Source: an optimization exercise on an open RTL-to-GDS flow (aim: small area). Production flows keep margins and buffers that such runs may drop. Where RTL was checked, it was by simulation tests only, not by an equivalence proof against the original. Some runs may be left out. An edit can pass the tests and still lose a function that they never use. No functional check of the RTL was part of runs 2 and 3.

File: design/flow/config.mk
export PLATFORM = sky130hd
export DESIGN_NAME = tinycpu
export DESIGN_NICKNAME = tinycpu
export VERILOG_FILES = /design/flow/design.v
export SDC_FILE = /design/flow/constraint.sdc
export NUM_CORES = 8
export LEC_CHECK = 0
export CAP_MARGIN = 20
export CORE_MARGIN = 2
export CORE_UTILIZATION = 25
export SETUP_SLACK_MARGIN = 0.6
export SLEW_MARGIN = 20
File: design/flow/constraint.sdc
create_clock -name core_clock -period 15.0 [get_ports {clk}]
set_input_delay 3.0000 -clock core_clock [delete_from_list [all_inputs] [get_ports {clk}]]
set_output_delay 3.0000 -clock core_clock [all_outputs]
set_load 0.01 [all_outputs]
File: design/flow/design.v
`timescale 1ns / 1ps
module decode(
    input [31:0] instruction,   
    output [6:0] op,            
    output [6:0] func7,         
    output [2:0] func3,         
    output [4:0] rs1,           
    output [4:0] rs2,           
    output [4:0] rd,            
    output [11:0] load_immediate,   
    output [11:0] save_immediate    
);
    assign op = instruction[6:0];                          
    assign func7 = instruction[31:25];                    
    assign func3 = instruction[14:12];                    
    assign rs1 = instruction[19:15];                      
    assign rs2 = instruction[24:20];                      
    assign rd = instruction[11:7];                        
    assign load_immediate = instruction[31:20];           
    assign save_immediate = {instruction[31:25], instruction[11:7]};   
endmodule
`timescale 1ns / 1ps
module control(
    input [6:0] Op,
    input [6:0] Funct7,
    input [2:0] Funct3,
    input zero,
    output regWrite,
    output memWrite,
    output [5:0] EXTOp,
    output [4:0] ALUOp,
    output ALUSrc,
    output [2:0] dataMemoryType,
    output writeDataSelection  
);
wire rtype  = ~Op[6]&Op[5]&Op[4]&~Op[3]&~Op[2]&Op[1]&Op[0];  
wire i_add=rtype&~Funct7[6]&~Funct7[5]&~Funct7[4]&~Funct7[3]&~Funct7[2]&~Funct7[1]&~Funct7[0]&~Funct3[2]&~Funct3[1]&~Funct3[0];  
wire i_sub=rtype&~Funct7[6]&Funct7[5]&~Funct7[4]&~Funct7[3]&~Funct7[2]&~Funct7[1]&~Funct7[0]&~Funct3[2]&~Funct3[1]&~Funct3[0];  
wire itype_l  = ~Op[6]&~Op[5]&~Op[4]&~Op[3]&~Op[2]&Op[1]&Op[0];  
wire i_lb=itype_l&~Funct3[2]& ~Funct3[1]& ~Funct3[0];  
wire i_lh=itype_l&~Funct3[2]& ~Funct3[1]& Funct3[0];   
wire i_lw=itype_l&~Funct3[2]& Funct3[1]& ~Funct3[0];   
wire itype_r  = ~Op[6]&~Op[5]&Op[4]&~Op[3]&~Op[2]&Op[1]&Op[0];  
wire i_addi  =  itype_r& ~Funct3[2]& ~Funct3[1]& ~Funct3[0];  
wire stype  = ~Op[6]&Op[5]&~Op[4]&~Op[3]&~Op[2]&Op[1]&Op[0]   ; 
wire i_sw   = stype&~Funct3[2]&Funct3[1]&Funct3[0];  
wire i_sb=stype& ~Funct3[2]& ~Funct3[1]&~Funct3[0];
wire i_sh=stype&& ~Funct3[2]&~Funct3[1]&Funct3[0];
assign regWrite   = rtype | itype_r|itype_l  ;  
assign memWrite   = stype;               
assign ALUSrc     = itype_r | stype | itype_l ;  
assign writeDataSelection = itype_l;   
assign ALUOp[0]= i_add  | i_addi|stype|itype_l ;
assign ALUOp[1]= i_add  | i_addi|stype|itype_l ;
assign ALUOp[2]=0;
assign ALUOp[3]=0;
assign ALUOp[4]=0;
assign EXTOp[0] =  stype;
assign EXTOp[1] =  itype_l | itype_r ; 
assign EXTOp[2]=0;
assign EXTOp[4]=0;
assign EXTOp[5]=0;
assign EXTOp[3]    =    0; 
assign dataMemoryType[2:1]=2'b00;
assign dataMemoryType[0]=i_lh | i_sh | i_lb | i_sb;
endmodule
`timescale 1ns / 1ps
module immediate_generate(
    input [4:0] i_immediate_shift_amount,
    input [11:0] i_immediate,
    input [11:0] s_immediate,
    input [11:0] b_immediate,
    input [19:0] u_immediate,
    input [19:0] j_immediate,
    input [5:0] EXTOp,
    output reg[31:0] immediate
    );
        always @(*) begin
        case (EXTOp)
            6'b000010:  
                immediate <= {{20{i_immediate[11]}}, i_immediate[11:0]};  
            6'b000001:  
                immediate <= {{20{s_immediate[11]}}, s_immediate[11:0]};  
            6'b000100:  
                immediate <= {{19{b_immediate[11]}}, b_immediate[11:0], 1'b0};  
            6'b000101:  
                immediate <= {u_immediate[19:0], 12'b0};  
            6'b000110:  
                immediate <= {{11{j_immediate[19]}}, j_immediate[19:0], 1'b0};  
            default:
                immediate <= 32'b0;  
        endcase
    end
endmodule
module alu(
    input signed [31:0] operandA, operandB,   
    input [4:0] ALUOp,                       
    output reg signed [31:0] result,         
    output reg Zero                          
);
always @(*) begin
    case (ALUOp)
        5'b00011:  begin  
            result = operandA + operandB;
        end
        default: result = 32'b0;  
    endcase
    Zero = (result == 0) ? 1'b1 : 1'b0;
end
endmodule
`timescale 1ns / 1ps
module RegisterFile(
    input clk,
    input reset,
    input enable,
    input RegisterFileWrite,
    input [4:0] rs1, rs2, rd,
    input [31:0] WriteData,
    output [31:0] rs1_data, rs2_data
);
reg [31:0] register[31:0];
genvar ith_register;
generate
    for (ith_register = 0; ith_register < 32; ith_register = ith_register + 1) begin : g_reg
        always @(posedge clk or negedge reset) begin
            if (!reset)
                register[ith_register] <= ith_register;
            else if (enable && RegisterFileWrite && rd == ith_register)
                register[ith_register] <= WriteData;
        end
    end
endgenerate
assign rs1_data = (rs1 == 5'b0) ? 32'b0 : register[rs1];
assign rs2_data = (rs2 == 5'b0) ? 32'b0 : register[rs2];
endmodule
`timescale 1ns / 1ps
module dataMemory    (
    input clk,
    input rstn,
    input dataMemoryWrite,
    input [4:0] address,
    input [31:0] dataIn,
    input [2:0] dataMemoryType,
    output reg[31:0]dataOut
);
reg [7:0]data[31:0];
wire [4:0] address1 = address + 5'd1;
wire [4:0] address2 = address + 5'd2;
wire [4:0] address3 = address + 5'd3;
genvar ith_register;
generate
    for (ith_register = 0; ith_register < 32; ith_register = ith_register + 1) begin : g_byte
        always@ (posedge clk or negedge rstn)begin
            if(!rstn)
                data[ith_register]<=8'b0;
            else if(dataMemoryWrite)
            begin
            case(dataMemoryType)
            3'b011: if (address == ith_register) data[ith_register]<=dataIn[7:0];
            3'b001: begin
                if (address == ith_register) data[ith_register]<=dataIn[7:0];
                else if (address1 == ith_register) data[ith_register]<=dataIn[15:8];
            end
            3'b000: begin
                if (address == ith_register) data[ith_register]<=dataIn[7:0];
                else if (address1 == ith_register) data[ith_register]<=dataIn[15:8];
                else if (address2 == ith_register) data[ith_register]<=dataIn[23:16];
                else if (address3 == ith_register) data[ith_register]<=dataIn[31:24];
            end
            default: ;
            endcase
            end
        end
    end
endgenerate
always@(*)
begin
    case(dataMemoryType)
    3'b011: begin
    dataOut={{24{data[address][7]}}, data[address][7:0]};
    end
    3'b001: begin
        dataOut={16'b0,data[address1][7:0],data[address][7:0]};
    end
    default: begin
        dataOut={data[address3][7:0],data[address2][7:0],data[address1][7:0],data[address][7:0]};
    end
    endcase
end
endmodule
`timescale 1ns / 1ps
module tinycpu(
    input         clk,
    input         rstn,           
    input         stall,          
    input  [31:0] instr,          
    output [5:0]  imem_addr,      
    output        rf_we,          
    output [4:0]  rf_waddr,
    output [31:0] rf_wdata,
    output        dm_we,          
    output        dm_half,        
    output [4:0]  dm_addr,
    output [31:0] dm_wdata
    );
reg [5:0] rom_addr;
always @(posedge clk or negedge rstn) begin
    if (!rstn)
        rom_addr <= 6'd0;
    else if (!stall)
        rom_addr <= rom_addr + 1'b1;
end
wire [6:0] op;
wire [6:0] func7;
wire [2:0] func3;
wire [4:0] rs1;
wire [4:0] rs2;
wire [4:0] rd;
wire [11:0] load_immediate;
wire [11:0] save_immediate;
wire regWrite;
wire memWrite;
wire [5:0] EXTOp;
wire [4:0] ALUOp;
wire ALUSrc;
wire [2:0] dataMemoryType;
wire writeDataSelection;
wire [31:0] immediate;
wire [31:0] rs1_data;
wire [31:0] rs2_data;
wire signed [31:0] aluOutput;
wire Zero;
wire [31:0] dataMemory_dataOut;
wire [31:0] WriteData;
decode decoder(.instruction(instr),.op(op),.func7(func7),.func3(func3),.rs1(rs1),.rs2(rs2),.rd(rd),.load_immediate(load_immediate),.save_immediate(save_immediate));
control control_signal(.Op(op),.Funct7(func7),.Funct3(func3),.zero(Zero),.regWrite(regWrite),.memWrite(memWrite),.EXTOp(EXTOp),.ALUOp(ALUOp),.ALUSrc(ALUSrc),.dataMemoryType(dataMemoryType),.writeDataSelection(writeDataSelection));
immediate_generate gen(.i_immediate_shift_amount(5'b0),.i_immediate(instr[31:20]),.s_immediate({instr[31:25],instr[11:7]}),.b_immediate({instr[31],instr[7],instr[30:25],instr[11:8]}),.u_immediate(20'b0),.j_immediate(20'b0),.EXTOp(EXTOp),.immediate(immediate));
assign WriteData = writeDataSelection ? dataMemory_dataOut : aluOutput;
RegisterFile myRegisterFile(
    .clk(clk),
    .reset(rstn),
    .enable(~stall),
    .RegisterFileWrite(regWrite),
    .rs1(rs1),
    .rs2(rs2),
    .rd(rd),
    .WriteData(WriteData),
    .rs1_data(rs1_data),
    .rs2_data(rs2_data)
);
wire [31:0] operandA, operandB;
assign operandA = rs1_data;
assign operandB = (ALUSrc) ? immediate : rs2_data;
alu myAlu(
    .operandA(operandA),
    .operandB(operandB),
    .ALUOp(ALUOp),
    .result(aluOutput),
    .Zero(Zero)
);
dataMemory myDataMemory(
    .clk(clk),
    .rstn(rstn),
    .dataMemoryWrite(memWrite & ~stall),
    .address(aluOutput[4:0]),
    .dataIn(rs2_data),
    .dataMemoryType(dataMemoryType),
    .dataOut(dataMemory_dataOut)
);
assign imem_addr = rom_addr;
assign rf_we     = regWrite;
assign rf_waddr  = rd;
assign rf_wdata  = WriteData;
assign dm_we     = memWrite;
assign dm_half   = dataMemoryType[0];
assign dm_addr   = aluOutput[4:0];
assign dm_wdata  = rs2_data;
endmodule
File: design/flow/run.sh
#!/bin/bash
# synth_recipe.tcl (not shown) runs the flow's synth.tcl, then flattens the netlist and writes it again
# the make line also repeats each setting of config.mk as NAME=value (left out here)
make -C /OpenROAD-flow-scripts/flow DESIGN_CONFIG=/design/flow/config.mk WORK_HOME=/design/flow/orfs CLKGATE_MAP_FILE= SYNTH_SCRIPT=/design/flow/synth_recipe.tcl finish
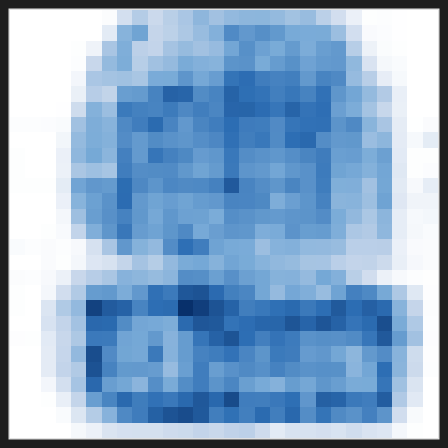
Run 1: signal metal coverage by tile
28 x 28 tiles, from white (low) to dark blue (high), scaled to the fullest tile. Values are wire area over tile area, all layers added.
The fullest tile reaches 0.97. 16% of the tiles are nearly empty. The densest ninth of the die: south.

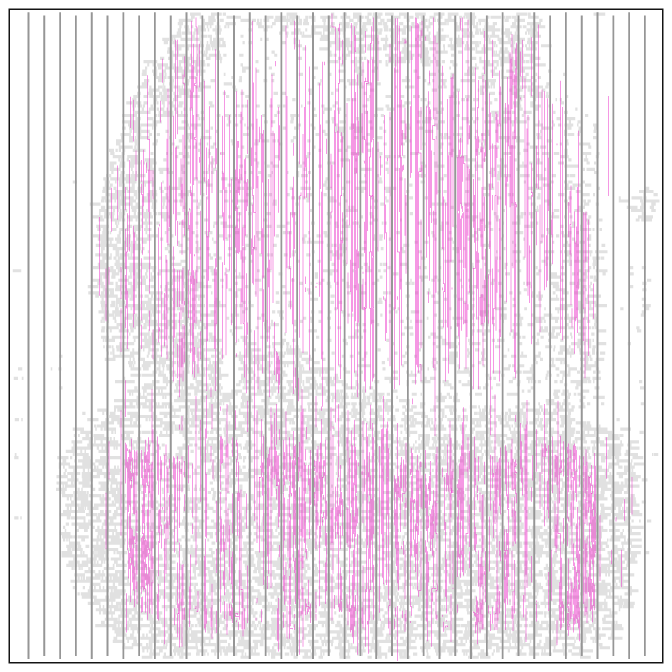
Run 1: metal 4
Supply wires on this layer in grey. Cells faint in the background.
The longest straight run is 315 um. 660 nets have wire on it. The layer holds 8.5% of the routed length. The wires run mostly vertical.
Vias: 95228
detailed-route wire length: 683100 um

==> results.json, run 1 <==
{
  "number_of_distinct_standard_cells_referenced_by_the_synthesized_netlist": 108,
  "critical-path-max-stage-delay_ns": 0.76,
  "synth_area_mm2": 0.07722,
  "worst_path_max_delay_cell": "sky130_fd_sc_hd__dlygate4sd2_1",
  "max-clock-path-buffers": 4,
  "min_period_over_period_pct": 95.59,
  "synthMostInstantiatedCell": "sky130_fd_sc_hd__nand2_1",
  "timing.hold.worst_endpoint": "rom_addr[5]",
  "crit_type": "input pin to primary output",
  "finClkSkew_ns": 0.1403,
  "crit_required_ns": 12.00,
  "relSlewSlack_pct": 11.84,
  "cts_inserted_buffers": 153,
  "synthAdderAreaFrac_pct": 0.6417,
  "critical_path_cell_count": 30,
  "synth_top_family_by_area": "compound AO/OA/AOI/OAI gates",
  "globalplace.congestion": 1.193,
  "synthXorXnorAreaFrac_pct": 0.5849,
  "antenna_left": 0,
  "worstHoldPathType": "register to register",
  "clock_latency_ns": 0.94,
  "gr-usage-all-layers_pct": 41.82,
  "commonest_cells_after_routing_fill_and_taps_aside": "1186 x sky130_fd_sc_hd__nand2_1, 1173 x sky130_fd_sc_hd__dfrtp_1, 976 x sky130_fd_sc_hd__buf_4, 853 x sky130_fd_sc_hd__nor2_1, 811 x sky130_fd_sc_hd__o21ai_0",
  "yosys-top-cells-count": "1220 x sky130_fd_sc_hd__nand2_1, 1174 x sky130_fd_sc_hd__dfrtp_1, 937 x sky130_fd_sc_hd__nor2_1, 814 x sky130_fd_sc_hd__o21ai_0, 779 x sky130_fd_sc_hd__clkbuf_1",
  "grt_max_degree": 155,
  "post_synth_edffs": 0,
  "max_slew_violation_count": 0,
  "layout_cells_sized_above_1_pct": 18.41,
  "die-area_mm2": 0.3133,
  "dieWidth_um": 559.8,
  "yosysSeqAreaShare_pct": 40.77,
  "cell_count_post_placement": 13694,
  "grt_setup_unrepaired": "false",
  "post-route-util_pct": 31.36,
  "fin_crit_ns": 14.34,
  "tritoncts_clock_tree": "done",
  "r2r-start": "myRegisterFile.register[6][0]",
  "hold-path-cell-count": 1,
  "worstReg2RegEnd": "myRegisterFile.register[14][22]",
  "cts.clk_slew.worst_paths_ns": 0.07,
  "ff2ff_setup_slack_ns": 7.35,
  "effective_utilization_at_floorplan_pct": 25.06,
  "wl_met3_um": 98690,
  "core.rowCount": 204,
  "routed.top_layer": "met5",
  "drc": 0,
  "most_frequent_cell_on_the_critical_path": "sky130_fd_sc_hd__buf_4",
  "max_freq_mhz": 69.74,
  "postSynth.asyncResetShare_pct": 100.0,
  "timing.critical_path.buf_inv": 10,
  "critPathCapture": "rf_wdata[19]",
  "netlist_instances": 9286,
  "antenna_found_initial": 134,
  "drv.max_cap_violation_count": 0,
  "worst-path-max-fanout": 15,
  "post_dp_cell_area_mm2": 0.09105,
  "fin_setup_tns_ns": 0,
  "cts_max_level": 4,
  "tritoncts_num_sinks": 1254,
  "detailed_place_hpwl_um": 496400,
  "worst-r2r-cell-count": 26,
  "outcome": "timing/DRC/antenna clean",
  "global_route_wire_length_before_repair_um": 876500,
  "area_delta_synth_final_pct": 25.13,
  "worst_path_dominant_cell_family": "buffers and inverters",
  "post_synth.cell_area_avg_um2": 8.316,
  "worst_endpoint_data_arrival_time_ns": 11.34,
  "wl_per_cell_um": 48.55,
  "synth_largest_type_area_fraction_pct": 38.05
}
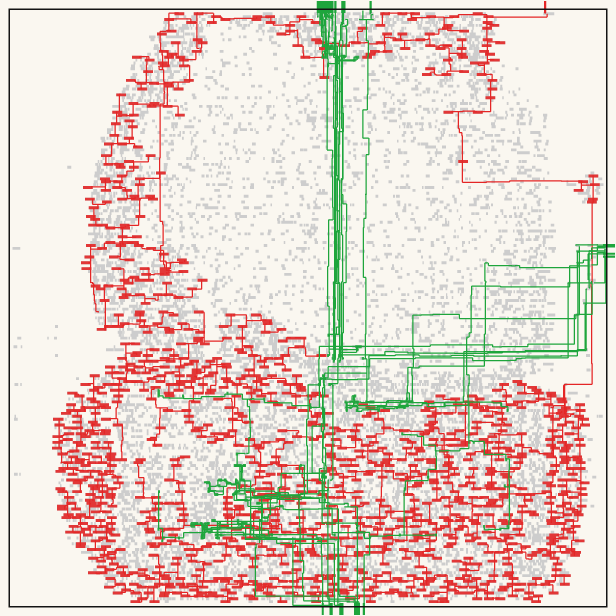
Run 1: I/O nets highlighted
Key: instr = green [bits 32, direction input, edge 18 north, 10 south, 4 east, end cells 138, buffers 52, wire 11800 um]; rstn = red [bits 1, direction input, edge north, end cells 1254, buffers 13, wire 11600 um]
IO Pins: 118
Port-buffer cells: 117

-- run 1: layer usage --
layer / vias to the layer above / global-route usage [%]
met2: 9178 / 54.01
li1: 35979 / -
met3: 2519 / 19.22
met4: 65 / 27.92
met5: - / 0.9146
met1: 47487 / 54.56
-- run 1: timing repair --
item	in CTS	in global routing
hold buffers	0	0
endpoints found under the setup margin	16	19
gates resized for setup	9	12
buffers inserted	4	2
pin swaps	1	3
-- run 1: sequential cells by signal, summed over array words and instances, names as in the netlist --
register,flops
myRegisterFile.register,992
myDataMemory.data,256
rom_addr,6
-- run 1: per-stage QoR --
stage / setup slack, ns / hold WS, ns
final: 0.6618 / 0.4763
after global routing: 0.5644 / 0.4960
after CTS: 0.6119 / 0.4783
after detailed placement: 0.2586 / 0.4691
after global placement: 0.1764 / 0.4645
after floorplan: 0.9058 / 0.4636
-- run 1: cell type report --
type	count	area, um2
fillers	32480	211500
repair buffers	1201	10680
clock buffers	207	4334
flip-flops and latches	1254	31480
clock inverters	61	817.0
well taps	4120	5155
inverters	50	190.2
multi-input cells	7075	43700
diodes	102	255.2
==> inputs of run 2 (changes only) <==
==> design/flow/design.v (replaced) <==
`timescale 1ns / 1ps
module tinycpu(
    input         clk,
    input         rstn,           
    input         stall,          
    input  [31:0] instr,          
    output [5:0]  imem_addr,      
    output        rf_we,          
    output [4:0]  rf_waddr,
    output [31:0] rf_wdata,
    output        dm_we,          
    output        dm_half,        
    output [4:0]  dm_addr,
    output [31:0] dm_wdata
    );
integer i, j;
reg [5:0] pc;
always @(posedge clk or negedge rstn) begin
    if (!rstn)
        pc <= 6'd0;
    else if (!stall)
        pc <= pc + 1'b1;
end
wire [6:0] op  = instr[6:0];
wire [2:0] f3  = instr[14:12];
wire [6:0] f7  = instr[31:25];
wire [4:0] rd  = instr[11:7];
wire [4:0] rs1 = instr[19:15];
wire [4:0] rs2 = instr[24:20];
wire low_ok = ~op[6] & ~op[3] & ~op[2] & op[1] & op[0];
wire is_r   = low_ok &  op[5] &  op[4];
wire is_i   = low_ok & ~op[5] &  op[4];
wire is_l   = low_ok & ~op[5] & ~op[4];
wire is_s   = low_ok &  op[5] & ~op[4];
wire half   = ~f3[2] & ~f3[1];
reg  [31:0] r [1:31];
reg  [31:1] v;                  
wire [31:0] wdata;
wire        rf_wen = rf_we & ~stall;
genvar g;
generate
    for (g = 1; g < 32; g = g + 1) begin : g_reg
        wire we_g = rf_wen & (rd == g);
        always @(posedge clk)
            if (we_g) r[g] <= wdata;
        always @(posedge clk or negedge rstn)
            if (!rstn)
                v[g] <= 1'b0;
            else if (we_g)
                v[g] <= 1'b1;
    end
endgenerate
reg  [31:0] rs1_data, rs2_data;
reg  [31:1] sel1, sel2;
always @(*) begin
    for (i = 1; i < 32; i = i + 1) begin
        sel1[i] = (rs1 == i) & v[i];
        sel2[i] = (rs2 == i) & v[i];
    end
    rs1_data = 32'b0;
    rs2_data = 32'b0;
    for (i = 1; i < 32; i = i + 1) begin
        rs1_data = rs1_data | ({32{sel1[i]}} & r[i]);
        rs2_data = rs2_data | ({32{sel2[i]}} & r[i]);
    end
    rs1_data[4:0] = rs1_data[4:0] | (rs1 & {5{~|sel1}});
    rs2_data[4:0] = rs2_data[4:0] | (rs2 & {5{~|sel2}});
end
wire [31:0] imm = {{20{instr[31]}}, instr[31:25], op[5] ? instr[11:7] : instr[24:20]};
wire [31:0] opb = (op[5] & op[4]) ? rs2_data : imm;
wire [31:0] sum = rs1_data + opb;
reg  [7:0] m [0:31];
wire [4:0] a  = sum[4:0];
wire [1:0] s  = a[1:0];
wire [2:0] wb = a[4:2];
reg  [2:0] c  [0:3];            
reg  [1:0] k  [0:3];            
reg  [7:0] z  [0:3];            
reg  [7:0] st [0:3];            
reg  [7:0] ld [0:3];            
always @(*) begin
    for (j = 0; j < 4; j = j + 1) begin
        c[j] = wb + (j < s);
        k[j] = j - s;
        z[j] = m[{c[j], j[1:0]}];
        st[j] = rs2_data[8*k[j] +: 8];
    end
    for (j = 0; j < 4; j = j + 1)
        ld[j] = z[(s + j) & 3];
end
wire dm_wen = is_s & ~stall;
generate
    for (g = 0; g < 32; g = g + 1) begin : g_byte
        wire we_g = dm_wen & (c[g % 4] == g / 4) & (~k[g % 4][1] | ~half);
        always @(posedge clk or negedge rstn)
            if (!rstn)
                m[g] <= 8'b0;
            else if (we_g)
                m[g] <= st[g % 4];
    end
endgenerate
wire [31:0] load_data = {half ? 16'b0 : {ld[3], ld[2]}, ld[1], ld[0]};
wire add_ok = (f3 == 3'b000) & (~op[5] | (f7 == 7'b0));
assign wdata = ~op[4] ? load_data : (add_ok ? sum : 32'b0);
assign imem_addr = pc;
assign rf_we     = is_r | is_i | is_l;
assign rf_waddr  = rd;
assign rf_wdata  = wdata;
assign dm_we     = is_s;
assign dm_half   = half;
assign dm_addr   = a;
assign dm_wdata  = rs2_data;
endmodule
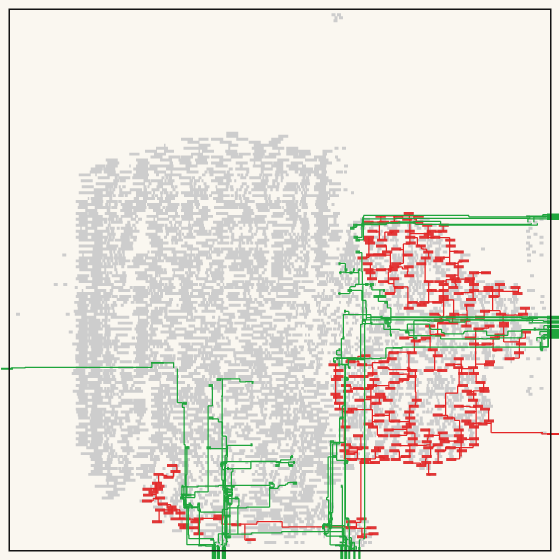
Run 2: I/O nets highlighted
Key: instr = green [bits 32, direction input, edge 16 east, 15 south, 1 west, end cells 99, buffers 40, wire 5900 um]; rstn = red [bits 1, direction input, edge east, end cells 293, buffers 4, wire 2860 um]

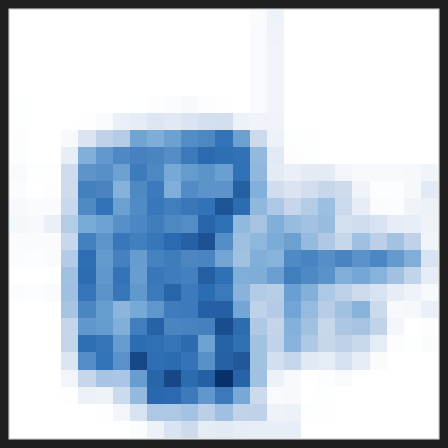
Run 2: signal metal coverage by tile
25 x 25 tiles, from white (low) to dark blue (high), scaled to the fullest tile. Values are wire area over tile area, all layers added.
41% of the tiles are nearly empty. The mean over all tiles is 0.23. The densest ninth of the die: centre. The fullest tile reaches 0.97.

==> results.json, run 2 <==
{
  "post-route-util_pct": 29.54,
  "pin_count": 118,
  "dieWidth_um": 495.3,
  "gr-usage-met1_pct": 28.10,
  "global_route_wire_length_before_repair_um": 401800,
  "dr_wl_met2_um": 121200,
  "detailed_place_hpwl_um": 176900,
  "crit_path_cell_trace": "clkdlybuf4s50_1, buf_4, nor2b_2, and3_2, nor4_1, nand4_1, nor2_2, a2111o_1, mux2i_1, o21ai_0, fa_1, ha_1, ha_1, ha_1, xnor2_1, xnor2_1, nor2_1, a222oi_1, a31oi_1, a221oi_1, o22ai_2, clkdlybuf4s50_1",
  "worstSetupEndpointType": "primary output",
  "synth_area_mm2": 0.06034,
  "netlist_top_cells_area": "sky130_fd_sc_hd__edfxtp_1 49%, sky130_fd_sc_hd__dfrtp_1 12%, sky130_fd_sc_hd__a22oi_1 7.3%",
  "hold_slack_ns": 0.4677,
  "cts-root-buf": "sky130_fd_sc_hd__clkbuf_16",
  "vias_per_cell": 6.491,
  "area_delta_synth_final_pct": 17.63,
  "worst_path_max_delay_cell": "sky130_fd_sc_hd__xnor2_1",
  "worstHoldPathType": "register to register",
  "groute.layer.met2.usage_pct": 33.42,
  "layout_commonest_cell": "sky130_fd_sc_hd__edfxtp_1",
  "timing.hold.worst_endpoint": "pc[5]",
  "fin_crit_ns": 14.35,
  "worst_endpoint_data_arrival_time_ns": 11.35,
  "largest_register_ff_count": 992,
  "core.rowCount": 180,
  "post-route-cell-area_mm2": 0.07098,
  "final_hold_viol_count": 0,
  "clock_latency_ns": 0.83,
  "ff2ff_setup_slack_ns": 7.18,
  "commonest_cells_after_routing_fill_and_taps_aside": "992 x sky130_fd_sc_hd__edfxtp_1, 589 x sky130_fd_sc_hd__a22oi_1, 293 x sky130_fd_sc_hd__dfrtp_1, 282 x sky130_fd_sc_hd__mux2_2, 252 x sky130_fd_sc_hd__buf_4",
  "drc": 0,
  "setup_violating_endpoint_count_in_the_final_report": 0,
  "number_of_distinct_standard_cells_referenced_by_the_synthesized_netlist": 84,
  "drt-initial-drc-count": 11368,
  "tightest_slew_ns": 1.245,
  "placement.io_buffers": 117,
  "postCtsSetupRepairBufs": 0,
  "finClkSkew_ns": 0.06836,
  "crit_type": "input pin to primary output",
  "use_met3_pct": 11.54,
  "postSynth.asyncResetShare_pct": 22.80,
  "critical_path_cell_count": 22,
  "antenna_found_initial": 27,
  "antenna_left": 0,
  "num-nets-final": 4696,
  "post_cts_resized": 9,
  "gr-usage-all-layers_pct": 23.48,
  "synth_largest_type_area_fraction_pct": 49.36,
  "number_of_global_route_vias_before_repair": 47828,
  "overflow": 0,
  "grt_max_degree": 105,
  "cts.clk_slew.worst_paths_ns": 0.05,
  "post_dp_cell_area_mm2": 0.06613,
  "netlist_instances": 4510,
  "dp_slack_ns": 0.2667,
  "most_frequent_cell_on_the_critical_path": "sky130_fd_sc_hd__ha_1",
  "cell_count_post_placement": 7658,
  "hold-path-cell-count": 1,
  "min_period_over_period_pct": 95.67,
  "vias": 51452,
  "tritoncts_clock_tree": "done",
  "post_cts_hold_buffer_count": 0,
  "worst-r2r-cell-count": 22,
  "routed.top_layer": "met5",
  "grt_setup_unrepaired": "false",
  "top_register": "r",
  "wl_per_cell_um": 37.84,
  "postSynthRegisterBits": 1285,
  "largest_registers": "r x992, m x256, v x31",
  "globalplace.congestion": 1.035,
  "wl_met3_um": 53160,
  "worst-path-max-fanout": 10,
  "worstSetupStartpointType": "input pin",
  "yosys-top-cells-count": "992 x sky130_fd_sc_hd__edfxtp_1, 589 x sky130_fd_sc_hd__a22oi_1, 302 x sky130_fd_sc_hd__clkbuf_1, 293 x sky130_fd_sc_hd__dfrtp_1, 282 x sky130_fd_sc_hd__mux2_2",
  "hold_path.startpoint": "pc[5]",
  "gr-max-usage-layer": "met2",
  "outcome": "timing/DRC/antenna clean",
  "dominantRegCellSynth": "sky130_fd_sc_hd__edfxtp_1",
  "fin_setup_tns_ns": 0,
  "relSlewSlack_pct": 17.01,
  "drv.max_cap_violation_count": 0,
  "timing.critical_path.buf_inv": 3,
  "die_height_um": 495.3,
  "max_slew_violation_count": 0,
  "routed_wirelength_um": 300000,
  "worstReg2RegEnd": "r[8][11]",
  "cts_max_level": 4,
  "cts_inserted_buffers": 137,
  "post_synth.cell_area_avg_um2": 13.38,
  "post_route_setup_slack_ns": 0.6500,
  "yosys_warnings": 8,
  "effective_utilization_at_floorplan_pct": 25.11,
  "post_synth_edffs": 992,
  "yosysSeqAreaShare_pct": 61.51,
  "max-clock-path-buffers": 3,
  "critPathCapture": "rf_wdata[11]",
  "area_of_the_placeable_core_mm2": 0.2403,
  "crit_required_ns": 12.00,
  "r2r-start": "v[3]",
  "critPathLaunch": "instr[23]",
  "synthMostInstantiatedCell": "sky130_fd_sc_hd__edfxtp_1",
  "die-area_mm2": 0.2453,
  "syn_nets": 4592,
  "worst_path_dominant_cell_family": "compound AO/OA/AOI/OAI gates",
  "tritoncts_num_sinks": 1285,
  "critical-path-max-stage-delay_ns": 0.82,
  "max_freq_mhz": 69.69,
  "layout_cells_sized_above_1_pct": 20.41,
  "first_pass_iters": 14
}
run 2: cell types whose count changed in the layout (fill, tap and decap cells not counted), moves of 558 or more:
| cell | before | now |
|---|---|---|
| sky130_fd_sc_hd__buf_4 | 976 | 252 |
| sky130_fd_sc_hd__nor2_1 | 853 | 120 |
| sky130_fd_sc_hd__nand2_1 | 1186 | 123 |
| sky130_fd_sc_hd__a21oi_1 | 636 | 78 |
| sky130_fd_sc_hd__o21ai_0 | 811 | 48 |
| sky130_fd_sc_hd__dfrtp_1 | 1173 | 293 |
| sky130_fd_sc_hd__edfxtp_1 | 0 | 992 |
run 2: final cells by class:
class,count,area [um2]
fillers,23918,169300
diodes,14,35.03
clock inverters,81,959.7
multi-input cells,2789,21920
clock buffers,172,3745
inverters,32,120.1
flip-flops and latches,1285,37120
repair buffers,369,3093
well taps,3185,3985
run 2: logic make-up after synthesis:
family                     count (synthesis)  synth area share, %
muxes                                    356                7.195
xor gates and xnor gates                  45               0.7215
AOI/OAI and AO/OA                       1393                18.14
and+or+nand+nor                          948                8.449
adders and majority gates                 47               0.9870
DFF                                     1285                61.51
buffers and inverters                    436                2.994
Run 2, metal 4:
Supply wires on this layer in grey. Cells faint in the background.
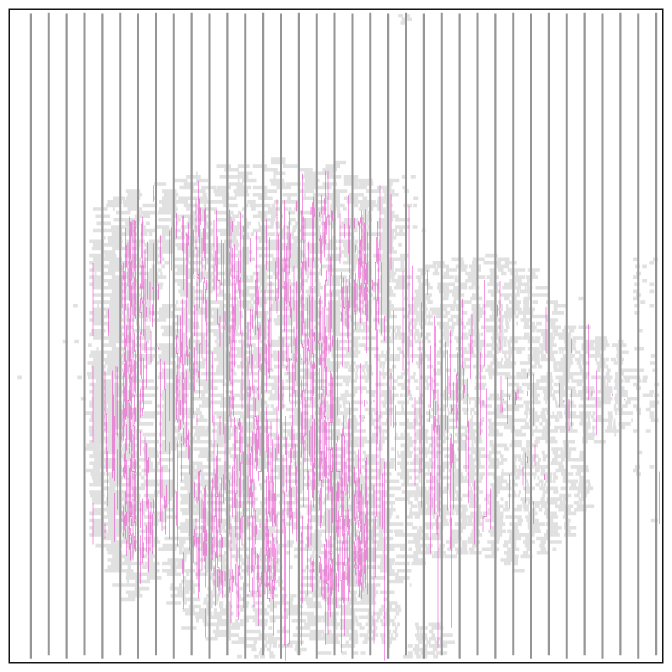

==> inputs of run 3 (changes only) <==
--- a/design/flow/design.v
+++ b/design/flow/design.v
@@ -72,2 +72,3 @@
 reg  [7:0] m [0:31];
+reg  [31:0] mv;                 
 wire [4:0] a  = sum[4:0];
@@ -84,3 +85,5 @@
         k[j] = j - s;
-        z[j] = m[{c[j], j[1:0]}];
+        z[j] = 8'b0;
+        for (i = 0; i < 8; i = i + 1)
+            z[j] = z[j] | ({8{(c[j] == i) & mv[4*i+j]}} & m[4*i+j]);
         st[j] = rs2_data[8*k[j] +: 8];
@@ -94,7 +97,10 @@
         wire we_g = dm_wen & (c[g % 4] == g / 4) & (~k[g % 4][1] | ~half);
+        always @(posedge clk)
+            if (we_g)
+                m[g] <= st[g % 4];
         always @(posedge clk or negedge rstn)
             if (!rstn)
-                m[g] <= 8'b0;
+                mv[g] <= 1'b0;
             else if (we_g)
-                m[g] <= st[g % 4];
+                mv[g] <= 1'b1;
     end
--- a/design/flow/config.mk
+++ b/design/flow/config.mk
@@ -9,4 +9,4 @@
 export CORE_MARGIN = 2
-export CORE_UTILIZATION = 25
-export SETUP_SLACK_MARGIN = 0.6
+export CORE_UTILIZATION = 50
+export SETUP_SLACK_MARGIN = 0.2
 export SLEW_MARGIN = 20
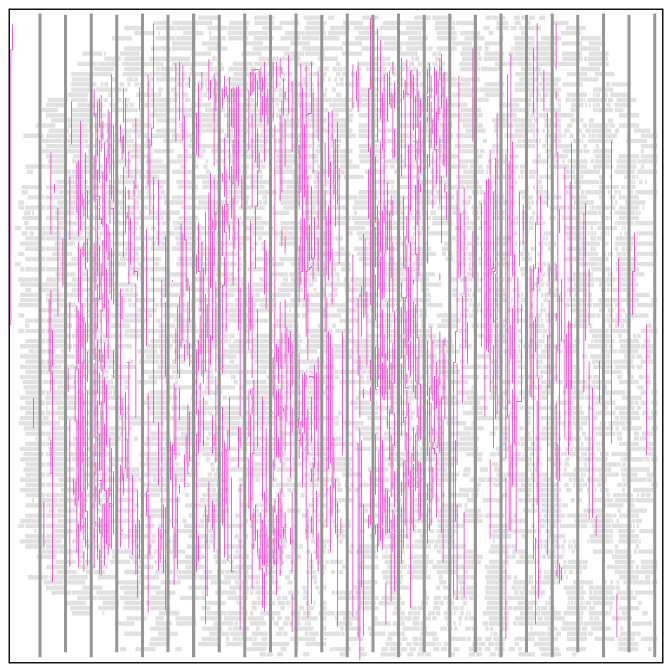
Run 3: metal 4
Supply wires on this layer in grey. Cells faint in the background.
322 nets have wire on it. The layer holds 9.3% of the routed length.

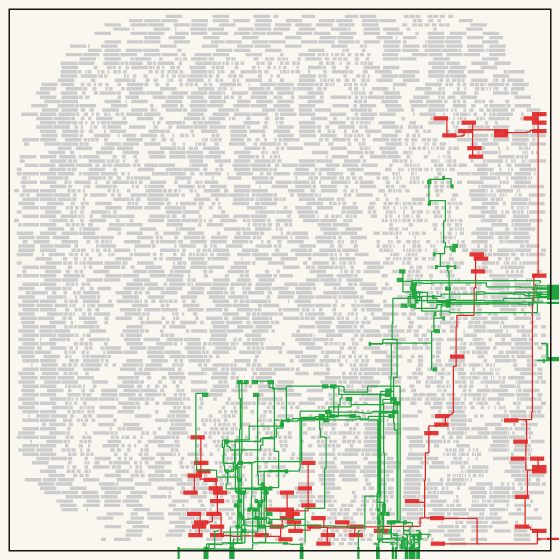
Run 3: I/O nets highlighted
Key: rstn = red [bits 1, direction input, edge east, end cells 69, buffers 2, wire 1090 um]; instr = green [bits 32, direction input, edge 22 south, 10 east, end cells 96, buffers 40, wire 4590 um]

==> results.json, run 3 <==
{
  "outcome": "timing/DRC/antenna clean",
  "netlist_instances": 4067,
  "relSlewSlack_pct": 20.16,
  "crit_type": "input pin to primary output",
  "fin_setup_tns_ns": 0,
  "number_of_distinct_standard_cells_referenced_by_the_synthesized_netlist": 93,
  "worst-path-max-fanout": 12,
  "netlist_top_cells_area": "sky130_fd_sc_hd__edfxtp_1 64%, sky130_fd_sc_hd__a22oi_1 7.5%, sky130_fd_sc_hd__a221oi_1 3.0%",
  "effective_utilization_at_floorplan_pct": 50.30,
  "area_of_the_placeable_core_mm2": 0.1159,
  "yosys_warnings": 8,
  "synth_largest_type_area_fraction_pct": 64.29,
  "post-route-util_pct": 57.71,
  "cts_inserted_buffers": 140,
  "globalplace.congestion": 1.040,
  "post-route-cell-area_mm2": 0.06688,
  "critical-path-max-stage-delay_ns": 0.77,
  "tritoncts_clock_tree": "done",
  "post_synth.cell_area_avg_um2": 14.33,
  "antenna_left": 0,
  "layout.cells.non_filler": 5871,
  "hold-path-cell-count": 1,
  "critPathLaunch": "instr[23]",
  "post_synth_edffs": 1248,
  "min_period_over_period_pct": 98.46,
  "fillers": 8994,
  "layout.nonclk_buf_share_pct": 4.423,
  "grt_setup_unrepaired": "false",
  "layout.cells.largest_class": "registers",
  "max_slew_violation_count": 0,
  "worst-r2r-cell-count": 24,
  "vias": 47651,
  "pin_count": 118,
  "synthMostInstantiatedCell": "sky130_fd_sc_hd__edfxtp_1",
  "finClkSkew_ns": 0.04292,
  "drt-initial-drc-count": 11100,
  "netlist.top_cell.by_area": "sky130_fd_sc_hd__edfxtp_1",
  "post_cts_hold_buffer_count": 0,
  "worst_path_max_delay_cell": "sky130_fd_sc_hd__clkdlybuf4s50_1",
  "dp_slack_ns": 0.4957,
  "layout_cells_sized_above_1_pct": 15.66,
  "multi_input_logic_portion_of_the_cell_area_pct": 27.13,
  "max_freq_mhz": 67.71,
  "worstHoldPathType": "register to register",
  "timing.critical_path.buf_inv": 6,
  "postCtsSetupRepairBufs": 0,
  "fin_crit_ns": 14.77,
  "taps": 1524,
  "post_cts_resized": 0,
  "hold_path.startpoint": "mv[21]",
  "antennaDiodeCount": 12,
  "cell_count_post_placement": 5606,
  "critical_path_cell_count": 26,
  "post_route_setup_slack_ns": 0.2313,
  "dominantRegCellSynth": "sky130_fd_sc_hd__edfxtp_1",
  "post_dp_cell_area_mm2": 0.06224,
  "clock_latency_ns": 0.80,
  "postSynthRegisterBits": 1317,
  "seq-cell-share_pct": 58.62,
  "die-area_mm2": 0.1193,
  "global_route_wire_length_before_repair_um": 371600,
  "r2r-start": "v[25]",
  "hold_slack_ns": 0.4573,
  "final-clk-cell-share_pct": 6.840,
  "commonest_cells_after_routing_fill_and_taps_aside": "1248 x sky130_fd_sc_hd__edfxtp_1, 579 x sky130_fd_sc_hd__a22oi_1, 234 x sky130_fd_sc_hd__buf_4, 221 x sky130_fd_sc_hd__nand3_1, 200 x sky130_fd_sc_hd__a221oi_1",
  "tightest_slew_ns": 1.198,
  "worst_endpoint_data_arrival_time_ns": 11.77,
  "routed_wirelength_um": 277600,
  "cts-root-buf": "sky130_fd_sc_hd__clkbuf_16",
  "critPathCapture": "rf_wdata[15]",
  "worstSetupEndpointType": "primary output",
  "area_delta_synth_final_pct": 14.74,
  "yosysSeqAreaShare_pct": 67.25,
  "tritoncts_num_sinks": 1317,
  "vias_per_cell": 8.116,
  "wl_per_cell_um": 47.29,
  "number_of_global_route_vias_before_repair": 44447,
  "max-clock-path-buffers": 3,
  "core.rowCount": 125,
  "layout_commonest_cell": "sky130_fd_sc_hd__edfxtp_1",
  "die_height_um": 345.4,
  "postSynth.asyncResetShare_pct": 5.239,
  "num-nets-final": 4305,
  "n_sequential_cell": 1317,
  "worst_path_dominant_cell_family": "compound AO/OA/AOI/OAI gates",
  "worstReg2RegEnd": "r[1][15]",
  "grt_max_degree": 47,
  "ff2ff_setup_slack_ns": 7.13,
  "worstSetupStartpointType": "input pin",
  "syn_nets": 4148,
  "synth_area_mm2": 0.05829,
  "largest_register_ff_count": 992,
  "first_pass_iters": 12,
  "placement.io_buffers": 117,
  "layout.area.seq_mm2": 0.03920,
  "signal_buffers": 352,
  "final_hold_viol_count": 0,
  "multi_input_area_mm2": 0.01814,
  "cts_max_level": 4,
  "num-nonclk-inverters": 17,
  "antenna_found_initial": 16,
  "timing.hold.worst_endpoint": "mv[21]",
  "drc": 0,
  "dieWidth_um": 345.4,
  "crit_required_ns": 12.00,
  "n_clock_buffer": 174,
  "top_register": "r",
  "setup_violating_endpoint_count_in_the_final_report": 0,
  "drv.max_cap_violation_count": 0,
  "n_multi_input_combinational_cell": 2396,
  "largest_registers": "r x992, m x256, mv x32",
  "yosys-top-cells-count": "1248 x sky130_fd_sc_hd__edfxtp_1, 580 x sky130_fd_sc_hd__a22oi_1, 276 x sky130_fd_sc_hd__clkbuf_1, 221 x sky130_fd_sc_hd__nand3_1, 202 x sky130_fd_sc_hd__a221oi_1",
  "detailed_place_hpwl_um": 165400,
  "gr-usage-all-layers_pct": 45.48,
  "overflow": 0,
  "cts.clk_slew.worst_paths_ns": 0.06
}
## run 3: cell count changes in the layout (fill, tap and decap cells not counted), moves of 28 or more
cell,previous run,this run
sky130_fd_sc_hd__nand2_1,123,93
sky130_fd_sc_hd__a221oi_1,157,200
sky130_fd_sc_hd__edfxtp_1,992,1248
sky130_fd_sc_hd__nor2_1,120,64
sky130_fd_sc_hd__or2_2,41,69
sky130_fd_sc_hd__mux2_2,282,17
sky130_fd_sc_hd__dfrtp_1,293,69
## run 3: kinds of logic after synthesis
logic type,synth area share [%]
AO/OA/AOI/OAI,18.64
flip-flops,67.25
AND/OR/NAND/NOR,8.395
buffers and inverters,2.361
multiplexers,1.702
adder cells (fa/ha/maj),1.000
XOR/XNOR,0.6461
## run 3: layer usage
metal	wire length (um)	up-vias	track usage, %
li1	-	17538	-
met1	90100	23100	54.23
met2	113600	5387	64.61
met3	48020	1606	21.96
met4	25780	20	31.74
met5	163	-	0
Run 3, signal metal coverage by tile:
35 x 35 tiles, from white (low) to dark blue (high), scaled to the fullest tile. Values are wire area over tile area, all layers added.
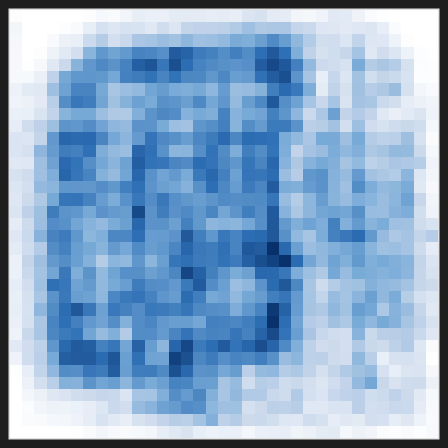

--- run 4 (changed files replaced; the others as in run 3) ---
==> design/flow/design.v <==
`timescale 1ns / 1ps
module alu_add(input [31:0] a, input [31:0] b, output [31:0] s);
    wire [31:0] g0 = a & b;
    wire [31:0] p0 = a ^ b;
    reg  [31:0] G, P;
    integer i, d;
    always @(*) begin
        G = g0;
        P = p0;
        for (d = 1; d < 32; d = d * 2)
            for (i = 2 * d - 1; i < 32; i = i + 2 * d) begin
                G[i] = G[i] | (P[i] & G[i - d]);
                P[i] = P[i] & P[i - d];
            end
        for (d = 8; d >= 1; d = d / 2)
            for (i = 3 * d - 1; i < 32; i = i + 2 * d) begin
                G[i] = G[i] | (P[i] & G[i - d]);
                P[i] = P[i] & P[i - d];
            end
    end
    assign s = p0 ^ {G[30:0], 1'b0};
endmodule
`timescale 1ns / 1ps
module sel31(input [31:1] s, input [31:1] d, output y);
    wire [10:0] n;
    genvar i;
    generate
        for (i = 0; i < 10; i = i + 1) begin : g_a
            c_a222oi u (.a1(s[3*i+1]), .a2(d[3*i+1]), .b1(s[3*i+2]), .b2(d[3*i+2]),
                        .c1(s[3*i+3]), .c2(d[3*i+3]), .y(n[i]));
        end
    endgenerate
    c_nand2 u10 (.a(s[31]), .b(d[31]), .y(n[10]));
    wire p0, p1, p2;
    c_nand4 w0 (.a(n[0]), .b(n[1]), .c(n[2]), .d(n[3]), .y(p0));
    c_nand4 w1 (.a(n[4]), .b(n[5]), .c(n[6]), .d(n[7]), .y(p1));
    c_nand3 w2 (.a(n[8]), .b(n[9]), .c(n[10]), .y(p2));
    c_or3   w3 (.a(p0), .b(p1), .c(p2), .y(y));
endmodule
module sel32(input [31:0] s, input [31:0] d, output y);
    wire [10:0] n;
    genvar i;
    generate
        for (i = 0; i < 10; i = i + 1) begin : g_a
            c_a222oi u (.a1(s[3*i]), .a2(d[3*i]), .b1(s[3*i+1]), .b2(d[3*i+1]),
                        .c1(s[3*i+2]), .c2(d[3*i+2]), .y(n[i]));
        end
    endgenerate
    wire n11;
    c_nand2 u10 (.a(s[30]), .b(d[30]), .y(n[10]));
    c_nand2 u11 (.a(s[31]), .b(d[31]), .y(n11));
    wire p0, p1, p2;
    c_nand4 w0 (.a(n[0]), .b(n[1]), .c(n[2]), .d(n[3]), .y(p0));
    c_nand4 w1 (.a(n[4]), .b(n[5]), .c(n[6]), .d(n[7]), .y(p1));
    c_nand4 w2 (.a(n[8]), .b(n[9]), .c(n[10]), .d(n11), .y(p2));
    c_or3   w3 (.a(p0), .b(p1), .c(p2), .y(y));
endmodule
module sel8(input [7:0] s, input [7:0] d, output y);
    wire n0, n1, n2, n3;
    c_a222oi u0 (.a1(s[0]), .a2(d[0]), .b1(s[1]), .b2(d[1]), .c1(s[2]), .c2(d[2]), .y(n0));
    c_a222oi u1 (.a1(s[3]), .a2(d[3]), .b1(s[4]), .b2(d[4]), .c1(s[5]), .c2(d[5]), .y(n1));
    c_nand2  u2 (.a(s[6]), .b(d[6]), .y(n2));
    c_nand2  u3 (.a(s[7]), .b(d[7]), .y(n3));
    c_nand4  w  (.a(n0), .b(n1), .c(n2), .d(n3), .y(y));
endmodule
module sel4(input [3:0] s, input [3:0] d, output y);
    assign y = |(s & d);
endmodule
module wb_bit(input [3:0] rs, input [3:0] rd, input as, input ad, output y);
    assign y = |(rs & rd) | (as & ad);
endmodule
module c_a222oi(input a1, a2, b1, b2, c1, c2, output y);
    assign y = ~((a1 & a2) | (b1 & b2) | (c1 & c2));
endmodule
module c_nand2(input a, b, output y);
    assign y = ~(a & b);
endmodule
module c_nand3(input a, b, c, output y);
    assign y = ~(a & b & c);
endmodule
module c_nand4(input a, b, c, d, output y);
    assign y = ~(a & b & c & d);
endmodule
module c_or3(input a, b, c, output y);
    assign y = a | b | c;
endmodule
`timescale 1ns / 1ps
module tinycpu(
    input         clk,
    input         rstn,           
    input         stall,          
    input  [31:0] instr,          
    output [5:0]  imem_addr,      
    output        rf_we,          
    output [4:0]  rf_waddr,
    output [31:0] rf_wdata,
    output        dm_we,          
    output        dm_half,        
    output [4:0]  dm_addr,
    output [31:0] dm_wdata
    );
integer i, j;
genvar g, b;
reg [5:0] pc;
always @(posedge clk or negedge rstn) begin
    if (!rstn)
        pc <= 6'd0;
    else if (!stall)
        pc <= pc + 1'b1;
end
wire [6:0] op  = instr[6:0];
wire [2:0] f3  = instr[14:12];
wire [6:0] f7  = instr[31:25];
wire [4:0] rd  = instr[11:7];
wire [4:0] rs1 = instr[19:15];
wire [4:0] rs2 = instr[24:20];
wire low_ok = ~op[6] & ~op[3] & ~op[2] & op[1] & op[0];
wire is_r   = low_ok &  op[5] &  op[4];
wire is_i   = low_ok & ~op[5] &  op[4];
wire is_l   = low_ok & ~op[5] & ~op[4];
wire is_s   = low_ok &  op[5] & ~op[4];
wire half   = ~f3[2] & ~f3[1];
reg  [31:0] r [1:31];
reg  [31:1] v;                  
wire [31:0] wdata;
wire        rf_wen = rf_we & ~stall;
generate
    for (g = 1; g < 32; g = g + 1) begin : g_reg
        wire we_g = rf_wen & (rd == g);
        always @(posedge clk)
            if (we_g) r[g] <= wdata;
        always @(posedge clk or negedge rstn)
            if (!rstn)
                v[g] <= 1'b0;
            else if (we_g)
                v[g] <= 1'b1;
    end
endgenerate
reg  [31:1] sel1, sel2;
always @(*)
    for (i = 1; i < 32; i = i + 1) begin
        sel1[i] = (rs1 == i) & v[i];
        sel2[i] = (rs2 == i) & v[i];
    end
wire none1 = ~|sel1;
wire none2 = ~|sel2;
wire [31:0] rs1_data, rs2_data;
generate
    for (b = 0; b < 32; b = b + 1) begin : g_rp
        wire [31:1] col;
        for (g = 1; g < 32; g = g + 1) begin : g_c
            assign col[g] = r[g][b];
        end
        if (b < 5) begin : g_lo
            sel32 p1 (.s({sel1, none1}), .d({col, rs1[b]}), .y(rs1_data[b]));
            sel32 p2 (.s({sel2, none2}), .d({col, rs2[b]}), .y(rs2_data[b]));
        end else begin : g_hi
            sel31 p1 (.s(sel1), .d(col), .y(rs1_data[b]));
            sel31 p2 (.s(sel2), .d(col), .y(rs2_data[b]));
        end
    end
endgenerate
wire [31:0] imm = {{20{instr[31]}}, instr[31:25], op[5] ? instr[11:7] : instr[24:20]};
wire [31:0] opb = (op[5] & op[4]) ? rs2_data : imm;
wire [31:0] sum;
alu_add adder (.a(rs1_data), .b(opb), .s(sum));
reg  [7:0] m [0:31];
reg  [31:0] mv;                 
wire [4:0] a  = sum[4:0];
wire [1:0] s  = a[1:0];
wire [2:0] wb = a[4:2];
reg  [7:0] wsel;                
reg  [7:0] cs [0:3];            
reg  [3:0] kk [0:3];            
always @(*) begin
    for (i = 0; i < 8; i = i + 1)
        wsel[i] = (wb == i);
    for (j = 0; j < 4; j = j + 1) begin
        cs[j] = (j < s) ? {wsel[6:0], wsel[7]} : wsel;
        for (i = 0; i < 4; i = i + 1)
            kk[j][i] = (((j - s) & 3) == i);
    end
end
reg  [7:0] zs [0:3];
always @(*)
    for (j = 0; j < 4; j = j + 1)
        for (i = 0; i < 8; i = i + 1)
            zs[j][i] = cs[j][i] & mv[4*i+j];
wire [7:0] z [0:3];
generate
    for (g = 0; g < 4; g = g + 1) begin : g_z
        for (b = 0; b < 8; b = b + 1) begin : g_zb
            sel8 u (.s(zs[g]),
                    .d({m[28+g][b], m[24+g][b], m[20+g][b], m[16+g][b],
                        m[12+g][b], m[8+g][b], m[4+g][b], m[g][b]}),
                    .y(z[g][b]));
        end
    end
endgenerate
wire [7:0] st [0:3];
generate
    for (g = 0; g < 4; g = g + 1) begin : g_st
        for (b = 0; b < 8; b = b + 1) begin : g_stb
            sel4 u (.s(kk[g]),
                    .d({rs2_data[24+b], rs2_data[16+b], rs2_data[8+b], rs2_data[b]}),
                    .y(st[g][b]));
        end
    end
endgenerate
wire dm_wen = is_s & ~stall;
generate
    for (g = 0; g < 32; g = g + 1) begin : g_byte
        wire we_g = dm_wen & cs[g % 4][g / 4] & (kk[g % 4][0] | kk[g % 4][1] | ~half);
        always @(posedge clk)
            if (we_g)
                m[g] <= st[g % 4];
        always @(posedge clk or negedge rstn)
            if (!rstn)
                mv[g] <= 1'b0;
            else if (we_g)
                mv[g] <= 1'b1;
    end
endgenerate
wire add_ok = op[4] & (f3 == 3'b000) & (~op[5] | (f7 == 7'b0));
reg  [3:0] rot [0:3];
always @(*)
    for (i = 0; i < 4; i = i + 1)
        for (j = 0; j < 4; j = j + 1)
            rot[i][j] = ~op[4] & kk[j][i] & (i < 2 | ~half);
generate
    for (b = 0; b < 32; b = b + 1) begin : g_wb
        wb_bit u (.rs(rot[b / 8]),
                  .rd({z[3][b % 8], z[2][b % 8], z[1][b % 8], z[0][b % 8]}),
                  .as(add_ok), .ad(sum[b]), .y(wdata[b]));
    end
endgenerate
assign imem_addr = pc;
assign rf_we     = is_r | is_i | is_l;
assign rf_waddr  = rd;
assign rf_wdata  = wdata;
assign dm_we     = is_s;
assign dm_half   = half;
assign dm_addr   = a;
assign dm_wdata  = rs2_data;
endmodule
==> design/flow/config.mk <==
export PLATFORM = sky130hd
export DESIGN_NAME = tinycpu
export DESIGN_NICKNAME = tinycpu
export VERILOG_FILES = /design/flow/design.v
export SDC_FILE = /design/flow/constraint.sdc
export NUM_CORES = 8
export LEC_CHECK = 0
export CAP_MARGIN = 20
export CORE_MARGIN = 2
export CORE_UTILIZATION = 50
export CTS_BUF_LIST = sky130_fd_sc_hd__clkbuf_4 sky130_fd_sc_hd__clkbuf_8
export CTS_CLUSTER_DIAMETER = 40
export CTS_CLUSTER_SIZE = 10
export SETUP_SLACK_MARGIN = 0.2
export SLEW_MARGIN = 20
export SYNTH_HIERARCHICAL = 1
export SYNTH_MINIMUM_KEEP_SIZE = 0
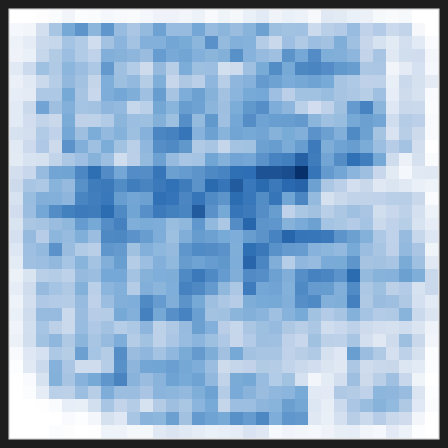
Run 4: signal metal coverage by tile
33 x 33 tiles, from white (low) to dark blue (high), scaled to the fullest tile. Values are wire area over tile area, all layers added.
The mean over all tiles is 0.38. 26% of the tiles are over half the peak. The fullest tile reaches 1.0. The densest ninth of the die: centre.
Vias: 42074
routed wirelength normalized by instance count: 43.31 um

==> results.json, run 4 <==
{
  "netlist_instances": 3292,
  "use_met3_pct": 13.26,
  "area_delta_synth_final_pct": 14.61,
  "groute.layer.met2.usage_pct": 58.16,
  "die_height_um": 333.4,
  "netlist_top_cells_area": "sky130_fd_sc_hd__edfxtp_1 69%, sky130_fd_sc_hd__a222oi_1 14%, sky130_fd_sc_hd__dfrtp_1 3.2%",
  "layout.cells.non_filler": 5253,
  "final_hold_viol_count": 0,
  "gr-usage-met1_pct": 51.76,
  "max-clock-path-buffers": 3,
  "routed.top_layer": "met5",
  "syn_nets": 3377,
  "num-nets-final": 3814,
  "global_route_wire_length_before_repair_um": 309700,
  "post-route-util_pct": 57.91,
  "layout.cells.largest_class": "registers",
  "hold_path.startpoint": "mv[18]",
  "outcome": "timing/DRC/antenna clean",
  "tightest_slew_ns": 1.270,
  "seq-cell-share_pct": 63.06,
  "synth_largest_type_area_fraction_pct": 69.09,
  "num-nonclk-inverters": 38,
  "largest_registers": "r x992, m x256, mv x32",
  "taps": 1403,
  "worst_path_max_delay_cell": "sky130_fd_sc_hd__clkdlybuf4s50_1",
  "postCtsSetupRepairBufs": 0,
  "pin_count": 118,
  "tritoncts_clock_tree": "done",
  "synth_top_family_by_area": "compound AO/OA/AOI/OAI gates",
  "drv.max_cap_violation_count": 0,
  "die-area_mm2": 0.1111,
  "post_route_setup_slack_ns": 0.5097,
  "multi_input_area_mm2": 0.01498,
  "timing.critical_path.buf_inv": 5,
  "clock_latency_ns": 0.90,
  "synthAdderAreaFrac_pct": 1.375,
  "worstHoldPathType": "register to register",
  "postSynth.asyncResetShare_pct": 5.239,
  "detailed_place_hpwl_um": 139100,
  "drt-initial-drc-count": 11391,
  "max_slew_violation_count": 0,
  "synth_compound_gate_area_share_pct": 16.68,
  "r2r-start": "v[26]",
  "antenna_left": 0,
  "commonest_cells_after_routing_fill_and_taps_aside": "1248 x sky130_fd_sc_hd__edfxtp_1, 736 x sky130_fd_sc_hd__a222oi_1, 238 x sky130_fd_sc_hd__nand2_1, 186 x sky130_fd_sc_hd__clkbuf_8, 181 x sky130_fd_sc_hd__buf_4",
  "n_multi_input_combinational_cell": 1896,
  "drc": 0,
  "grt_setup_unrepaired": "false",
  "crit_type": "input pin to primary output",
  "fillers": 8259,
  "multi_input_logic_portion_of_the_cell_area_pct": 24.10,
  "worstSetupStartpointType": "input pin",
  "yosys_warnings": 20,
  "netlist.top_cell.by_area": "sky130_fd_sc_hd__edfxtp_1",
  "post-route-cell-area_mm2": 0.06216,
  "cts_max_level": 4,
  "cts-root-buf": "sky130_fd_sc_hd__clkbuf_8",
  "core.rowCount": 120,
  "worst-path-max-fanout": 28,
  "grt_max_degree": 70,
  "dp_slack_ns": 0.6110,
  "synth_area_mm2": 0.05424,
  "critical-path-max-stage-delay_ns": 0.81,
  "first_pass_iters": 15,
  "finClkSkew_ns": 0.06606,
  "fin_crit_ns": 14.49,
  "dominantRegCellSynth": "sky130_fd_sc_hd__edfxtp_1",
  "wl_met3_um": 36990,
  "number_of_distinct_standard_cells_referenced_by_the_synthesized_netlist": 65,
  "post_synth.cell_area_avg_um2": 16.48,
  "gr-usage-all-layers_pct": 40.05,
  "yosys-top-cells-count": "1248 x sky130_fd_sc_hd__edfxtp_1, 736 x sky130_fd_sc_hd__a222oi_1, 238 x sky130_fd_sc_hd__nand2_1, 177 x sky130_fd_sc_hd__nand4_1, 98 x sky130_fd_sc_hd__a22oi_1",
  "post_synth_mux_area_share_pct": 0.3691,
  "cts_inserted_buffers": 178,
  "vias_per_cell": 8.010,
  "tritoncts_num_sinks": 1317,
  "antenna_found_initial": 14,
  "antennaDiodeCount": 6,
  "post_synth_edffs": 1248,
  "cts.clk_slew.worst_paths_ns": 0.07,
  "dieWidth_um": 333.4,
  "n_sequential_cell": 1317,
  "placement.io_buffers": 117,
  "relSlewSlack_pct": 15.32,
  "critPathLaunch": "instr[21]",
  "globalplace.congestion": 1.013,
  "met1_layer_wirelength_in_the_final_routing_um": 76010,
  "hold_slack_ns": 0.4539,
  "setup_violating_endpoint_count_in_the_final_report": 0
}
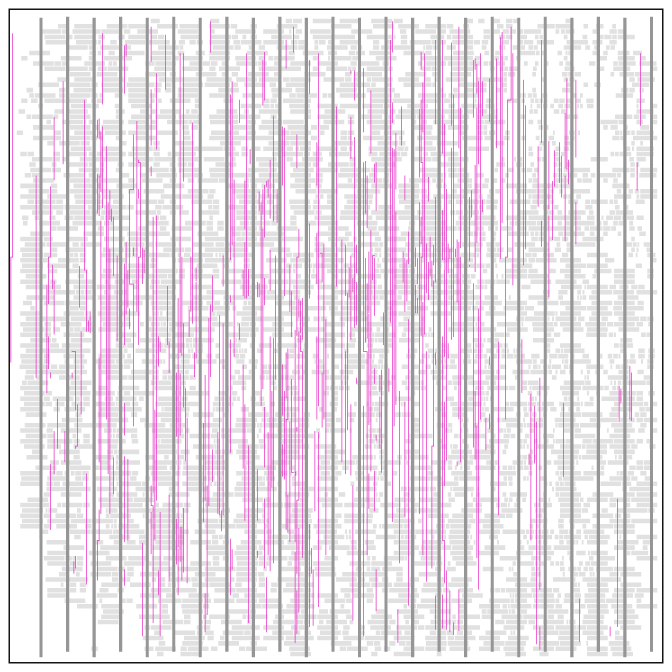
Run 4: metal 4
Supply wires on this layer in grey. Cells faint in the background.
The layer holds 7.2% of the routed length. 227 nets have wire on it. The layer carries 16500 um of wire. The longest straight run is 191 um. The wires run mostly vertical.
detailed-route wire length: 227500 um

-- run 4: changes by cell type after synthesis, moves of 65 or more --
| cell | delta |
|---|---|
| sky130_fd_sc_hd__nand4_1 | +90 |
| sky130_fd_sc_hd__or3_1 | +65 |
| sky130_fd_sc_hd__a22oi_1 | -482 |
| sky130_fd_sc_hd__nand3_1 | -162 |
| sky130_fd_sc_hd__a222oi_1 | +672 |
| sky130_fd_sc_hd__a221oi_1 | -199 |
| sky130_fd_sc_hd__a22o_1 | -173 |
| sky130_fd_sc_hd__nand2_1 | +145 |
| sky130_fd_sc_hd__clkbuf_1 | -252 |
-- run 4: final timing paths --
| check | endpoint | cells past startpoint |
|---|---|---|
| max | rf_wdata[25] | 26 |
| max reg2reg | r[10][25] | 25 |
| min in group asynchronous | mv[16] | 1 |
| max in group asynchronous | v[6] | 1 |
| min reg2reg | mv[18] | 1 |
| min | mv[18] | 1 |
Run 4, I/O nets highlighted:
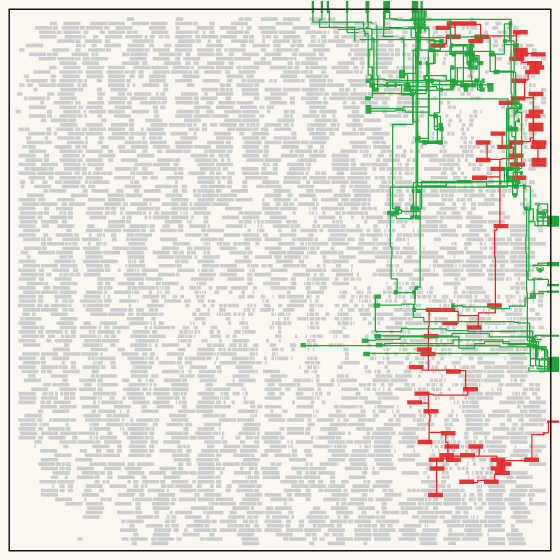

==> inputs of run 5 (changes only) <==
--- a/design/flow/config.mk
+++ b/design/flow/config.mk
@@ -10,5 +10,5 @@
 export CORE_UTILIZATION = 50
-export CTS_BUF_LIST = sky130_fd_sc_hd__clkbuf_4 sky130_fd_sc_hd__clkbuf_8
-export CTS_CLUSTER_DIAMETER = 40
-export CTS_CLUSTER_SIZE = 10
+export CTS_BUF_LIST = sky130_fd_sc_hd__clkbuf_8
+export CTS_CLUSTER_DIAMETER = 50
+export CTS_CLUSTER_SIZE = 14
 export SETUP_SLACK_MARGIN = 0.2
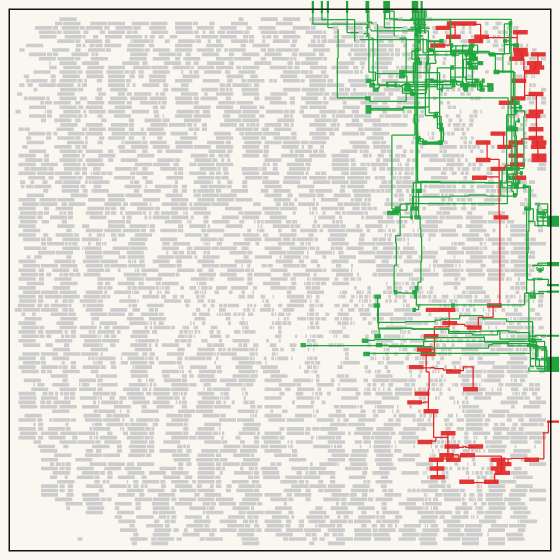
Run 5: I/O nets highlighted
Key: instr = green [bits 32, direction input, edge 17 east, 15 north, end cells 110, buffers 40, wire 5090 um]; rstn = red [bits 1, direction input, edge east, end cells 69, buffers 1, wire 731 um]

==> results.json, run 5 <==
{
  "outcome": "timing/DRC/antenna clean",
  "hold-path-cell-count": 1,
  "effective_utilization_at_floorplan_pct": 50.53,
  "drc": 0,
  "post_synth.cell_area_avg_um2": 16.48,
  "drv.max_cap_violation_count": 0,
  "synthMostInstantiatedCell": "sky130_fd_sc_hd__edfxtp_1",
  "worstReg2RegEnd": "r[26][20]",
  "gr-usage-met1_pct": 52.39,
  "routed.top_layer": "met5",
  "core.rowCount": 120,
  "num-nets-final": 3772,
  "antenna_found_initial": 10,
  "ff2ff_setup_slack_ns": 7.24,
  "crit_required_ns": 12.00,
  "vias_per_cell": 8.103,
  "post_route_setup_slack_ns": 0.5606,
  "post-route-util_pct": 57.29,
  "dominantRegCellSynth": "sky130_fd_sc_hd__edfxtp_1",
  "relSlewSlack_pct": 15.56,
  "r2r-start": "v[26]",
  "worst-path-max-fanout": 28,
  "largest_register_ff_count": 992,
  "dieWidth_um": 333.4,
  "final_hold_viol_count": 0,
  "grt_setup_unrepaired": "false",
  "yosys-top-cells-count": "1248 x sky130_fd_sc_hd__edfxtp_1, 736 x sky130_fd_sc_hd__a222oi_1, 238 x sky130_fd_sc_hd__nand2_1, 177 x sky130_fd_sc_hd__nand4_1, 98 x sky130_fd_sc_hd__a22oi_1",
  "critical-path-max-stage-delay_ns": 0.84,
  "first_pass_iters": 13,
  "yosys_warnings": 20,
  "max-clock-path-buffers": 3,
  "multi_input_area_mm2": 0.01498,
  "cts.clk_slew.worst_paths_ns": 0.08,
  "hold_path.startpoint": "mv[18]",
  "drt-initial-drc-count": 11101,
  "grt_max_degree": 70,
  "post-route-cell-area_mm2": 0.06151,
  "number_of_distinct_standard_cells_referenced_by_the_synthesized_netlist": 65,
  "post_cts_resized": 0,
  "worst_path_max_delay_cell": "sky130_fd_sc_hd__clkdlybuf4s50_1",
  "number_of_global_route_vias_before_repair": 40106,
  "groute.layer.met2.usage_pct": 57.83,
  "globalplace.congestion": 1.013,
  "worstSetupEndpointType": "primary output",
  "post_cts_hold_buffer_count": 0,
  "critical_path_cell_count": 27,
  "pin_count": 118,
  "dr_wl_met2_um": 96470,
  "worst_path_dominant_cell_family": "simple AND/OR/NAND/NOR gates",
  "clock_latency_ns": 0.88,
  "wl_met3_um": 35330,
  "detailed_place_hpwl_um": 139100,
  "global_route_wire_length_before_repair_um": 308300,
  "dp_slack_ns": 0.6110,
  "synth_largest_type_area_fraction_pct": 69.09,
  "post_synth_edffs": 1248,
  "crit_type": "input pin to primary output",
  "fillers": 8305,
  "cts_max_level": 4,
  "timing.hold.worst_endpoint": "mv[18]",
  "die-area_mm2": 0.1111,
  "worstHoldPathType": "register to register",
  "netlist_top_cells_area": "sky130_fd_sc_hd__edfxtp_1 69%, sky130_fd_sc_hd__a222oi_1 14%, sky130_fd_sc_hd__dfrtp_1 3.2%",
  "overflow": 0,
  "netlist_instances": 3292,
  "critPathCapture": "rf_wdata[25]",
  "met1_layer_wirelength_in_the_final_routing_um": 77450,
  "setup_violating_endpoint_count_in_the_final_report": 0,
  "netlist.top_cell.by_area": "sky130_fd_sc_hd__edfxtp_1",
  "postSynth.asyncResetShare_pct": 5.239,
  "finClkSkew_ns": 0.05062,
  "timing.critical_path.buf_inv": 5,
  "layout_commonest_cell": "sky130_fd_sc_hd__edfxtp_1",
  "cts-root-buf": "sky130_fd_sc_hd__clkbuf_8",
  "top_register": "r",
  "use_met3_pct": 11.94,
  "gr-max-usage-layer": "met2",
  "antenna_left": 0,
  "layout_cells_sized_above_1_pct": 12.91,
  "fin_crit_ns": 14.44,
  "syn_nets": 3377,
  "synth_area_mm2": 0.05424,
  "max_slew_violation_count": 0,
  "area_delta_synth_final_pct": 13.39,
  "area_of_the_placeable_core_mm2": 0.1074,
  "placement.io_buffers": 117,
  "tritoncts_clock_tree": "done",
  "worst_endpoint_data_arrival_time_ns": 11.44,
  "yosysSeqAreaShare_pct": 72.27,
  "layout.area.seq_mm2": 0.03920,
  "tritoncts_num_sinks": 1317,
  "post_dp_cell_area_mm2": 0.05862,
  "die_height_um": 333.4,
  "postCtsSetupRepairBufs": 0,
  "worst-r2r-cell-count": 25,
  "postSynthRegisterBits": 1317,
  "commonest_cells_after_routing_fill_and_taps_aside": "1248 x sky130_fd_sc_hd__edfxtp_1, 736 x sky130_fd_sc_hd__a222oi_1, 238 x sky130_fd_sc_hd__nand2_1, 181 x sky130_fd_sc_hd__buf_4, 177 x sky130_fd_sc_hd__nand4_1",
  "tightest_slew_ns": 1.267,
  "fin_setup_tns_ns": 0,
  "max_freq_mhz": 69.26,
  "cts_inserted_buffers": 136,
  "critPathLaunch": "instr[21]",
  "largest_registers": "r x992, m x256, mv x32",
  "worstSetupStartpointType": "input pin",
  "min_period_over_period_pct": 96.26
}
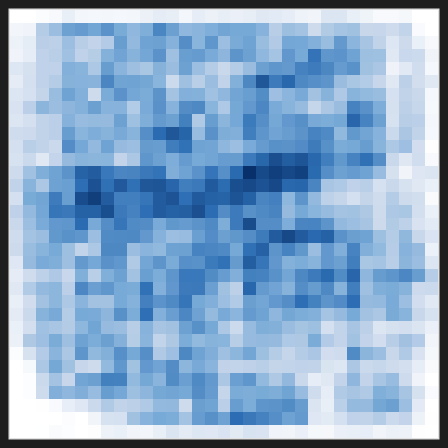
Run 5: signal metal coverage by tile
33 x 33 tiles, from white (low) to dark blue (high), scaled to the fullest tile. Values are wire area over tile area, all layers added.
2.9% of the tiles are nearly empty. The fullest tile reaches 0.89. The densest ninth of the die: centre. The mean over all tiles is 0.37. 37% of the tiles are over half the peak.
routed wirelength normalized by instance count: 43.62 um
total routing resource utilization after global routing: 39.83%
detailed-route wire length: 226300 um
Vias: 42046

run 5: logic make-up after synthesis:
group	share of synthesized area, %
DFF	72.27
AOI/OAI and AO/OA	16.68
and+or+nand+nor	8.293
buffers and inverters	0.6205
adders and majority gates	1.375
xor gates and xnor gates	0.3875
muxes	0.3691
run 5: modules after synthesis, one instance, submodules excluded, a selection:
module	area, um2	flops+latches	copies in the design
c_nand2	3.754	0	138
sel4	18.77	0	32
c_nand4	6.256	0	170
c_a222oi	10.01	0	704
tinycpu	42290	1317	1
alu_add	1376	0	1
c_nand3	5.005	0	54
c_or3	6.256	0	64
wb_bit	21.27	0	32
run 5: layout make-up:
cell class | count | share of cell area (%)
timing repair buffer | 298 | 4.130
tap | 1403 | 2.854
inverter | 38 | 0.2319
clock inverter | 86 | 1.436
antenna | 7 | 0.02848
clock buffer | 144 | 3.222
multi-input combinational | 1896 | 24.36
sequential | 1317 | 63.74
run 5: through the flow:
stage / hold WS (ns) / instances
final: 0.4552 / 5189
after global routing: 0.4758 / 5183
after CTS: 0.4583 / 5182
after detailed placement: 0.4402 / 4952
after global placement: 0.4379 / 4952
after floorplan: 0.4197 / 3292
Run 5, metal 4:
Supply wires on this layer in grey. Cells faint in the background.
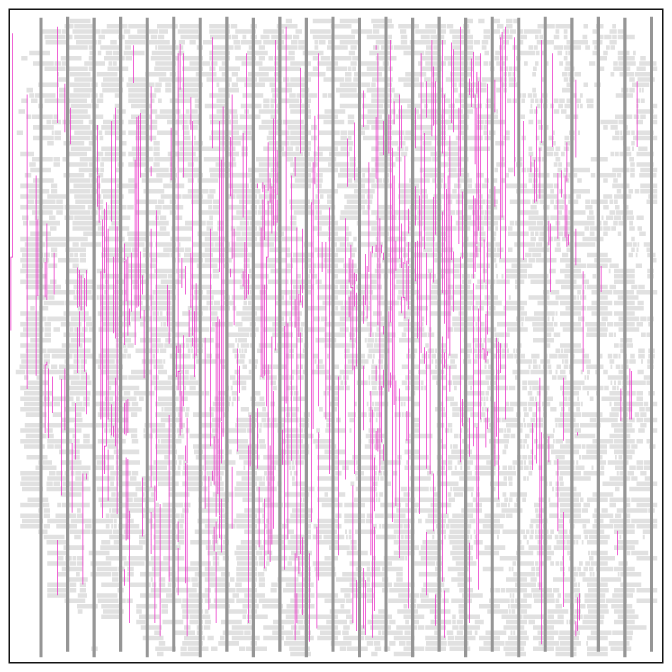

==> inputs of run 6 (changes only) <==
--- a/design/flow/design.v
+++ b/design/flow/design.v
@@ -223,3 +223,3 @@
 endgenerate
-wire add_ok = op[4] & (f3 == 3'b000) & (~op[5] | (f7 == 7'b0));
+wire alu_ok = (is_r & (f3 == 3'b000) & (f7 == 7'b0)) | (is_i & (f3 == 3'b000)) | is_s;
 reg  [3:0] rot [0:3];
@@ -228,3 +228,3 @@
         for (j = 0; j < 4; j = j + 1)
-            rot[i][j] = ~op[4] & kk[j][i] & (i < 2 | ~half);
+            rot[i][j] = is_l & kk[j][i] & (i < 2 | ~half);
 generate
@@ -233,3 +233,3 @@
                   .rd({z[3][b % 8], z[2][b % 8], z[1][b % 8], z[0][b % 8]}),
-                  .as(add_ok), .ad(sum[b]), .y(wdata[b]));
+                  .as(alu_ok), .ad(sum[b]), .y(wdata[b]));
     end
@@ -241,4 +241,4 @@
 assign dm_we     = is_s;
-assign dm_half   = half;
-assign dm_addr   = a;
+assign dm_half   = (is_l | is_s) & half;
+assign dm_addr   = a & {5{alu_ok | is_l}};
 assign dm_wdata  = rs2_data;
==> design/flow/flow/run.sh (new file) <==
#!/bin/bash
# Own layout flow: the standard ORFS layout (standard.sh, which runs the
# standard synthesis unchanged) with a leaner clock tree (no dummy loads, sink
# clusters of up to 25 flip-flops on clkbuf_16) and the smallest buffer on the
# ports. The full output of the flow goes to flow.log in this folder; ORFS keeps
# each step's own log under orfs/logs/.
set -euo pipefail
export CTS_ARGS="-sink_clustering_enable -repair_clock_nets -dont_use_dummy_load -buf_list sky130_fd_sc_hd__clkbuf_16 -sink_clustering_size 25 -sink_clustering_max_diameter 80"
export BUFFER_PORTS_ARGS="-buffer_cell sky130_fd_sc_hd__buf_1"
bash standard.sh > flow.log 2>&1
==> design/flow/standard.sh (new file) <==
#!/bin/bash
# synth_recipe.tcl (not shown) runs the flow's synth.tcl, then flattens the netlist and writes it again
# the make line also repeats each setting of config.mk as NAME=value (left out here)
make -C /OpenROAD-flow-scripts/flow DESIGN_CONFIG=/design/flow/config.mk WORK_HOME=/design/flow/orfs CLKGATE_MAP_FILE= SYNTH_SCRIPT=/design/flow/synth_recipe.tcl "${@:-finish}"
--- a/design/flow/config.mk
+++ b/design/flow/config.mk
@@ -9,6 +9,3 @@
 export CORE_MARGIN = 2
-export CORE_UTILIZATION = 50
-export CTS_BUF_LIST = sky130_fd_sc_hd__clkbuf_8
-export CTS_CLUSTER_DIAMETER = 50
-export CTS_CLUSTER_SIZE = 14
+export CORE_UTILIZATION = 60
 export SETUP_SLACK_MARGIN = 0.2
removed: design/flow/run.sh
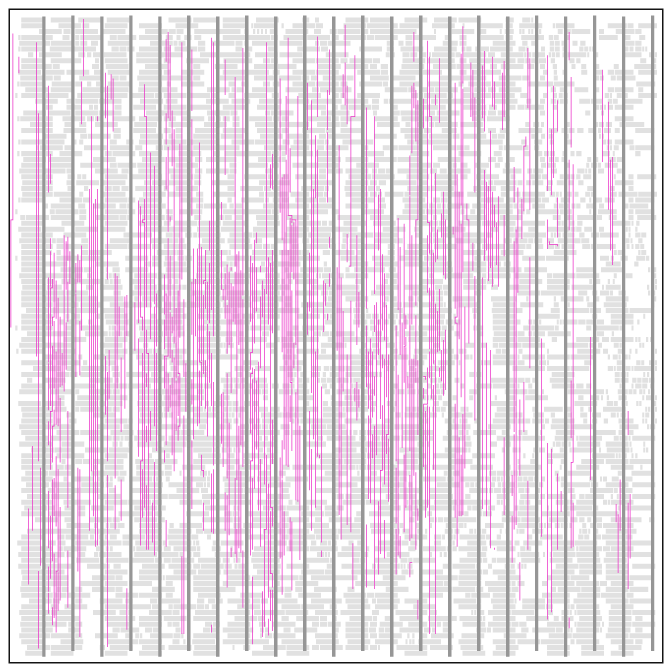
Run 6: metal 4
Supply wires on this layer in grey. Cells faint in the background.
257 nets have wire on it. The wires run mostly vertical. The layer holds 9.0% of the routed length.
detailed-route wire length: 218300 um
Vias: 42051

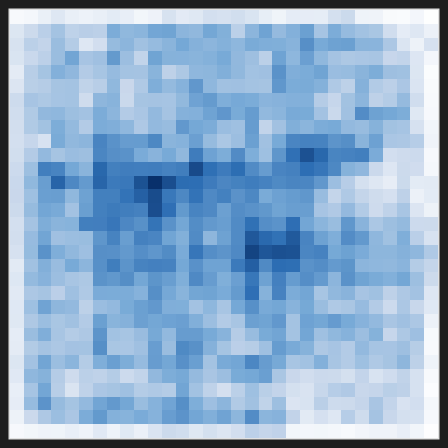
Run 6: signal metal coverage by tile
31 x 31 tiles, from white (low) to dark blue (high), scaled to the fullest tile. Values are wire area over tile area, all layers added.
0.30% of the tiles are nearly empty. 30% of the tiles are over half the peak. The mean over all tiles is 0.44. The emptiest ninth of the die: south-east. The densest ninth of the die: centre.
routed wirelength normalized by instance count: 45.41 um
total routing resource utilization after global routing: 46.04%

==> results.json, run 6 <==
{
  "outcome": "timing/DRC/antenna clean",
  "post_dp_cell_area_mm2": 0.05777,
  "antenna_left": 0,
  "synth_top_family_by_area": "compound AO/OA/AOI/OAI gates",
  "post_cts_hold_buffer_count": 0,
  "critPathLaunch": "instr[20]",
  "worst-r2r-cell-count": 20,
  "dominantRegCellSynth": "sky130_fd_sc_hd__edfxtp_1",
  "cts-root-buf": "sky130_fd_sc_hd__clkbuf_16",
  "synth_simple_gate_area_share_pct": 8.114,
  "largest_registers": "r x992, m x256, mv x32",
  "global_route_wire_length_before_repair_um": 299900,
  "area_of_the_placeable_core_mm2": 0.09001,
  "hold_slack_ns": 0.4655,
  "globalplace.congestion": 1.085,
  "yosysSeqAreaShare_pct": 72.00,
  "layout.cells.non_filler": 4808,
  "die-area_mm2": 0.09317,
  "detailed_place_hpwl_um": 134300,
  "die_height_um": 305.2,
  "clock_latency_ns": 0.75,
  "layout_commonest_cell": "sky130_fd_sc_hd__edfxtp_1",
  "pin_count": 118,
  "vias_per_cell": 8.746,
  "largest_register_ff_count": 992,
  "worst-path-max-fanout": 22,
  "postCtsSetupRepairBufs": 0,
  "worstSetupEndpointType": "primary output",
  "postSynth.asyncResetShare_pct": 5.239,
  "dieWidth_um": 305.2,
  "yosys_warnings": 20,
  "max_freq_mhz": 70.47,
  "use_met3_pct": 16.85,
  "max_slew_violation_count": 0,
  "met1_layer_wirelength_in_the_final_routing_um": 67770,
  "antenna_found_initial": 16,
  "yosys-top-cells-count": "1248 x sky130_fd_sc_hd__edfxtp_1, 737 x sky130_fd_sc_hd__a222oi_1, 242 x sky130_fd_sc_hd__nand2_1, 173 x sky130_fd_sc_hd__nand4_1, 100 x sky130_fd_sc_hd__a22oi_1",
  "critical_path_cell_count": 22,
  "min_period_over_period_pct": 94.61,
  "post_synth_mux_area_share_pct": 0.3700,
  "overflow": 0,
  "post_synth.cell_area_avg_um2": 16.40,
  "synthXorXnorAreaFrac_pct": 0.3861,
  "post-route-cell-area_mm2": 0.05932,
  "timing.critical_path.buf_inv": 4,
  "fin_setup_tns_ns": 0,
  "tightest_slew_ns": 1.252,
  "routed.top_layer": "met5",
  "hold-path-cell-count": 1,
  "cell_count_post_placement": 4738,
  "layout_cells_sized_above_1_pct": 9.274,
  "syn_nets": 3404,
  "worstHoldPathType": "register to register",
  "crit_type": "input pin to primary output",
  "post_route_setup_slack_ns": 0.8087,
  "cts_inserted_buffers": 61,
  "placement.io_buffers": 117,
  "worst_path_dominant_cell_family": "simple AND/OR/NAND/NOR gates",
  "critical-path-max-stage-delay_ns": 0.73,
  "dp_slack_ns": 1.234,
  "finClkSkew_ns": 0.08000,
  "post_synth_edffs": 1248,
  "groute.layer.met2.usage_pct": 66.56,
  "synth_area_mm2": 0.05445,
  "wl_met3_um": 38880,
  "top_register": "r",
  "tritoncts_clock_tree": "done",
  "worstSetupStartpointType": "input pin",
  "netlist.top_cell.by_area": "sky130_fd_sc_hd__edfxtp_1",
  "hold_path.startpoint": "mv[1]",
  "core.rowCount": 110,
  "cts.clk_slew.worst_paths_ns": 0.08,
  "worst_endpoint_data_arrival_time_ns": 11.19,
  "max-clock-path-buffers": 3,
  "worst_path_max_delay_cell": "sky130_fd_sc_hd__a2111oi_2",
  "synth_compound_gate_area_share_pct": 17.07,
  "number_of_distinct_standard_cells_referenced_by_the_synthesized_netlist": 66,
  "post-route-util_pct": 65.91,
  "setup_violating_endpoint_count_in_the_final_report": 0,
  "grt_setup_unrepaired": "false",
  "grt_max_degree": 70,
  "first_pass_iters": 15,
  "num-nets-final": 3710,
  "effective_utilization_at_floorplan_pct": 60.49,
  "area_delta_synth_final_pct": 8.955,
  "fin_crit_ns": 14.19,
  "drv.max_cap_violation_count": 0,
  "crit_required_ns": 12.00,
  "drc": 0,
  "netlist_instances": 3319,
  "dr_wl_met2_um": 91900,
  "synthMostInstantiatedCell": "sky130_fd_sc_hd__edfxtp_1",
  "synth_largest_type_area_fraction_pct": 68.83,
  "cts_max_level": 2,
  "number_of_global_route_vias_before_repair": 39909,
  "post_cts_resized": 0,
  "r2r-start": "v[18]"
}
==> run 6: cell count changes in the layout (fill, tap and decap cells not counted), moves of 12 or more <==
| cell | previous run | this run |
|---|---|---|
| sky130_fd_sc_hd__inv_1 | 53 | 33 |
| sky130_fd_sc_hd__clkbuf_8 | 144 | 0 |
| sky130_fd_sc_hd__clkinv_1 | 14 | 0 |
| sky130_fd_sc_hd__o21bai_1 | 33 | 52 |
| sky130_fd_sc_hd__buf_1 | 0 | 116 |
| sky130_fd_sc_hd__clkbuf_16 | 0 | 61 |
| sky130_fd_sc_hd__clkdlybuf4s50_1 | 116 | 0 |
| sky130_fd_sc_hd__bufinv_16 | 14 | 0 |
| sky130_fd_sc_hd__clkinv_2 | 12 | 0 |
==> run 6: worst paths after layout <==
kind	to	slack, ns
worst max-delay path	rf_wdata[21]	0.81
worst min-delay path	mv[1]	0.47
worst max register to register	r[13][21]	6.87
worst min register to register	mv[1]	0.47
max in group asynchronous	v[2]	11.84
min in group asynchronous	mv[19]	2.43
==> run 6: area by class of cell <==
type,instances,area [um2]
timing repair buffer,295,1792
fill,6295,30690
multi-input combinational,1917,15180
clock buffer,61,1526
sequential,1317,39200
tap,1176,1471
inverter,33,123.9
antenna,9,22.52
Run 6, logic cells by family:
Bar = 100 um.
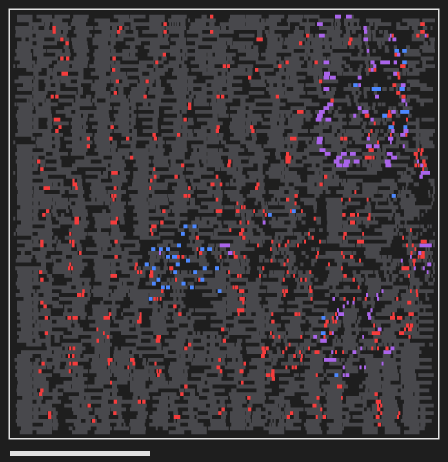

==> inputs of run 7 (changes only) <==
--- a/design/flow/design.v
+++ b/design/flow/design.v
@@ -70,2 +70,14 @@
     assign y = |(rs & rd) | (as & ad);
+endmodule
+module hold #(parameter W = 32) (input [W-1:0] q, input we, input wen, input [W-1:0] w,
+                                 output [W-1:0] d);
+    genvar i;
+    generate
+        for (i = 0; i < W; i = i + 1) begin : g_b
+            c_a22o u (.a1(q[i]), .a2(wen), .b1(w[i]), .b2(we), .y(d[i]));
+        end
+    endgenerate
+endmodule
+module c_a22o(input a1, a2, b1, b2, output y);
+    assign y = (a1 & a2) | (b1 & b2);
 endmodule
@@ -129,4 +141,6 @@
         wire we_g = rf_wen & (rd == g);
+        wire [31:0] next_g;
+        hold #(32) h (.q(r[g]), .we(we_g), .wen(~we_g), .w(wdata), .d(next_g));
         always @(posedge clk)
-            if (we_g) r[g] <= wdata;
+            r[g] <= next_g;
         always @(posedge clk or negedge rstn)
@@ -213,5 +227,6 @@
         wire we_g = dm_wen & cs[g % 4][g / 4] & (kk[g % 4][0] | kk[g % 4][1] | ~half);
+        wire [7:0] next_g;
+        hold #(8) h (.q(m[g]), .we(we_g), .wen(~we_g), .w(st[g % 4]), .d(next_g));
         always @(posedge clk)
-            if (we_g)
-                m[g] <= st[g % 4];
+            m[g] <= next_g;
         always @(posedge clk or negedge rstn)
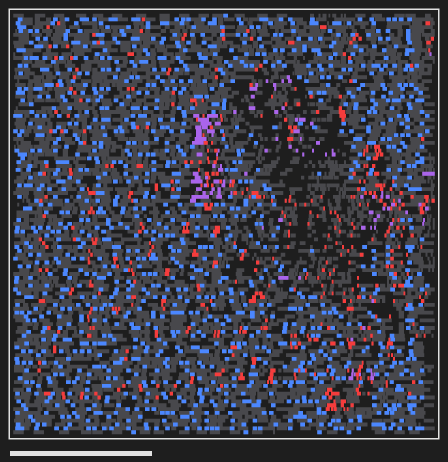
Run 7: logic cells by family
Bar = 100 um.
Key: non-inverting ao/oa cells = blue [cells 1323, most used a22o_1, where spread over the die]; nand cells = red [cells 566, most used nand2_1, where spread over the die]; nor cells = purple [cells 119, most used nor2_1]
commonest non-fill, non-tap cell in the layout: sky130_fd_sc_hd__a22o_1
multi-input logic portion of the cell area: 45.16%
non-filler instance count after layout: 6134

==> results.json, run 7 <==
{
  "max-clock-path-buffers": 3,
  "crit_required_ns": 12.00,
  "top_register": "r",
  "antennaDiodeCount": 17,
  "post_synth_mux_area_share_pct": 0.3481,
  "first_pass_iters": 15,
  "grt_setup_unrepaired": "false",
  "yosys_warnings": 20,
  "ff2ff_setup_slack_ns": 6.66,
  "worstSetupEndpointType": "primary output",
  "placement.io_buffers": 117,
  "synthXorXnorAreaFrac_pct": 0.3951,
  "largest_register_ff_count": 992,
  "setup_violating_endpoint_count_in_the_final_report": 0,
  "outcome": "timing/DRC/antenna clean",
  "r2r-start": "v[20]",
  "wl_met3_um": 43980,
  "area_delta_synth_final_pct": 9.469,
  "post_synth.cell_area_avg_um2": 11.44,
  "gr-usage-all-layers_pct": 52.36,
  "worst_endpoint_data_arrival_time_ns": 11.39,
  "netlist_instances": 4649,
  "post-route-util_pct": 66.10,
  "postCtsSetupRepairBufs": 0,
  "number_of_distinct_standard_cells_referenced_by_the_synthesized_netlist": 71,
  "dominantRegCellSynth": "sky130_fd_sc_hd__dfxtp_1",
  "vias": 53796,
  "grt_max_degree": 50,
  "cts_inserted_buffers": 66,
  "worstHoldPathType": "register to register",
  "post_cts_hold_buffer_count": 0,
  "multi_input_area_mm2": 0.02630,
  "die-area_mm2": 0.09106,
  "finClkSkew_ns": 0.07450,
  "taps": 1165,
  "synth_largest_type_area_fraction_pct": 46.96,
  "worst_path_dominant_cell_family": "simple AND/OR/NAND/NOR gates",
  "worstSetupStartpointType": "input pin",
  "vias_per_cell": 8.770,
  "hold_path.startpoint": "mv[6]",
  "hold-path-cell-count": 1,
  "critPathLaunch": "instr[21]",
  "critPathCapture": "rf_wdata[29]",
  "antenna_found_initial": 26,
  "groute.layer.met2.usage_pct": 70.64,
  "cts-root-buf": "sky130_fd_sc_hd__clkbuf_16",
  "signal_buffers": 290,
  "synth_top_family_by_area": "compound AO/OA/AOI/OAI gates",
  "hold_slack_ns": 0.4533,
  "fin_crit_ns": 14.39,
  "fillers": 7028,
  "n_clock_buffer": 66,
  "postSynth.asyncResetShare_pct": 5.239,
  "post_route_setup_slack_ns": 0.6086,
  "layout.area.seq_mm2": 0.02671,
  "number_of_global_route_vias_before_repair": 49180,
  "globalplace.congestion": 1.052,
  "n_sequential_cell": 1317,
  "area_of_the_placeable_core_mm2": 0.08810,
  "synth_simple_gate_area_share_pct": 9.057,
  "effective_utilization_at_floorplan_pct": 60.38,
  "largest_registers": "r x992, m x256, mv x32",
  "critical-path-max-stage-delay_ns": 0.69,
  "crit_type": "input pin to primary output",
  "die_height_um": 301.8,
  "cts.clk_slew.worst_paths_ns": 0.08,
  "layout_cells_sized_above_1_pct": 6.765,
  "timing.critical_path.buf_inv": 4,
  "fin_setup_tns_ns": 0,
  "detailed_place_hpwl_um": 158000,
  "n_multi_input_combinational_cell": 3219,
  "cts_max_level": 3
}
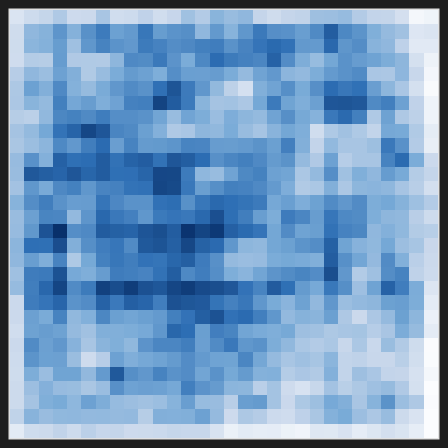
Run 7: signal metal coverage by tile
30 x 30 tiles, from white (low) to dark blue (high), scaled to the fullest tile. Values are wire area over tile area, all layers added.
0.30% of the tiles are nearly empty. The mean over all tiles is 0.53. 52% of the tiles are over half the peak. The fullest tile reaches 1.0. The emptiest ninth of the die: south-east.
routed wirelength normalized by instance count: 40.61 um
detailed-route wire length: 249100 um

run 7: cell count changes after synthesis, moves of 37 or more:
cell and change:
sky130_fd_sc_hd__edfxtp_1 -1248, sky130_fd_sc_hd__a21o_1 +37, sky130_fd_sc_hd__a22o_1 +1241, sky130_fd_sc_hd__nand2_1 +42, sky130_fd_sc_hd__dfxtp_1 +1248, sky130_fd_sc_hd__o21bai_1 -51
run 7: per-module statistics from Yosys, one instance, submodules excluded, excerpt:
module | flops+latches | cells | area [um2] | copies in the design
tinycpu | 1317 | 1922 | 30310 | 1
alu_add | 0 | 157 | 1375 | 1
wb_bit | 0 | 3 | 21.27 | 32
sel4 | 0 | 3 | 18.77 | 32
c_a222oi | 0 | 1 | 10.01 | 704
c_a22o | 0 | 1 | 8.758 | 1248
c_nand4 | 0 | 1 | 6.256 | 170
c_or3 | 0 | 1 | 6.256 | 64
c_nand3 | 0 | 1 | 5.005 | 54
c_nand2 | 0 | 1 | 3.754 | 138
run 7: stage by stage:
stage	cells	cell area, um2
finish	6134	58240
global route	6122	58210
CTS	6113	58080
detailed placement	6047	56430
global placement	6044	56370
floorplan	4649	53200
Run 7, metal 4:
Supply wires on this layer in grey. Cells faint in the background.
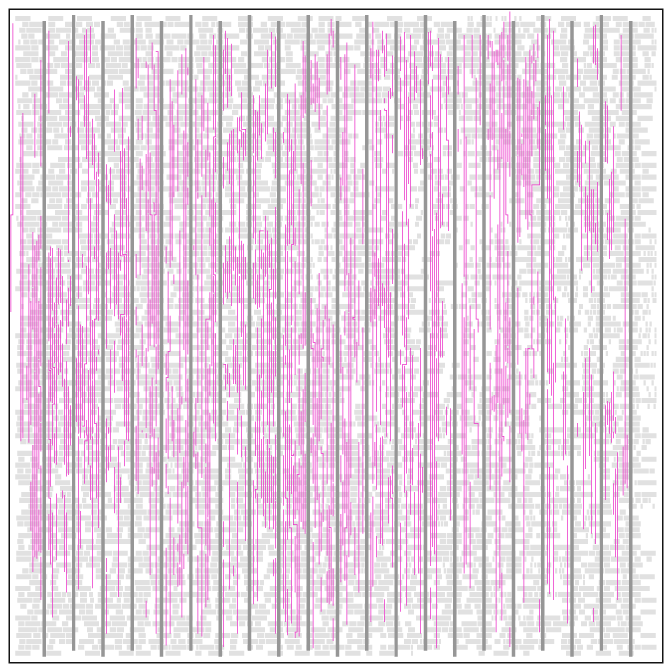

==> inputs of run 8 (changes only) <==
--- a/design/flow/design.v
+++ b/design/flow/design.v
@@ -2,4 +2,15 @@
 module alu_add(input [31:0] a, input [31:0] b, output [31:0] s);
-    wire [31:0] g0 = a & b;
-    wire [31:0] p0 = a ^ b;
+    wire [31:0] p, g, c;
+    alu_pg    pg (.a(a), .b(b), .p(p), .g(g));
+    alu_carry cy (.p(p), .g(g), .c(c));
+    alu_sum   sm (.p(p), .c(c), .s(s));
+endmodule
+module alu_pg(input [31:0] a, input [31:0] b, output [31:0] p, output [31:0] g);
+    assign p = a ^ b;
+    assign g = a & b;
+endmodule
+module alu_sum(input [31:0] p, input [31:0] c, output [31:0] s);
+    assign s = p ^ {c[30:0], 1'b0};
+endmodule
+module alu_carry(input [31:0] p, input [31:0] g, output [31:0] c);
     reg  [31:0] G, P;
@@ -7,4 +18,4 @@
     always @(*) begin
-        G = g0;
-        P = p0;
+        G = g;
+        P = p;
         for (d = 1; d < 32; d = d * 2)
@@ -20,3 +31,3 @@
     end
-    assign s = p0 ^ {G[30:0], 1'b0};
+    assign c = G;
 endmodule
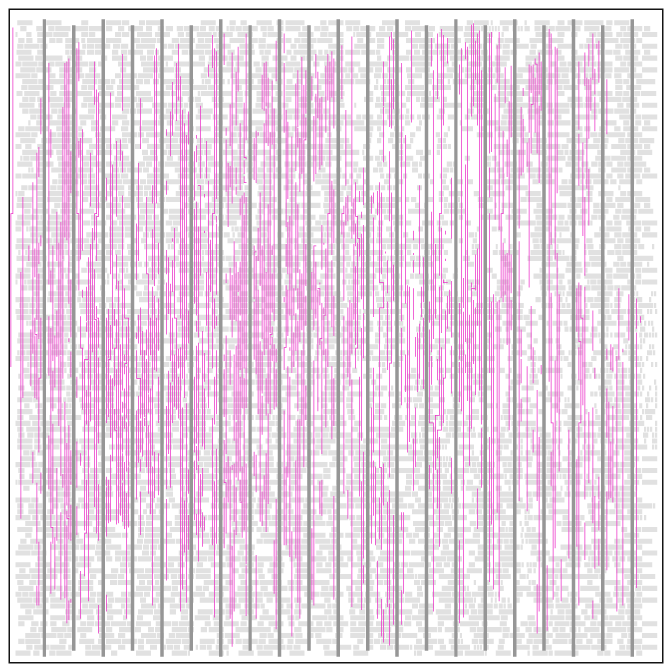
Run 8: metal 4
Supply wires on this layer in grey. Cells faint in the background.
The longest straight run is 167 um. The layer holds 9.8% of the routed length.
Vias: 53620
detailed-route wire length: 250100 um

==> results.json, run 8 <==
{
  "post_cts_hold_buffer_count": 0,
  "worst_endpoint_data_arrival_time_ns": 11.22,
  "placement.io_buffers": 117,
  "relSlewSlack_pct": 12.24,
  "cts_max_level": 3,
  "antenna_found_initial": 25,
  "globalplace.congestion": 1.119,
  "post_dp_cell_area_mm2": 0.05607,
  "layout_cells_sized_above_1_pct": 6.738,
  "timing.critical_path.buf_inv": 3,
  "critical-path-max-stage-delay_ns": 0.79,
  "fin_setup_tns_ns": 0,
  "fin_crit_ns": 14.22,
  "area_of_the_placeable_core_mm2": 0.08716,
  "setup_violating_endpoint_count_in_the_final_report": 0,
  "ff2ff_setup_slack_ns": 6.72,
  "critPathCapture": "rf_wdata[9]",
  "r2r-start": "v[7]",
  "number_of_global_route_vias_before_repair": 49277,
  "max_freq_mhz": 70.32,
  "netlist_instances": 4620,
  "first_pass_iters": 15,
  "vias_per_cell": 8.774,
  "clock_latency_ns": 0.69,
  "outcome": "timing/DRC/antenna clean",
  "crit_type": "input pin to primary output",
  "hold-path-cell-count": 1,
  "detailed_place_hpwl_um": 154400,
  "grt_max_degree": 56,
  "die-area_mm2": 0.09060,
  "cell_count_post_placement": 6030,
  "finClkSkew_ns": 0.08534,
  "cts-root-buf": "sky130_fd_sc_hd__clkbuf_16",
  "post_synth.cell_area_avg_um2": 11.46,
  "critPathLaunch": "instr[21]",
  "layout_commonest_cell": "sky130_fd_sc_hd__a22o_1",
  "largest_registers": "r x992, m x256, mv x32",
  "worstSetupStartpointType": "input pin",
  "max_slew_violation_count": 0,
  "cts_inserted_buffers": 66,
  "effective_utilization_at_floorplan_pct": 60.72,
  "worstHoldPathType": "register to register",
  "hold_path.startpoint": "mv[20]",
  "wl_per_cell_um": 40.93,
  "post_route_setup_slack_ns": 0.7793,
  "worstSetupEndpointType": "primary output",
  "crit_required_ns": 12.00,
  "gr-usage-all-layers_pct": 52.93,
  "worst_path_dominant_cell_family": "simple AND/OR/NAND/NOR gates",
  "largest_register_ff_count": 992,
  "grt_setup_unrepaired": "false",
  "post-route-cell-area_mm2": 0.05777,
  "yosys_warnings": 20,
  "top_register": "r",
  "max-clock-path-buffers": 3,
  "area_delta_synth_final_pct": 9.149,
  "die_height_um": 301.0
}
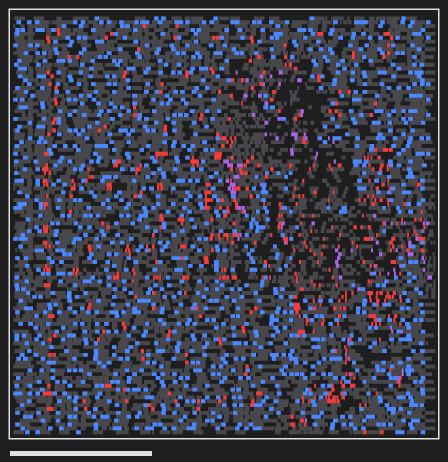
Run 8: logic cells by family
Bar = 100 um.
Key: nand cells = red [cells 569, most used nand2_1, where spread over the die]; non-inverting ao/oa cells = blue [cells 1327, most used a22o_1, where spread over the die]; nor cells = purple [cells 101, most used nor2_1]
multi-input logic portion of the cell area: 44.89%
non-filler instance count after layout: 6111

-- run 8: routing by layer --
layer  vias to the layer above  routed length [um]  GRT usage (%)
li1                      21082                   -              -
met1                     25707               84230          66.09
met2                      5348               95340          70.27
met3                      1453               45180          24.12
met4                        30               24540          40.18
met5                         -                 821          3.915
-- run 8: final cells by class --
type	instances	area [um2]
timing repair buffer	299	1809
sequential	1317	26710
tap	1155	1445
inverter	50	187.7
fill	7009	29390
multi-input combinational	3210	25930
clock buffer	66	1652
antenna	14	35.03
-- run 8: worst reg2reg max path, delay by kind of cell, from the launching register on --
kind | cells | cell delay (ns)
buffers and inverters | 2 | 0.62
AO/OA/AOI/OAI | 9 | 2.46
flip-flops | 1 | 0.43
AND/OR/NAND/NOR | 11 | 3.39
multiplexers | 1 | 0.20
XOR/XNOR | 1 | 0.79
adder cells (fa/ha/maj) | 1 | 0.31
-- run 8: metrics by stage --
stage	util, %	hold slack (ns)
6_report	66.28	0.4507
5_1_grt	66.25	0.4688
4_1_cts	66.22	0.4535
3_5_place_dp	64.33	0.4362
3_3_place_gp	64.33	0.4300
2_1_floorplan	-	0.4197
Run 8, I/O nets highlighted:
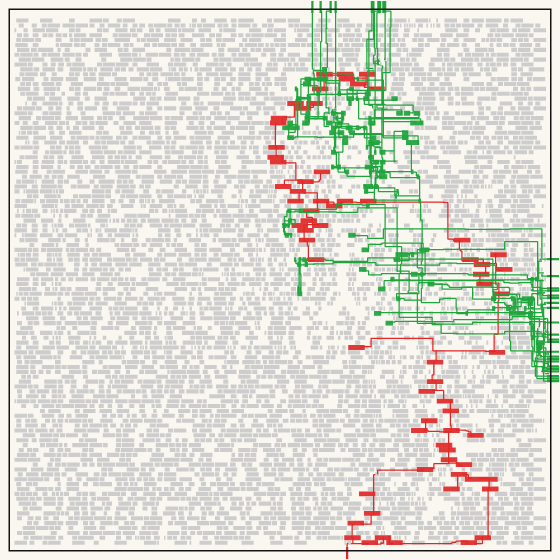

## Run 9: files that changed since run 8, shown whole
==> design/flow/design.v <==
`timescale 1ns / 1ps
module alu_add(input [31:0] a, input [31:0] b, input ci, output [31:0] s);
    wire [31:0] p, g, c;
    alu_pg    pg (.a(a), .b(b), .ci(ci), .p(p), .g(g));
    alu_carry cy (.p(p), .g(g), .c(c));
    alu_sum   sm (.p(p), .c(c), .ci(ci), .s(s));
endmodule
module alu_pg(input [31:0] a, input [31:0] b, input ci, output [31:0] p, output [31:0] g);
    assign p = a ^ b;
    assign g = {a[31:1] & b[31:1], (a[0] & b[0]) | (ci & (a[0] ^ b[0]))};
endmodule
module alu_sum(input [31:0] p, input [31:0] c, input ci, output [31:0] s);
    assign s = p ^ {c[30:0], ci};
endmodule
module alu_carry(input [31:0] p, input [31:0] g, output [31:0] c);
    reg  [31:0] G, P;
    integer i, d;
    always @(*) begin
        G = g;
        P = p;
        for (d = 1; d < 32; d = d * 2)
            for (i = 2 * d - 1; i < 32; i = i + 2 * d) begin
                G[i] = G[i] | (P[i] & G[i - d]);
                P[i] = P[i] & P[i - d];
            end
        for (d = 8; d >= 1; d = d / 2)
            for (i = 3 * d - 1; i < 32; i = i + 2 * d) begin
                G[i] = G[i] | (P[i] & G[i - d]);
                P[i] = P[i] & P[i - d];
            end
    end
    assign c = G;
endmodule
`timescale 1ns / 1ps
module sel31(input [31:1] s, input [31:1] d, input x, output y);
    wire [10:0] n;
    genvar i;
    generate
        for (i = 0; i < 10; i = i + 1) begin : g_a
            c_a222oi u (.a1(s[3*i+1]), .a2(d[3*i+1]), .b1(s[3*i+2]), .b2(d[3*i+2]),
                        .c1(s[3*i+3]), .c2(d[3*i+3]), .y(n[i]));
        end
    endgenerate
    c_nand2 u10 (.a(s[31]), .b(d[31]), .y(n[10]));
    wire p0, p1, p2;
    c_nand4 w0 (.a(n[0]), .b(n[1]), .c(n[2]), .d(n[3]), .y(p0));
    c_nand4 w1 (.a(n[4]), .b(n[5]), .c(n[6]), .d(n[7]), .y(p1));
    c_nand3 w2 (.a(n[8]), .b(n[9]), .c(n[10]), .y(p2));
    c_or4   w3 (.a(p0), .b(p1), .c(p2), .d(x), .y(y));
endmodule
module sel9(input [8:0] s, input [8:0] d, output y);
    wire n0, n1, n2;
    c_a222oi u0 (.a1(s[0]), .a2(d[0]), .b1(s[1]), .b2(d[1]), .c1(s[2]), .c2(d[2]), .y(n0));
    c_a222oi u1 (.a1(s[3]), .a2(d[3]), .b1(s[4]), .b2(d[4]), .c1(s[5]), .c2(d[5]), .y(n1));
    c_a222oi u2 (.a1(s[6]), .a2(d[6]), .b1(s[7]), .b2(d[7]), .c1(s[8]), .c2(d[8]), .y(n2));
    c_nand3  w  (.a(n0), .b(n1), .c(n2), .y(y));
endmodule
module sel4(input [3:0] s, input [3:0] d, output y);
    assign y = |(s & d);
endmodule
module wb_bit(input [3:0] rs, input [3:0] rd, input as, input ad, input zs, input zd,
              output y);
    wire n0, n1;
    c_a222oi u0 (.a1(rs[0]), .a2(rd[0]), .b1(rs[1]), .b2(rd[1]), .c1(rs[2]), .c2(rd[2]), .y(n0));
    c_a222oi u1 (.a1(rs[3]), .a2(rd[3]), .b1(as), .b2(ad), .c1(zs), .c2(zd), .y(n1));
    c_nand2  w  (.a(n0), .b(n1), .y(y));
endmodule
module hold #(parameter W = 32) (input [W-1:0] q, input we, input wen, input [W-1:0] w,
                                 output [W-1:0] d);
    genvar i;
    generate
        for (i = 0; i < W; i = i + 1) begin : g_b
            c_o22ai u (.a1(q[i]), .a2(we), .b1(w[i]), .b2(wen), .y(d[i]));
        end
    endgenerate
endmodule
module c_o22ai(input a1, a2, b1, b2, output y);
    assign y = ~((a1 | a2) & (b1 | b2));
endmodule
module c_a222oi(input a1, a2, b1, b2, c1, c2, output y);
    assign y = ~((a1 & a2) | (b1 & b2) | (c1 & c2));
endmodule
module c_nand2(input a, b, output y);
    assign y = ~(a & b);
endmodule
module c_nand3(input a, b, c, output y);
    assign y = ~(a & b & c);
endmodule
module c_nand4(input a, b, c, d, output y);
    assign y = ~(a & b & c & d);
endmodule
module c_or4(input a, b, c, d, output y);
    assign y = a | b | c | d;
endmodule
`timescale 1ns / 1ps
module tinycpu(
    input         clk,
    input         rstn,           
    input         stall,          
    input  [31:0] instr,          
    output [5:0]  imem_addr,      
    output        rf_we,          
    output [4:0]  rf_waddr,
    output [31:0] rf_wdata,
    output        dm_we,          
    output        dm_half,        
    output [4:0]  dm_addr,
    output [31:0] dm_wdata
    );
integer i, j;
genvar g, b;
reg [5:0] pc;
always @(posedge clk or negedge rstn) begin
    if (!rstn)
        pc <= 6'd0;
    else if (!stall)
        pc <= pc + 1'b1;
end
reg ph;
always @(posedge clk or negedge rstn) begin
    if (!rstn)
        ph <= 1'b0;
    else
        ph <= ~ph;
end
wire [6:0] op  = instr[6:0];
wire [2:0] f3  = instr[14:12];
wire [6:0] f7  = instr[31:25];
wire [4:0] rd  = instr[11:7];
wire [4:0] rs1 = instr[19:15];
wire [4:0] rs2 = instr[24:20];
wire low_ok = ~op[6] & ~op[3] & ~op[2] & op[1] & op[0];
wire is_r   = low_ok &  op[5] &  op[4];
wire is_i   = low_ok & ~op[5] &  op[4];
wire is_l   = low_ok & ~op[5] & ~op[4];
wire is_s   = low_ok &  op[5] & ~op[4];
wire half   = ~f3[2] & ~f3[1];
reg  [31:0] r [1:31];           
reg  [31:1] v;                  
wire [31:0] wdata_e;            
wire        rf_wen = rf_we & ~stall;
generate
    for (g = 1; g < 32; g = g + 1) begin : g_reg
        wire we_g = rf_wen & (rd == g);
        wire [31:0] next_g;
        hold #(32) h (.q(r[g]), .we(we_g), .wen(~we_g), .w(wdata_e), .d(next_g));
        always @(posedge clk)
            r[g] <= next_g;
        always @(posedge clk or negedge rstn)
            if (!rstn)
                v[g] <= 1'b0;
            else if (we_g)
                v[g] <= 1'b1;
    end
endgenerate
reg  [31:1] sel1, sel2;
always @(*)
    for (i = 1; i < 32; i = i + 1) begin
        sel1[i] = (rs1 == i) & v[i];
        sel2[i] = (rs2 == i) & v[i];
    end
wire none1 = ~|sel1;
wire none2 = ~|sel2;
wire [31:0] idx1_e = {27'b0, rs1} ^ {32{ph}};
wire [31:0] idx2_e = {27'b0, rs2} ^ {32{ph}};
wire [31:0] ix1 = {{27{none1 & ph}}, {5{none1}} & idx1_e[4:0]};
wire [31:0] ix2 = {{27{none2 & ph}}, {5{none2}} & idx2_e[4:0]};
wire [31:0] rs1_e, rs2_e;       
generate
    for (b = 0; b < 32; b = b + 1) begin : g_rp
        wire [31:1] col;
        for (g = 1; g < 32; g = g + 1) begin : g_c
            assign col[g] = r[g][b];
        end
        sel31 p1 (.s(sel1), .d(col), .x(ix1[b]), .y(rs1_e[b]));
        sel31 p2 (.s(sel2), .d(col), .x(ix2[b]), .y(rs2_e[b]));
    end
endgenerate
wire [31:0] imm   = {{20{instr[31]}}, instr[31:25], op[5] ? instr[11:7] : instr[24:20]};
wire [31:0] opb_e = (op[5] & op[4]) ? rs2_e : (imm ^ {32{ph}});
wire [31:0] sum_e;
alu_add adder (.a(rs1_e), .b(opb_e), .ci(ph), .s(sum_e));
reg  [7:0] m [0:31];            
reg  [31:0] mv;                 
wire [4:0] a  = sum_e[4:0] ^ {5{ph}};
wire [1:0] s  = a[1:0];
wire [2:0] wb = a[4:2];
reg  [7:0] wsel;                
reg  [7:0] cs [0:3];            
reg  [3:0] kk [0:3];            
always @(*) begin
    for (i = 0; i < 8; i = i + 1)
        wsel[i] = (wb == i);
    for (j = 0; j < 4; j = j + 1) begin
        cs[j] = (j < s) ? {wsel[6:0], wsel[7]} : wsel;
        for (i = 0; i < 4; i = i + 1)
            kk[j][i] = (((j - s) & 3) == i);
    end
end
reg  [7:0] zs [0:3];
reg  [3:0] znone;
always @(*)
    for (j = 0; j < 4; j = j + 1) begin
        for (i = 0; i < 8; i = i + 1)
            zs[j][i] = cs[j][i] & mv[4*i+j];
        znone[j] = ~|zs[j];
    end
wire [7:0] z_e [0:3];
generate
    for (g = 0; g < 4; g = g + 1) begin : g_z
        for (b = 0; b < 8; b = b + 1) begin : g_zb
            sel9 u (.s({znone[g], zs[g]}),
                    .d({ph, m[28+g][b], m[24+g][b], m[20+g][b], m[16+g][b],
                        m[12+g][b], m[8+g][b], m[4+g][b], m[g][b]}),
                    .y(z_e[g][b]));
        end
    end
endgenerate
wire [7:0] st_e [0:3];
generate
    for (g = 0; g < 4; g = g + 1) begin : g_st
        for (b = 0; b < 8; b = b + 1) begin : g_stb
            sel4 u (.s(kk[g]),
                    .d({rs2_e[24+b], rs2_e[16+b], rs2_e[8+b], rs2_e[b]}),
                    .y(st_e[g][b]));
        end
    end
endgenerate
wire dm_wen = is_s & ~stall;
generate
    for (g = 0; g < 32; g = g + 1) begin : g_byte
        wire we_g = dm_wen & cs[g % 4][g / 4] & (kk[g % 4][0] | kk[g % 4][1] | ~half);
        wire [7:0] next_g;
        hold #(8) h (.q(m[g]), .we(we_g), .wen(~we_g), .w(st_e[g % 4]), .d(next_g));
        always @(posedge clk)
            m[g] <= next_g;
        always @(posedge clk or negedge rstn)
            if (!rstn)
                mv[g] <= 1'b0;
            else if (we_g)
                mv[g] <= 1'b1;
    end
endgenerate
wire alu_ok = (is_r & (f3 == 3'b000) & (f7 == 7'b0)) | (is_i & (f3 == 3'b000)) | is_s;
reg  [3:0] rot [0:3];
reg  [3:0] zero;
always @(*)
    for (i = 0; i < 4; i = i + 1) begin
        for (j = 0; j < 4; j = j + 1)
            rot[i][j] = is_l & kk[j][i] & (i < 2 | ~half);
        zero[i] = is_l ? (i >= 2 & half) : ~alu_ok;
    end
generate
    for (b = 0; b < 32; b = b + 1) begin : g_wb
        wb_bit u (.rs(rot[b / 8]),
                  .rd({z_e[3][b % 8], z_e[2][b % 8], z_e[1][b % 8], z_e[0][b % 8]}),
                  .as(alu_ok), .ad(sum_e[b]), .zs(zero[b / 8]), .zd(ph), .y(wdata_e[b]));
    end
endgenerate
assign imem_addr = pc;
assign rf_we     = is_r | is_i | is_l;
assign rf_waddr  = rd;
assign rf_wdata  = wdata_e ^ {32{ph}};
assign dm_we     = is_s;
assign dm_half   = (is_l | is_s) & half;
assign dm_addr   = a & {5{alu_ok | is_l}};
assign dm_wdata  = rs2_e ^ {32{ph}};
endmodule
==> design/flow/flow/run.sh <==
#!/bin/bash
# Own layout flow: the standard ORFS layout (standard.sh, which runs the
# standard synthesis unchanged) with a leaner clock tree (no dummy loads, sink
# clusters of up to 30 flip-flops on clkbuf_16) and the smallest buffer on the
# ports. The full output of the flow goes to flow.log in this folder; ORFS keeps
# each step's own log under orfs/logs/.
set -euo pipefail
export CTS_ARGS="-sink_clustering_enable -repair_clock_nets -dont_use_dummy_load -buf_list sky130_fd_sc_hd__clkbuf_16 -sink_clustering_size 30 -sink_clustering_max_diameter 70"
export BUFFER_PORTS_ARGS="-buffer_cell sky130_fd_sc_hd__buf_1"
bash standard.sh > flow.log 2>&1
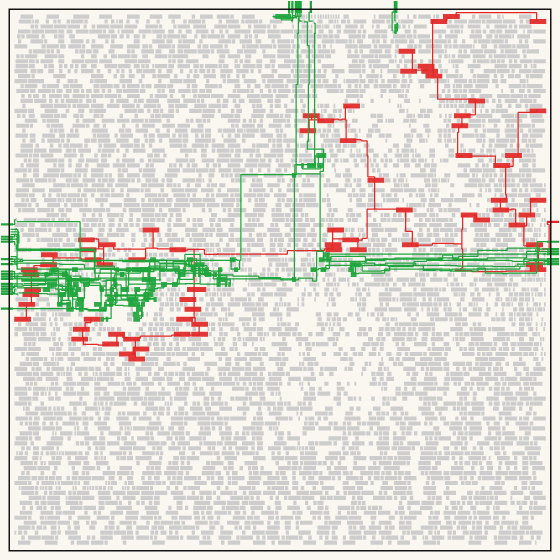
Run 9: I/O nets highlighted
Key: instr = green [bits 32, direction input, edge 16 west, 9 north, 7 east, end cells 120, buffers 39, wire 3920 um]; rstn = red [bits 1, direction input, edge east, end cells 70, buffers 2, wire 1050 um]

==> results.json, run 9 <==
{
  "tritoncts_clock_tree": "done",
  "num-nonclk-inverters": 76,
  "n_clock_buffer": 56,
  "antenna_left": 0,
  "post_dp_cell_area_mm2": 0.05425,
  "drv.max_cap_violation_count": 0,
  "largest_register_ff_count": 992,
  "multi_input_area_mm2": 0.02398,
  "die-area_mm2": 0.08762,
  "pin_count": 118,
  "hold-path-cell-count": 1,
  "drt-initial-drc-count": 13471,
  "hold_path.startpoint": "m[9][0]",
  "wl_met3_um": 43300,
  "antenna_found_initial": 29,
  "detailed_place_hpwl_um": 153900,
  "fin_setup_tns_ns": 0,
  "num-nets-final": 5116,
  "worstSetupEndpointType": "primary output",
  "globalplace.congestion": 1.046,
  "layout.nonclk_buf_share_pct": 3.262,
  "routed.top_layer": "met5",
  "cell_count_post_placement": 6130,
  "cts_max_level": 2,
  "worst-path-max-fanout": 28,
  "placement.io_buffers": 117,
  "post_synth.cell_area_avg_um2": 10.79,
  "layout_cells_sized_above_1_pct": 6.525,
  "groute.layer.met2.usage_pct": 71.44,
  "crit_required_ns": 12.00,
  "taps": 1144,
  "max-clock-path-buffers": 3,
  "worst-r2r-cell-count": 24,
  "final-clk-cell-share_pct": 2.516,
  "fillers": 6979,
  "max_freq_mhz": 69.31,
  "die_height_um": 296.0,
  "area_delta_synth_final_pct": 8.853,
  "postCtsSetupRepairBufs": 0,
  "ff2ff_setup_slack_ns": 6.39,
  "setup_violating_endpoint_count_in_the_final_report": 0,
  "min_period_over_period_pct": 96.18,
  "overflow": 0,
  "grt_max_degree": 75,
  "timing.hold.worst_endpoint": "m[9][0]",
  "core.rowCount": 107,
  "multi_input_logic_portion_of_the_cell_area_pct": 43.05,
  "top_register": "r",
  "layout.cells.non_filler": 6202,
  "cts-root-buf": "sky130_fd_sc_hd__clkbuf_16",
  "post-route-util_pct": 65.61,
  "gr-max-usage-layer": "met2",
  "antennaDiodeCount": 16,
  "wl_per_cell_um": 38.72,
  "worstHoldPathType": "register to register",
  "signal_buffers": 300,
  "relSlewSlack_pct": 30.90,
  "layout.area.seq_mm2": 0.02674,
  "gr-usage-all-layers_pct": 52.53,
  "netlist_instances": 4741,
  "largest_registers": "r x992, m x256, mv x32",
  "first_pass_iters": 17,
  "post_cts_resized": 0,
  "crit_type": "input pin to primary output",
  "seq-cell-share_pct": 48.01,
  "drc": 0,
  "fin_crit_ns": 14.43,
  "critical-path-max-stage-delay_ns": 0.69,
  "hold_slack_ns": 0.4503,
  "vias_per_cell": 8.714,
  "layout.cells.largest_class": "registers",
  "worstSetupStartpointType": "input pin",
  "finClkSkew_ns": 0.06172,
  "worstReg2RegEnd": "r[5][31]",
  "dp_slack_ns": 0.9783,
  "n_multi_input_combinational_cell": 3292,
  "worst_endpoint_data_arrival_time_ns": 11.43,
  "met1_layer_wirelength_in_the_final_routing_um": 80400,
  "area_of_the_placeable_core_mm2": 0.08488,
  "r2r-start": "v[13]",
  "n_sequential_cell": 1318,
  "commonest_cells_after_routing_fill_and_taps_aside": "1263 x sky130_fd_sc_hd__o22ai_1, 1248 x sky130_fd_sc_hd__dfxtp_1, 800 x sky130_fd_sc_hd__a222oi_1, 216 x sky130_fd_sc_hd__nand2_1, 183 x sky130_fd_sc_hd__buf_4",
  "worst_path_max_delay_cell": "sky130_fd_sc_hd__xor2_2",
  "layout_commonest_cell": "sky130_fd_sc_hd__o22ai_1",
  "dr_wl_met2_um": 92140,
  "cts_inserted_buffers": 56,
  "post_cts_hold_buffer_count": 0,
  "post-route-cell-area_mm2": 0.05569,
  "outcome": "timing/DRC/antenna clean",
  "gr-usage-met1_pct": 65.00,
  "tightest_slew_ns": 1.036,
  "grt_setup_unrepaired": "false",
  "final_hold_viol_count": 0,
  "number_of_global_route_vias_before_repair": 48114,
  "post_route_setup_slack_ns": 0.5726,
  "max_slew_violation_count": 0,
  "dieWidth_um": 296.0,
  "effective_utilization_at_floorplan_pct": 60.27,
  "clock_latency_ns": 0.72,
  "tritoncts_num_sinks": 1318,
  "use_met3_pct": 23.80,
  "yosys_warnings": 20
}
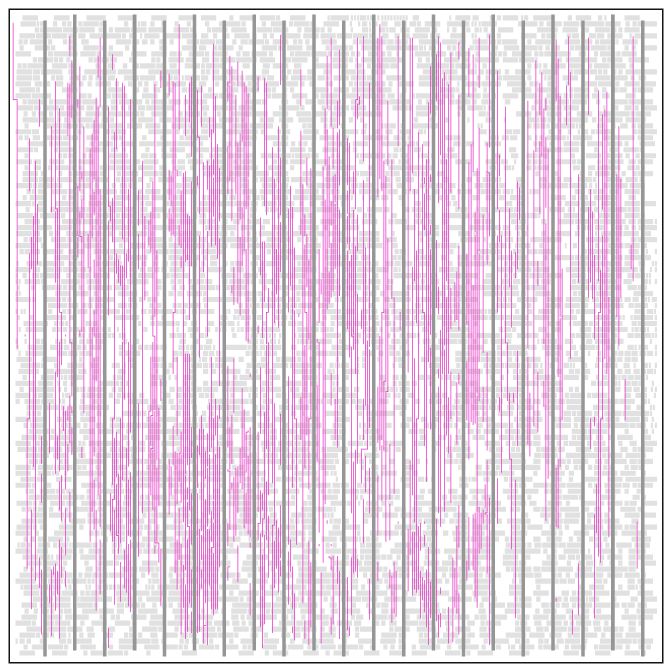
Run 9: metal 4
Supply wires on this layer in grey. Cells faint in the background.
The layer carries 24.1 mm of wire. The longest straight run is 190 um. The wires run mostly vertical.
detailed-route wire length: 240200 um
Vias: 54043

==> run 9: cell count changes in the layout (fill, tap and decap cells not counted), sizes merged, moves of 36 or more <==
cell	delta
or3	-64
nand4	-37
nand2	-53
o22ai	+1263
a22oi	-36
a222oi	+64
xor2	+71
nand3	+44
a22o	-1242
or4	+66
==> run 9: how the worst max path moves through the flow <==
stage | startpoint | to | slack [ns] | depth (start not counted)
3_3_place_gp | instr[21] | rf_wdata[0] | 1.21 | 26
5_1_grt | instr[21] | rf_wdata[5] | 0.46 | 26
3_5_place_dp | instr[21] | rf_wdata[0] | 0.98 | 26
2_1_floorplan | instr[20] | rf_wdata[16] | 1.49 | 26
4_1_cts | instr[21] | rf_wdata[0] | 0.95 | 26
6_report | instr[21] | rf_wdata[0] | 0.57 | 26
==> run 9: worst max-delay path: cells and delay by family <==
| kind | cells | cell delay (ns) |
|---|---|---|
| AO/OA/AOI/OAI | 9 | 1.96 |
| adder cells (fa/ha/maj) | 1 | 0.32 |
| XOR/XNOR | 2 | 0.95 |
| AND/OR/NAND/NOR | 10 | 3.96 |
| buffers and inverters | 4 | 1.18 |
Run 9, logic cells by family:
Bar = 100 um.
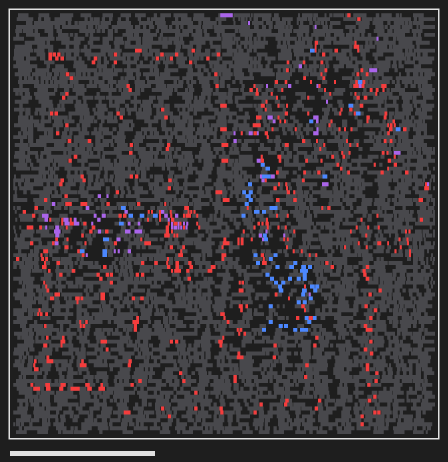

==> inputs of run 10 (changes only) <==
==> design/flow/flow/run.sh (replaced) <==
#!/bin/bash
# Own layout flow: the standard ORFS layout (standard.sh, which runs the
# standard synthesis unchanged) with a leaner clock tree (no dummy loads, sink
# clusters of up to 25 flip-flops on clkbuf_16) and the smallest buffer on the
# ports. The full output of the flow goes to flow.log in this folder; ORFS keeps
# each step's own log under orfs/logs/.
set -euo pipefail
export CTS_ARGS="-sink_clustering_enable -repair_clock_nets -dont_use_dummy_load -buf_list sky130_fd_sc_hd__clkbuf_16 -sink_clustering_size 25 -sink_clustering_max_diameter 80"
export BUFFER_PORTS_ARGS="-buffer_cell sky130_fd_sc_hd__buf_1"
bash standard.sh > flow.log 2>&1
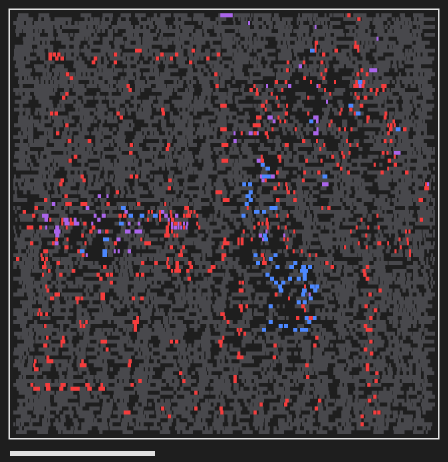
Run 10: logic cells by family
Bar = 100 um.
Key: nand cells = red [cells 550, most used nand2_1, where spread over the die]; nor cells = purple [cells 82, most used nor2_1]; non-inverting ao/oa cells = blue [cells 73, most used a21o_1]
non-filler instance count after layout: 6215
multi-input logic portion of the cell area: 42.96%
commonest non-fill, non-tap cell in the layout: sky130_fd_sc_hd__o22ai_1

==> results.json, run 10 <==
{
  "largest_register_ff_count": 992,
  "area_of_the_placeable_core_mm2": 0.08488,
  "post-route-cell-area_mm2": 0.05581,
  "max-clock-path-buffers": 3,
  "outcome": "timing/DRC/antenna clean",
  "postCtsSetupRepairBufs": 0,
  "drc": 0,
  "post_synth.cell_area_avg_um2": 10.79,
  "global_route_wire_length_before_repair_um": 337400,
  "tritoncts_clock_tree": "done",
  "worst_endpoint_data_arrival_time_ns": 11.47,
  "placement.io_buffers": 117,
  "finClkSkew_ns": 0.09014,
  "die_height_um": 296.0,
  "overflow": 0,
  "gr-usage-all-layers_pct": 52.34,
  "clock_latency_ns": 0.72,
  "dieWidth_um": 296.0,
  "vias_per_cell": 8.684,
  "vias": 53968,
  "num-nets-final": 5120,
  "largest_registers": "r x992, m x256, mv x32",
  "cts_max_level": 2,
  "grt_max_degree": 75,
  "syn_nets": 4813,
  "post_dp_cell_area_mm2": 0.05425,
  "min_period_over_period_pct": 96.45,
  "timing.critical_path.buf_inv": 4,
  "tritoncts_num_sinks": 1318,
  "drv.max_cap_violation_count": 0,
  "number_of_global_route_vias_before_repair": 48258,
  "worst-path-max-fanout": 28,
  "crit_required_ns": 12.00,
  "first_pass_iters": 17,
  "cts_inserted_buffers": 60,
  "antenna_left": 0,
  "max_freq_mhz": 69.12,
  "cts-root-buf": "sky130_fd_sc_hd__clkbuf_16",
  "effective_utilization_at_floorplan_pct": 60.27,
  "worstSetupStartpointType": "input pin",
  "fin_setup_tns_ns": 0,
  "worst_path_dominant_cell_family": "simple AND/OR/NAND/NOR gates",
  "core.rowCount": 107,
  "cts.clk_slew.worst_paths_ns": 0.09,
  "top_register": "r",
  "post_route_setup_slack_ns": 0.5323,
  "area_delta_synth_final_pct": 9.093,
  "drt-initial-drc-count": 13376,
  "post_cts_resized": 0,
  "synth_area_mm2": 0.05116,
  "die-area_mm2": 0.08762,
  "setup_violating_endpoint_count_in_the_final_report": 0,
  "post_cts_hold_buffer_count": 0,
  "ff2ff_setup_slack_ns": 6.38,
  "crit_type": "input pin to primary output",
  "post-route-util_pct": 65.76,
  "routed_wirelength_um": 239600,
  "relSlewSlack_pct": 31.18,
  "pin_count": 118,
  "worst_path_max_delay_cell": "sky130_fd_sc_hd__xor2_2",
  "antenna_found_initial": 31,
  "grt_setup_unrepaired": "false",
  "globalplace.congestion": 1.046,
  "commonest_cells_after_routing_fill_and_taps_aside": "1263 x sky130_fd_sc_hd__o22ai_1, 1248 x sky130_fd_sc_hd__dfxtp_1, 800 x sky130_fd_sc_hd__a222oi_1, 216 x sky130_fd_sc_hd__nand2_1, 183 x sky130_fd_sc_hd__buf_4",
  "worstSetupEndpointType": "primary output",
  "tightest_slew_ns": 1.032,
  "cell_count_post_placement": 6130,
  "wl_per_cell_um": 38.55,
  "final_hold_viol_count": 0,
  "hold_path.startpoint": "m[28][1]",
  "worstHoldPathType": "register to register",
  "netlist_instances": 4741,
  "hold_slack_ns": 0.4474,
  "dp_slack_ns": 0.9783,
  "max_slew_violation_count": 0,
  "critPathLaunch": "instr[21]",
  "critical-path-max-stage-delay_ns": 0.70,
  "layout_cells_sized_above_1_pct": 6.599,
  "r2r-start": "v[13]",
  "detailed_place_hpwl_um": 153900,
  "yosys_warnings": 20,
  "fin_crit_ns": 14.47
}
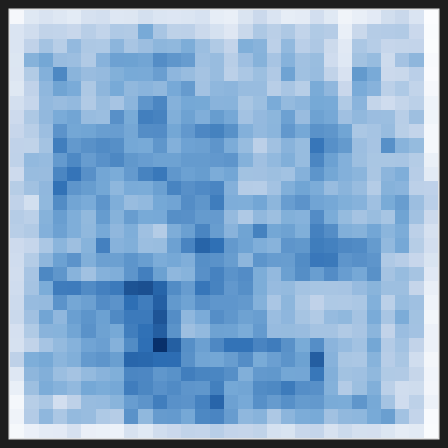
Run 10: signal metal coverage by tile
30 x 30 tiles, from white (low) to dark blue (high), scaled to the fullest tile. Values are wire area over tile area, all layers added.
0.10% of the tiles are nearly empty. The fullest tile reaches 1.2. 36% of the tiles are over half the peak. The emptiest ninth of the die: north-east. The mean over all tiles is 0.53.

run 10: area by class of cell:
cell class / count / area (um2)
Sequential cell: 1318 / 26740
Tap cell: 1144 / 1431
Inverter: 76 / 285.3
Antenna cell: 25 / 62.56
Timing Repair Buffer: 300 / 1817
Multi-Input combinational cell: 3292 / 23980
Fill cell: 6964 / 29070
Clock buffer: 60 / 1501
run 10: metal layers:
| layer | track usage (%) | up-vias | routed length [um] |
|---|---|---|---|
| li1 | - | 21721 | - |
| met1 | 65.15 | 25852 | 80940 |
| met2 | 71.86 | 5128 | 93230 |
| met3 | 22.69 | 1245 | 42610 |
| met4 | 37.48 | 22 | 22480 |
| met5 | 2.106 | - | 349 |
run 10: path summary, 6_finish.rpt:
kind,end,cells after the start
hold / removal,m[28][1],1
setup reg to reg,r[24][31],24
min in group asynchronous,pc[4],1
hold reg to reg,m[28][1],1
max in group asynchronous,ph,2
setup / recovery,rf_wdata[0],26

-- static timing again, ports no longer ideal --
Ports are ideal in the flow. The routed layouts listed here were re-timed in OpenROAD.
Step 1: set_driving_cell puts a clkbuf_16 on clk and a buf_2 on each other input, an assumption about the parent block.
Step 2, shift: input delay + t, output delay - t, t = (earliest + latest rising clock arrival at the registers) / 2. This alone moves slack from input paths to output paths.
Three values: ideal, step 1, step 2; two values: the first two.
| run | shift t [ns] | slack for setup (ns) | worst setup path at the end | latest minus earliest clock arrival (ns) |
|---|---|---|---|---|
| run 1 | 0.964 | 0.662 / 0.561 / 0.561 | input to output | 0.141 / 0.141 |
| run 2 | 0.874 | 0.650 / 0.622 / 0.622 | input to output | 0.068 / 0.068 |
| run 3 | 0.851 | 0.231 / 0.205 / 0.205 | input to output | 0.043 / 0.043 |
| run 4 | 0.937 | 0.510 / 0.472 / 0.472 | input to output | 0.066 / 0.066 |
| run 5 | 0.928 | 0.561 / 0.529 / 0.529 | input to output | 0.051 / 0.051 |
| run 6 | 0.784 | 0.809 / 0.763 / 0.763 | input to output | 0.080 / 0.080 |
| run 7 | 0.728 | 0.609 / 0.503 / 0.503 | input to output | 0.074 / 0.075 |
| run 8 | 0.734 | 0.779 / 0.711 / 0.711 | input to output | 0.085 / 0.085 |
| run 9 | 0.769 | 0.573 / 0.516 / 0.516 | input to output | 0.062 / 0.062 |
| run 10 | 0.754 | 0.532 / 0.474 / 0.474 | input to output | 0.090 / 0.090 |
After both steps every run listed still meets setup and hold. For run 7, which loses most, drivers alone change the setup slack by -0.106 ns; drivers and shift together by -0.106 ns.
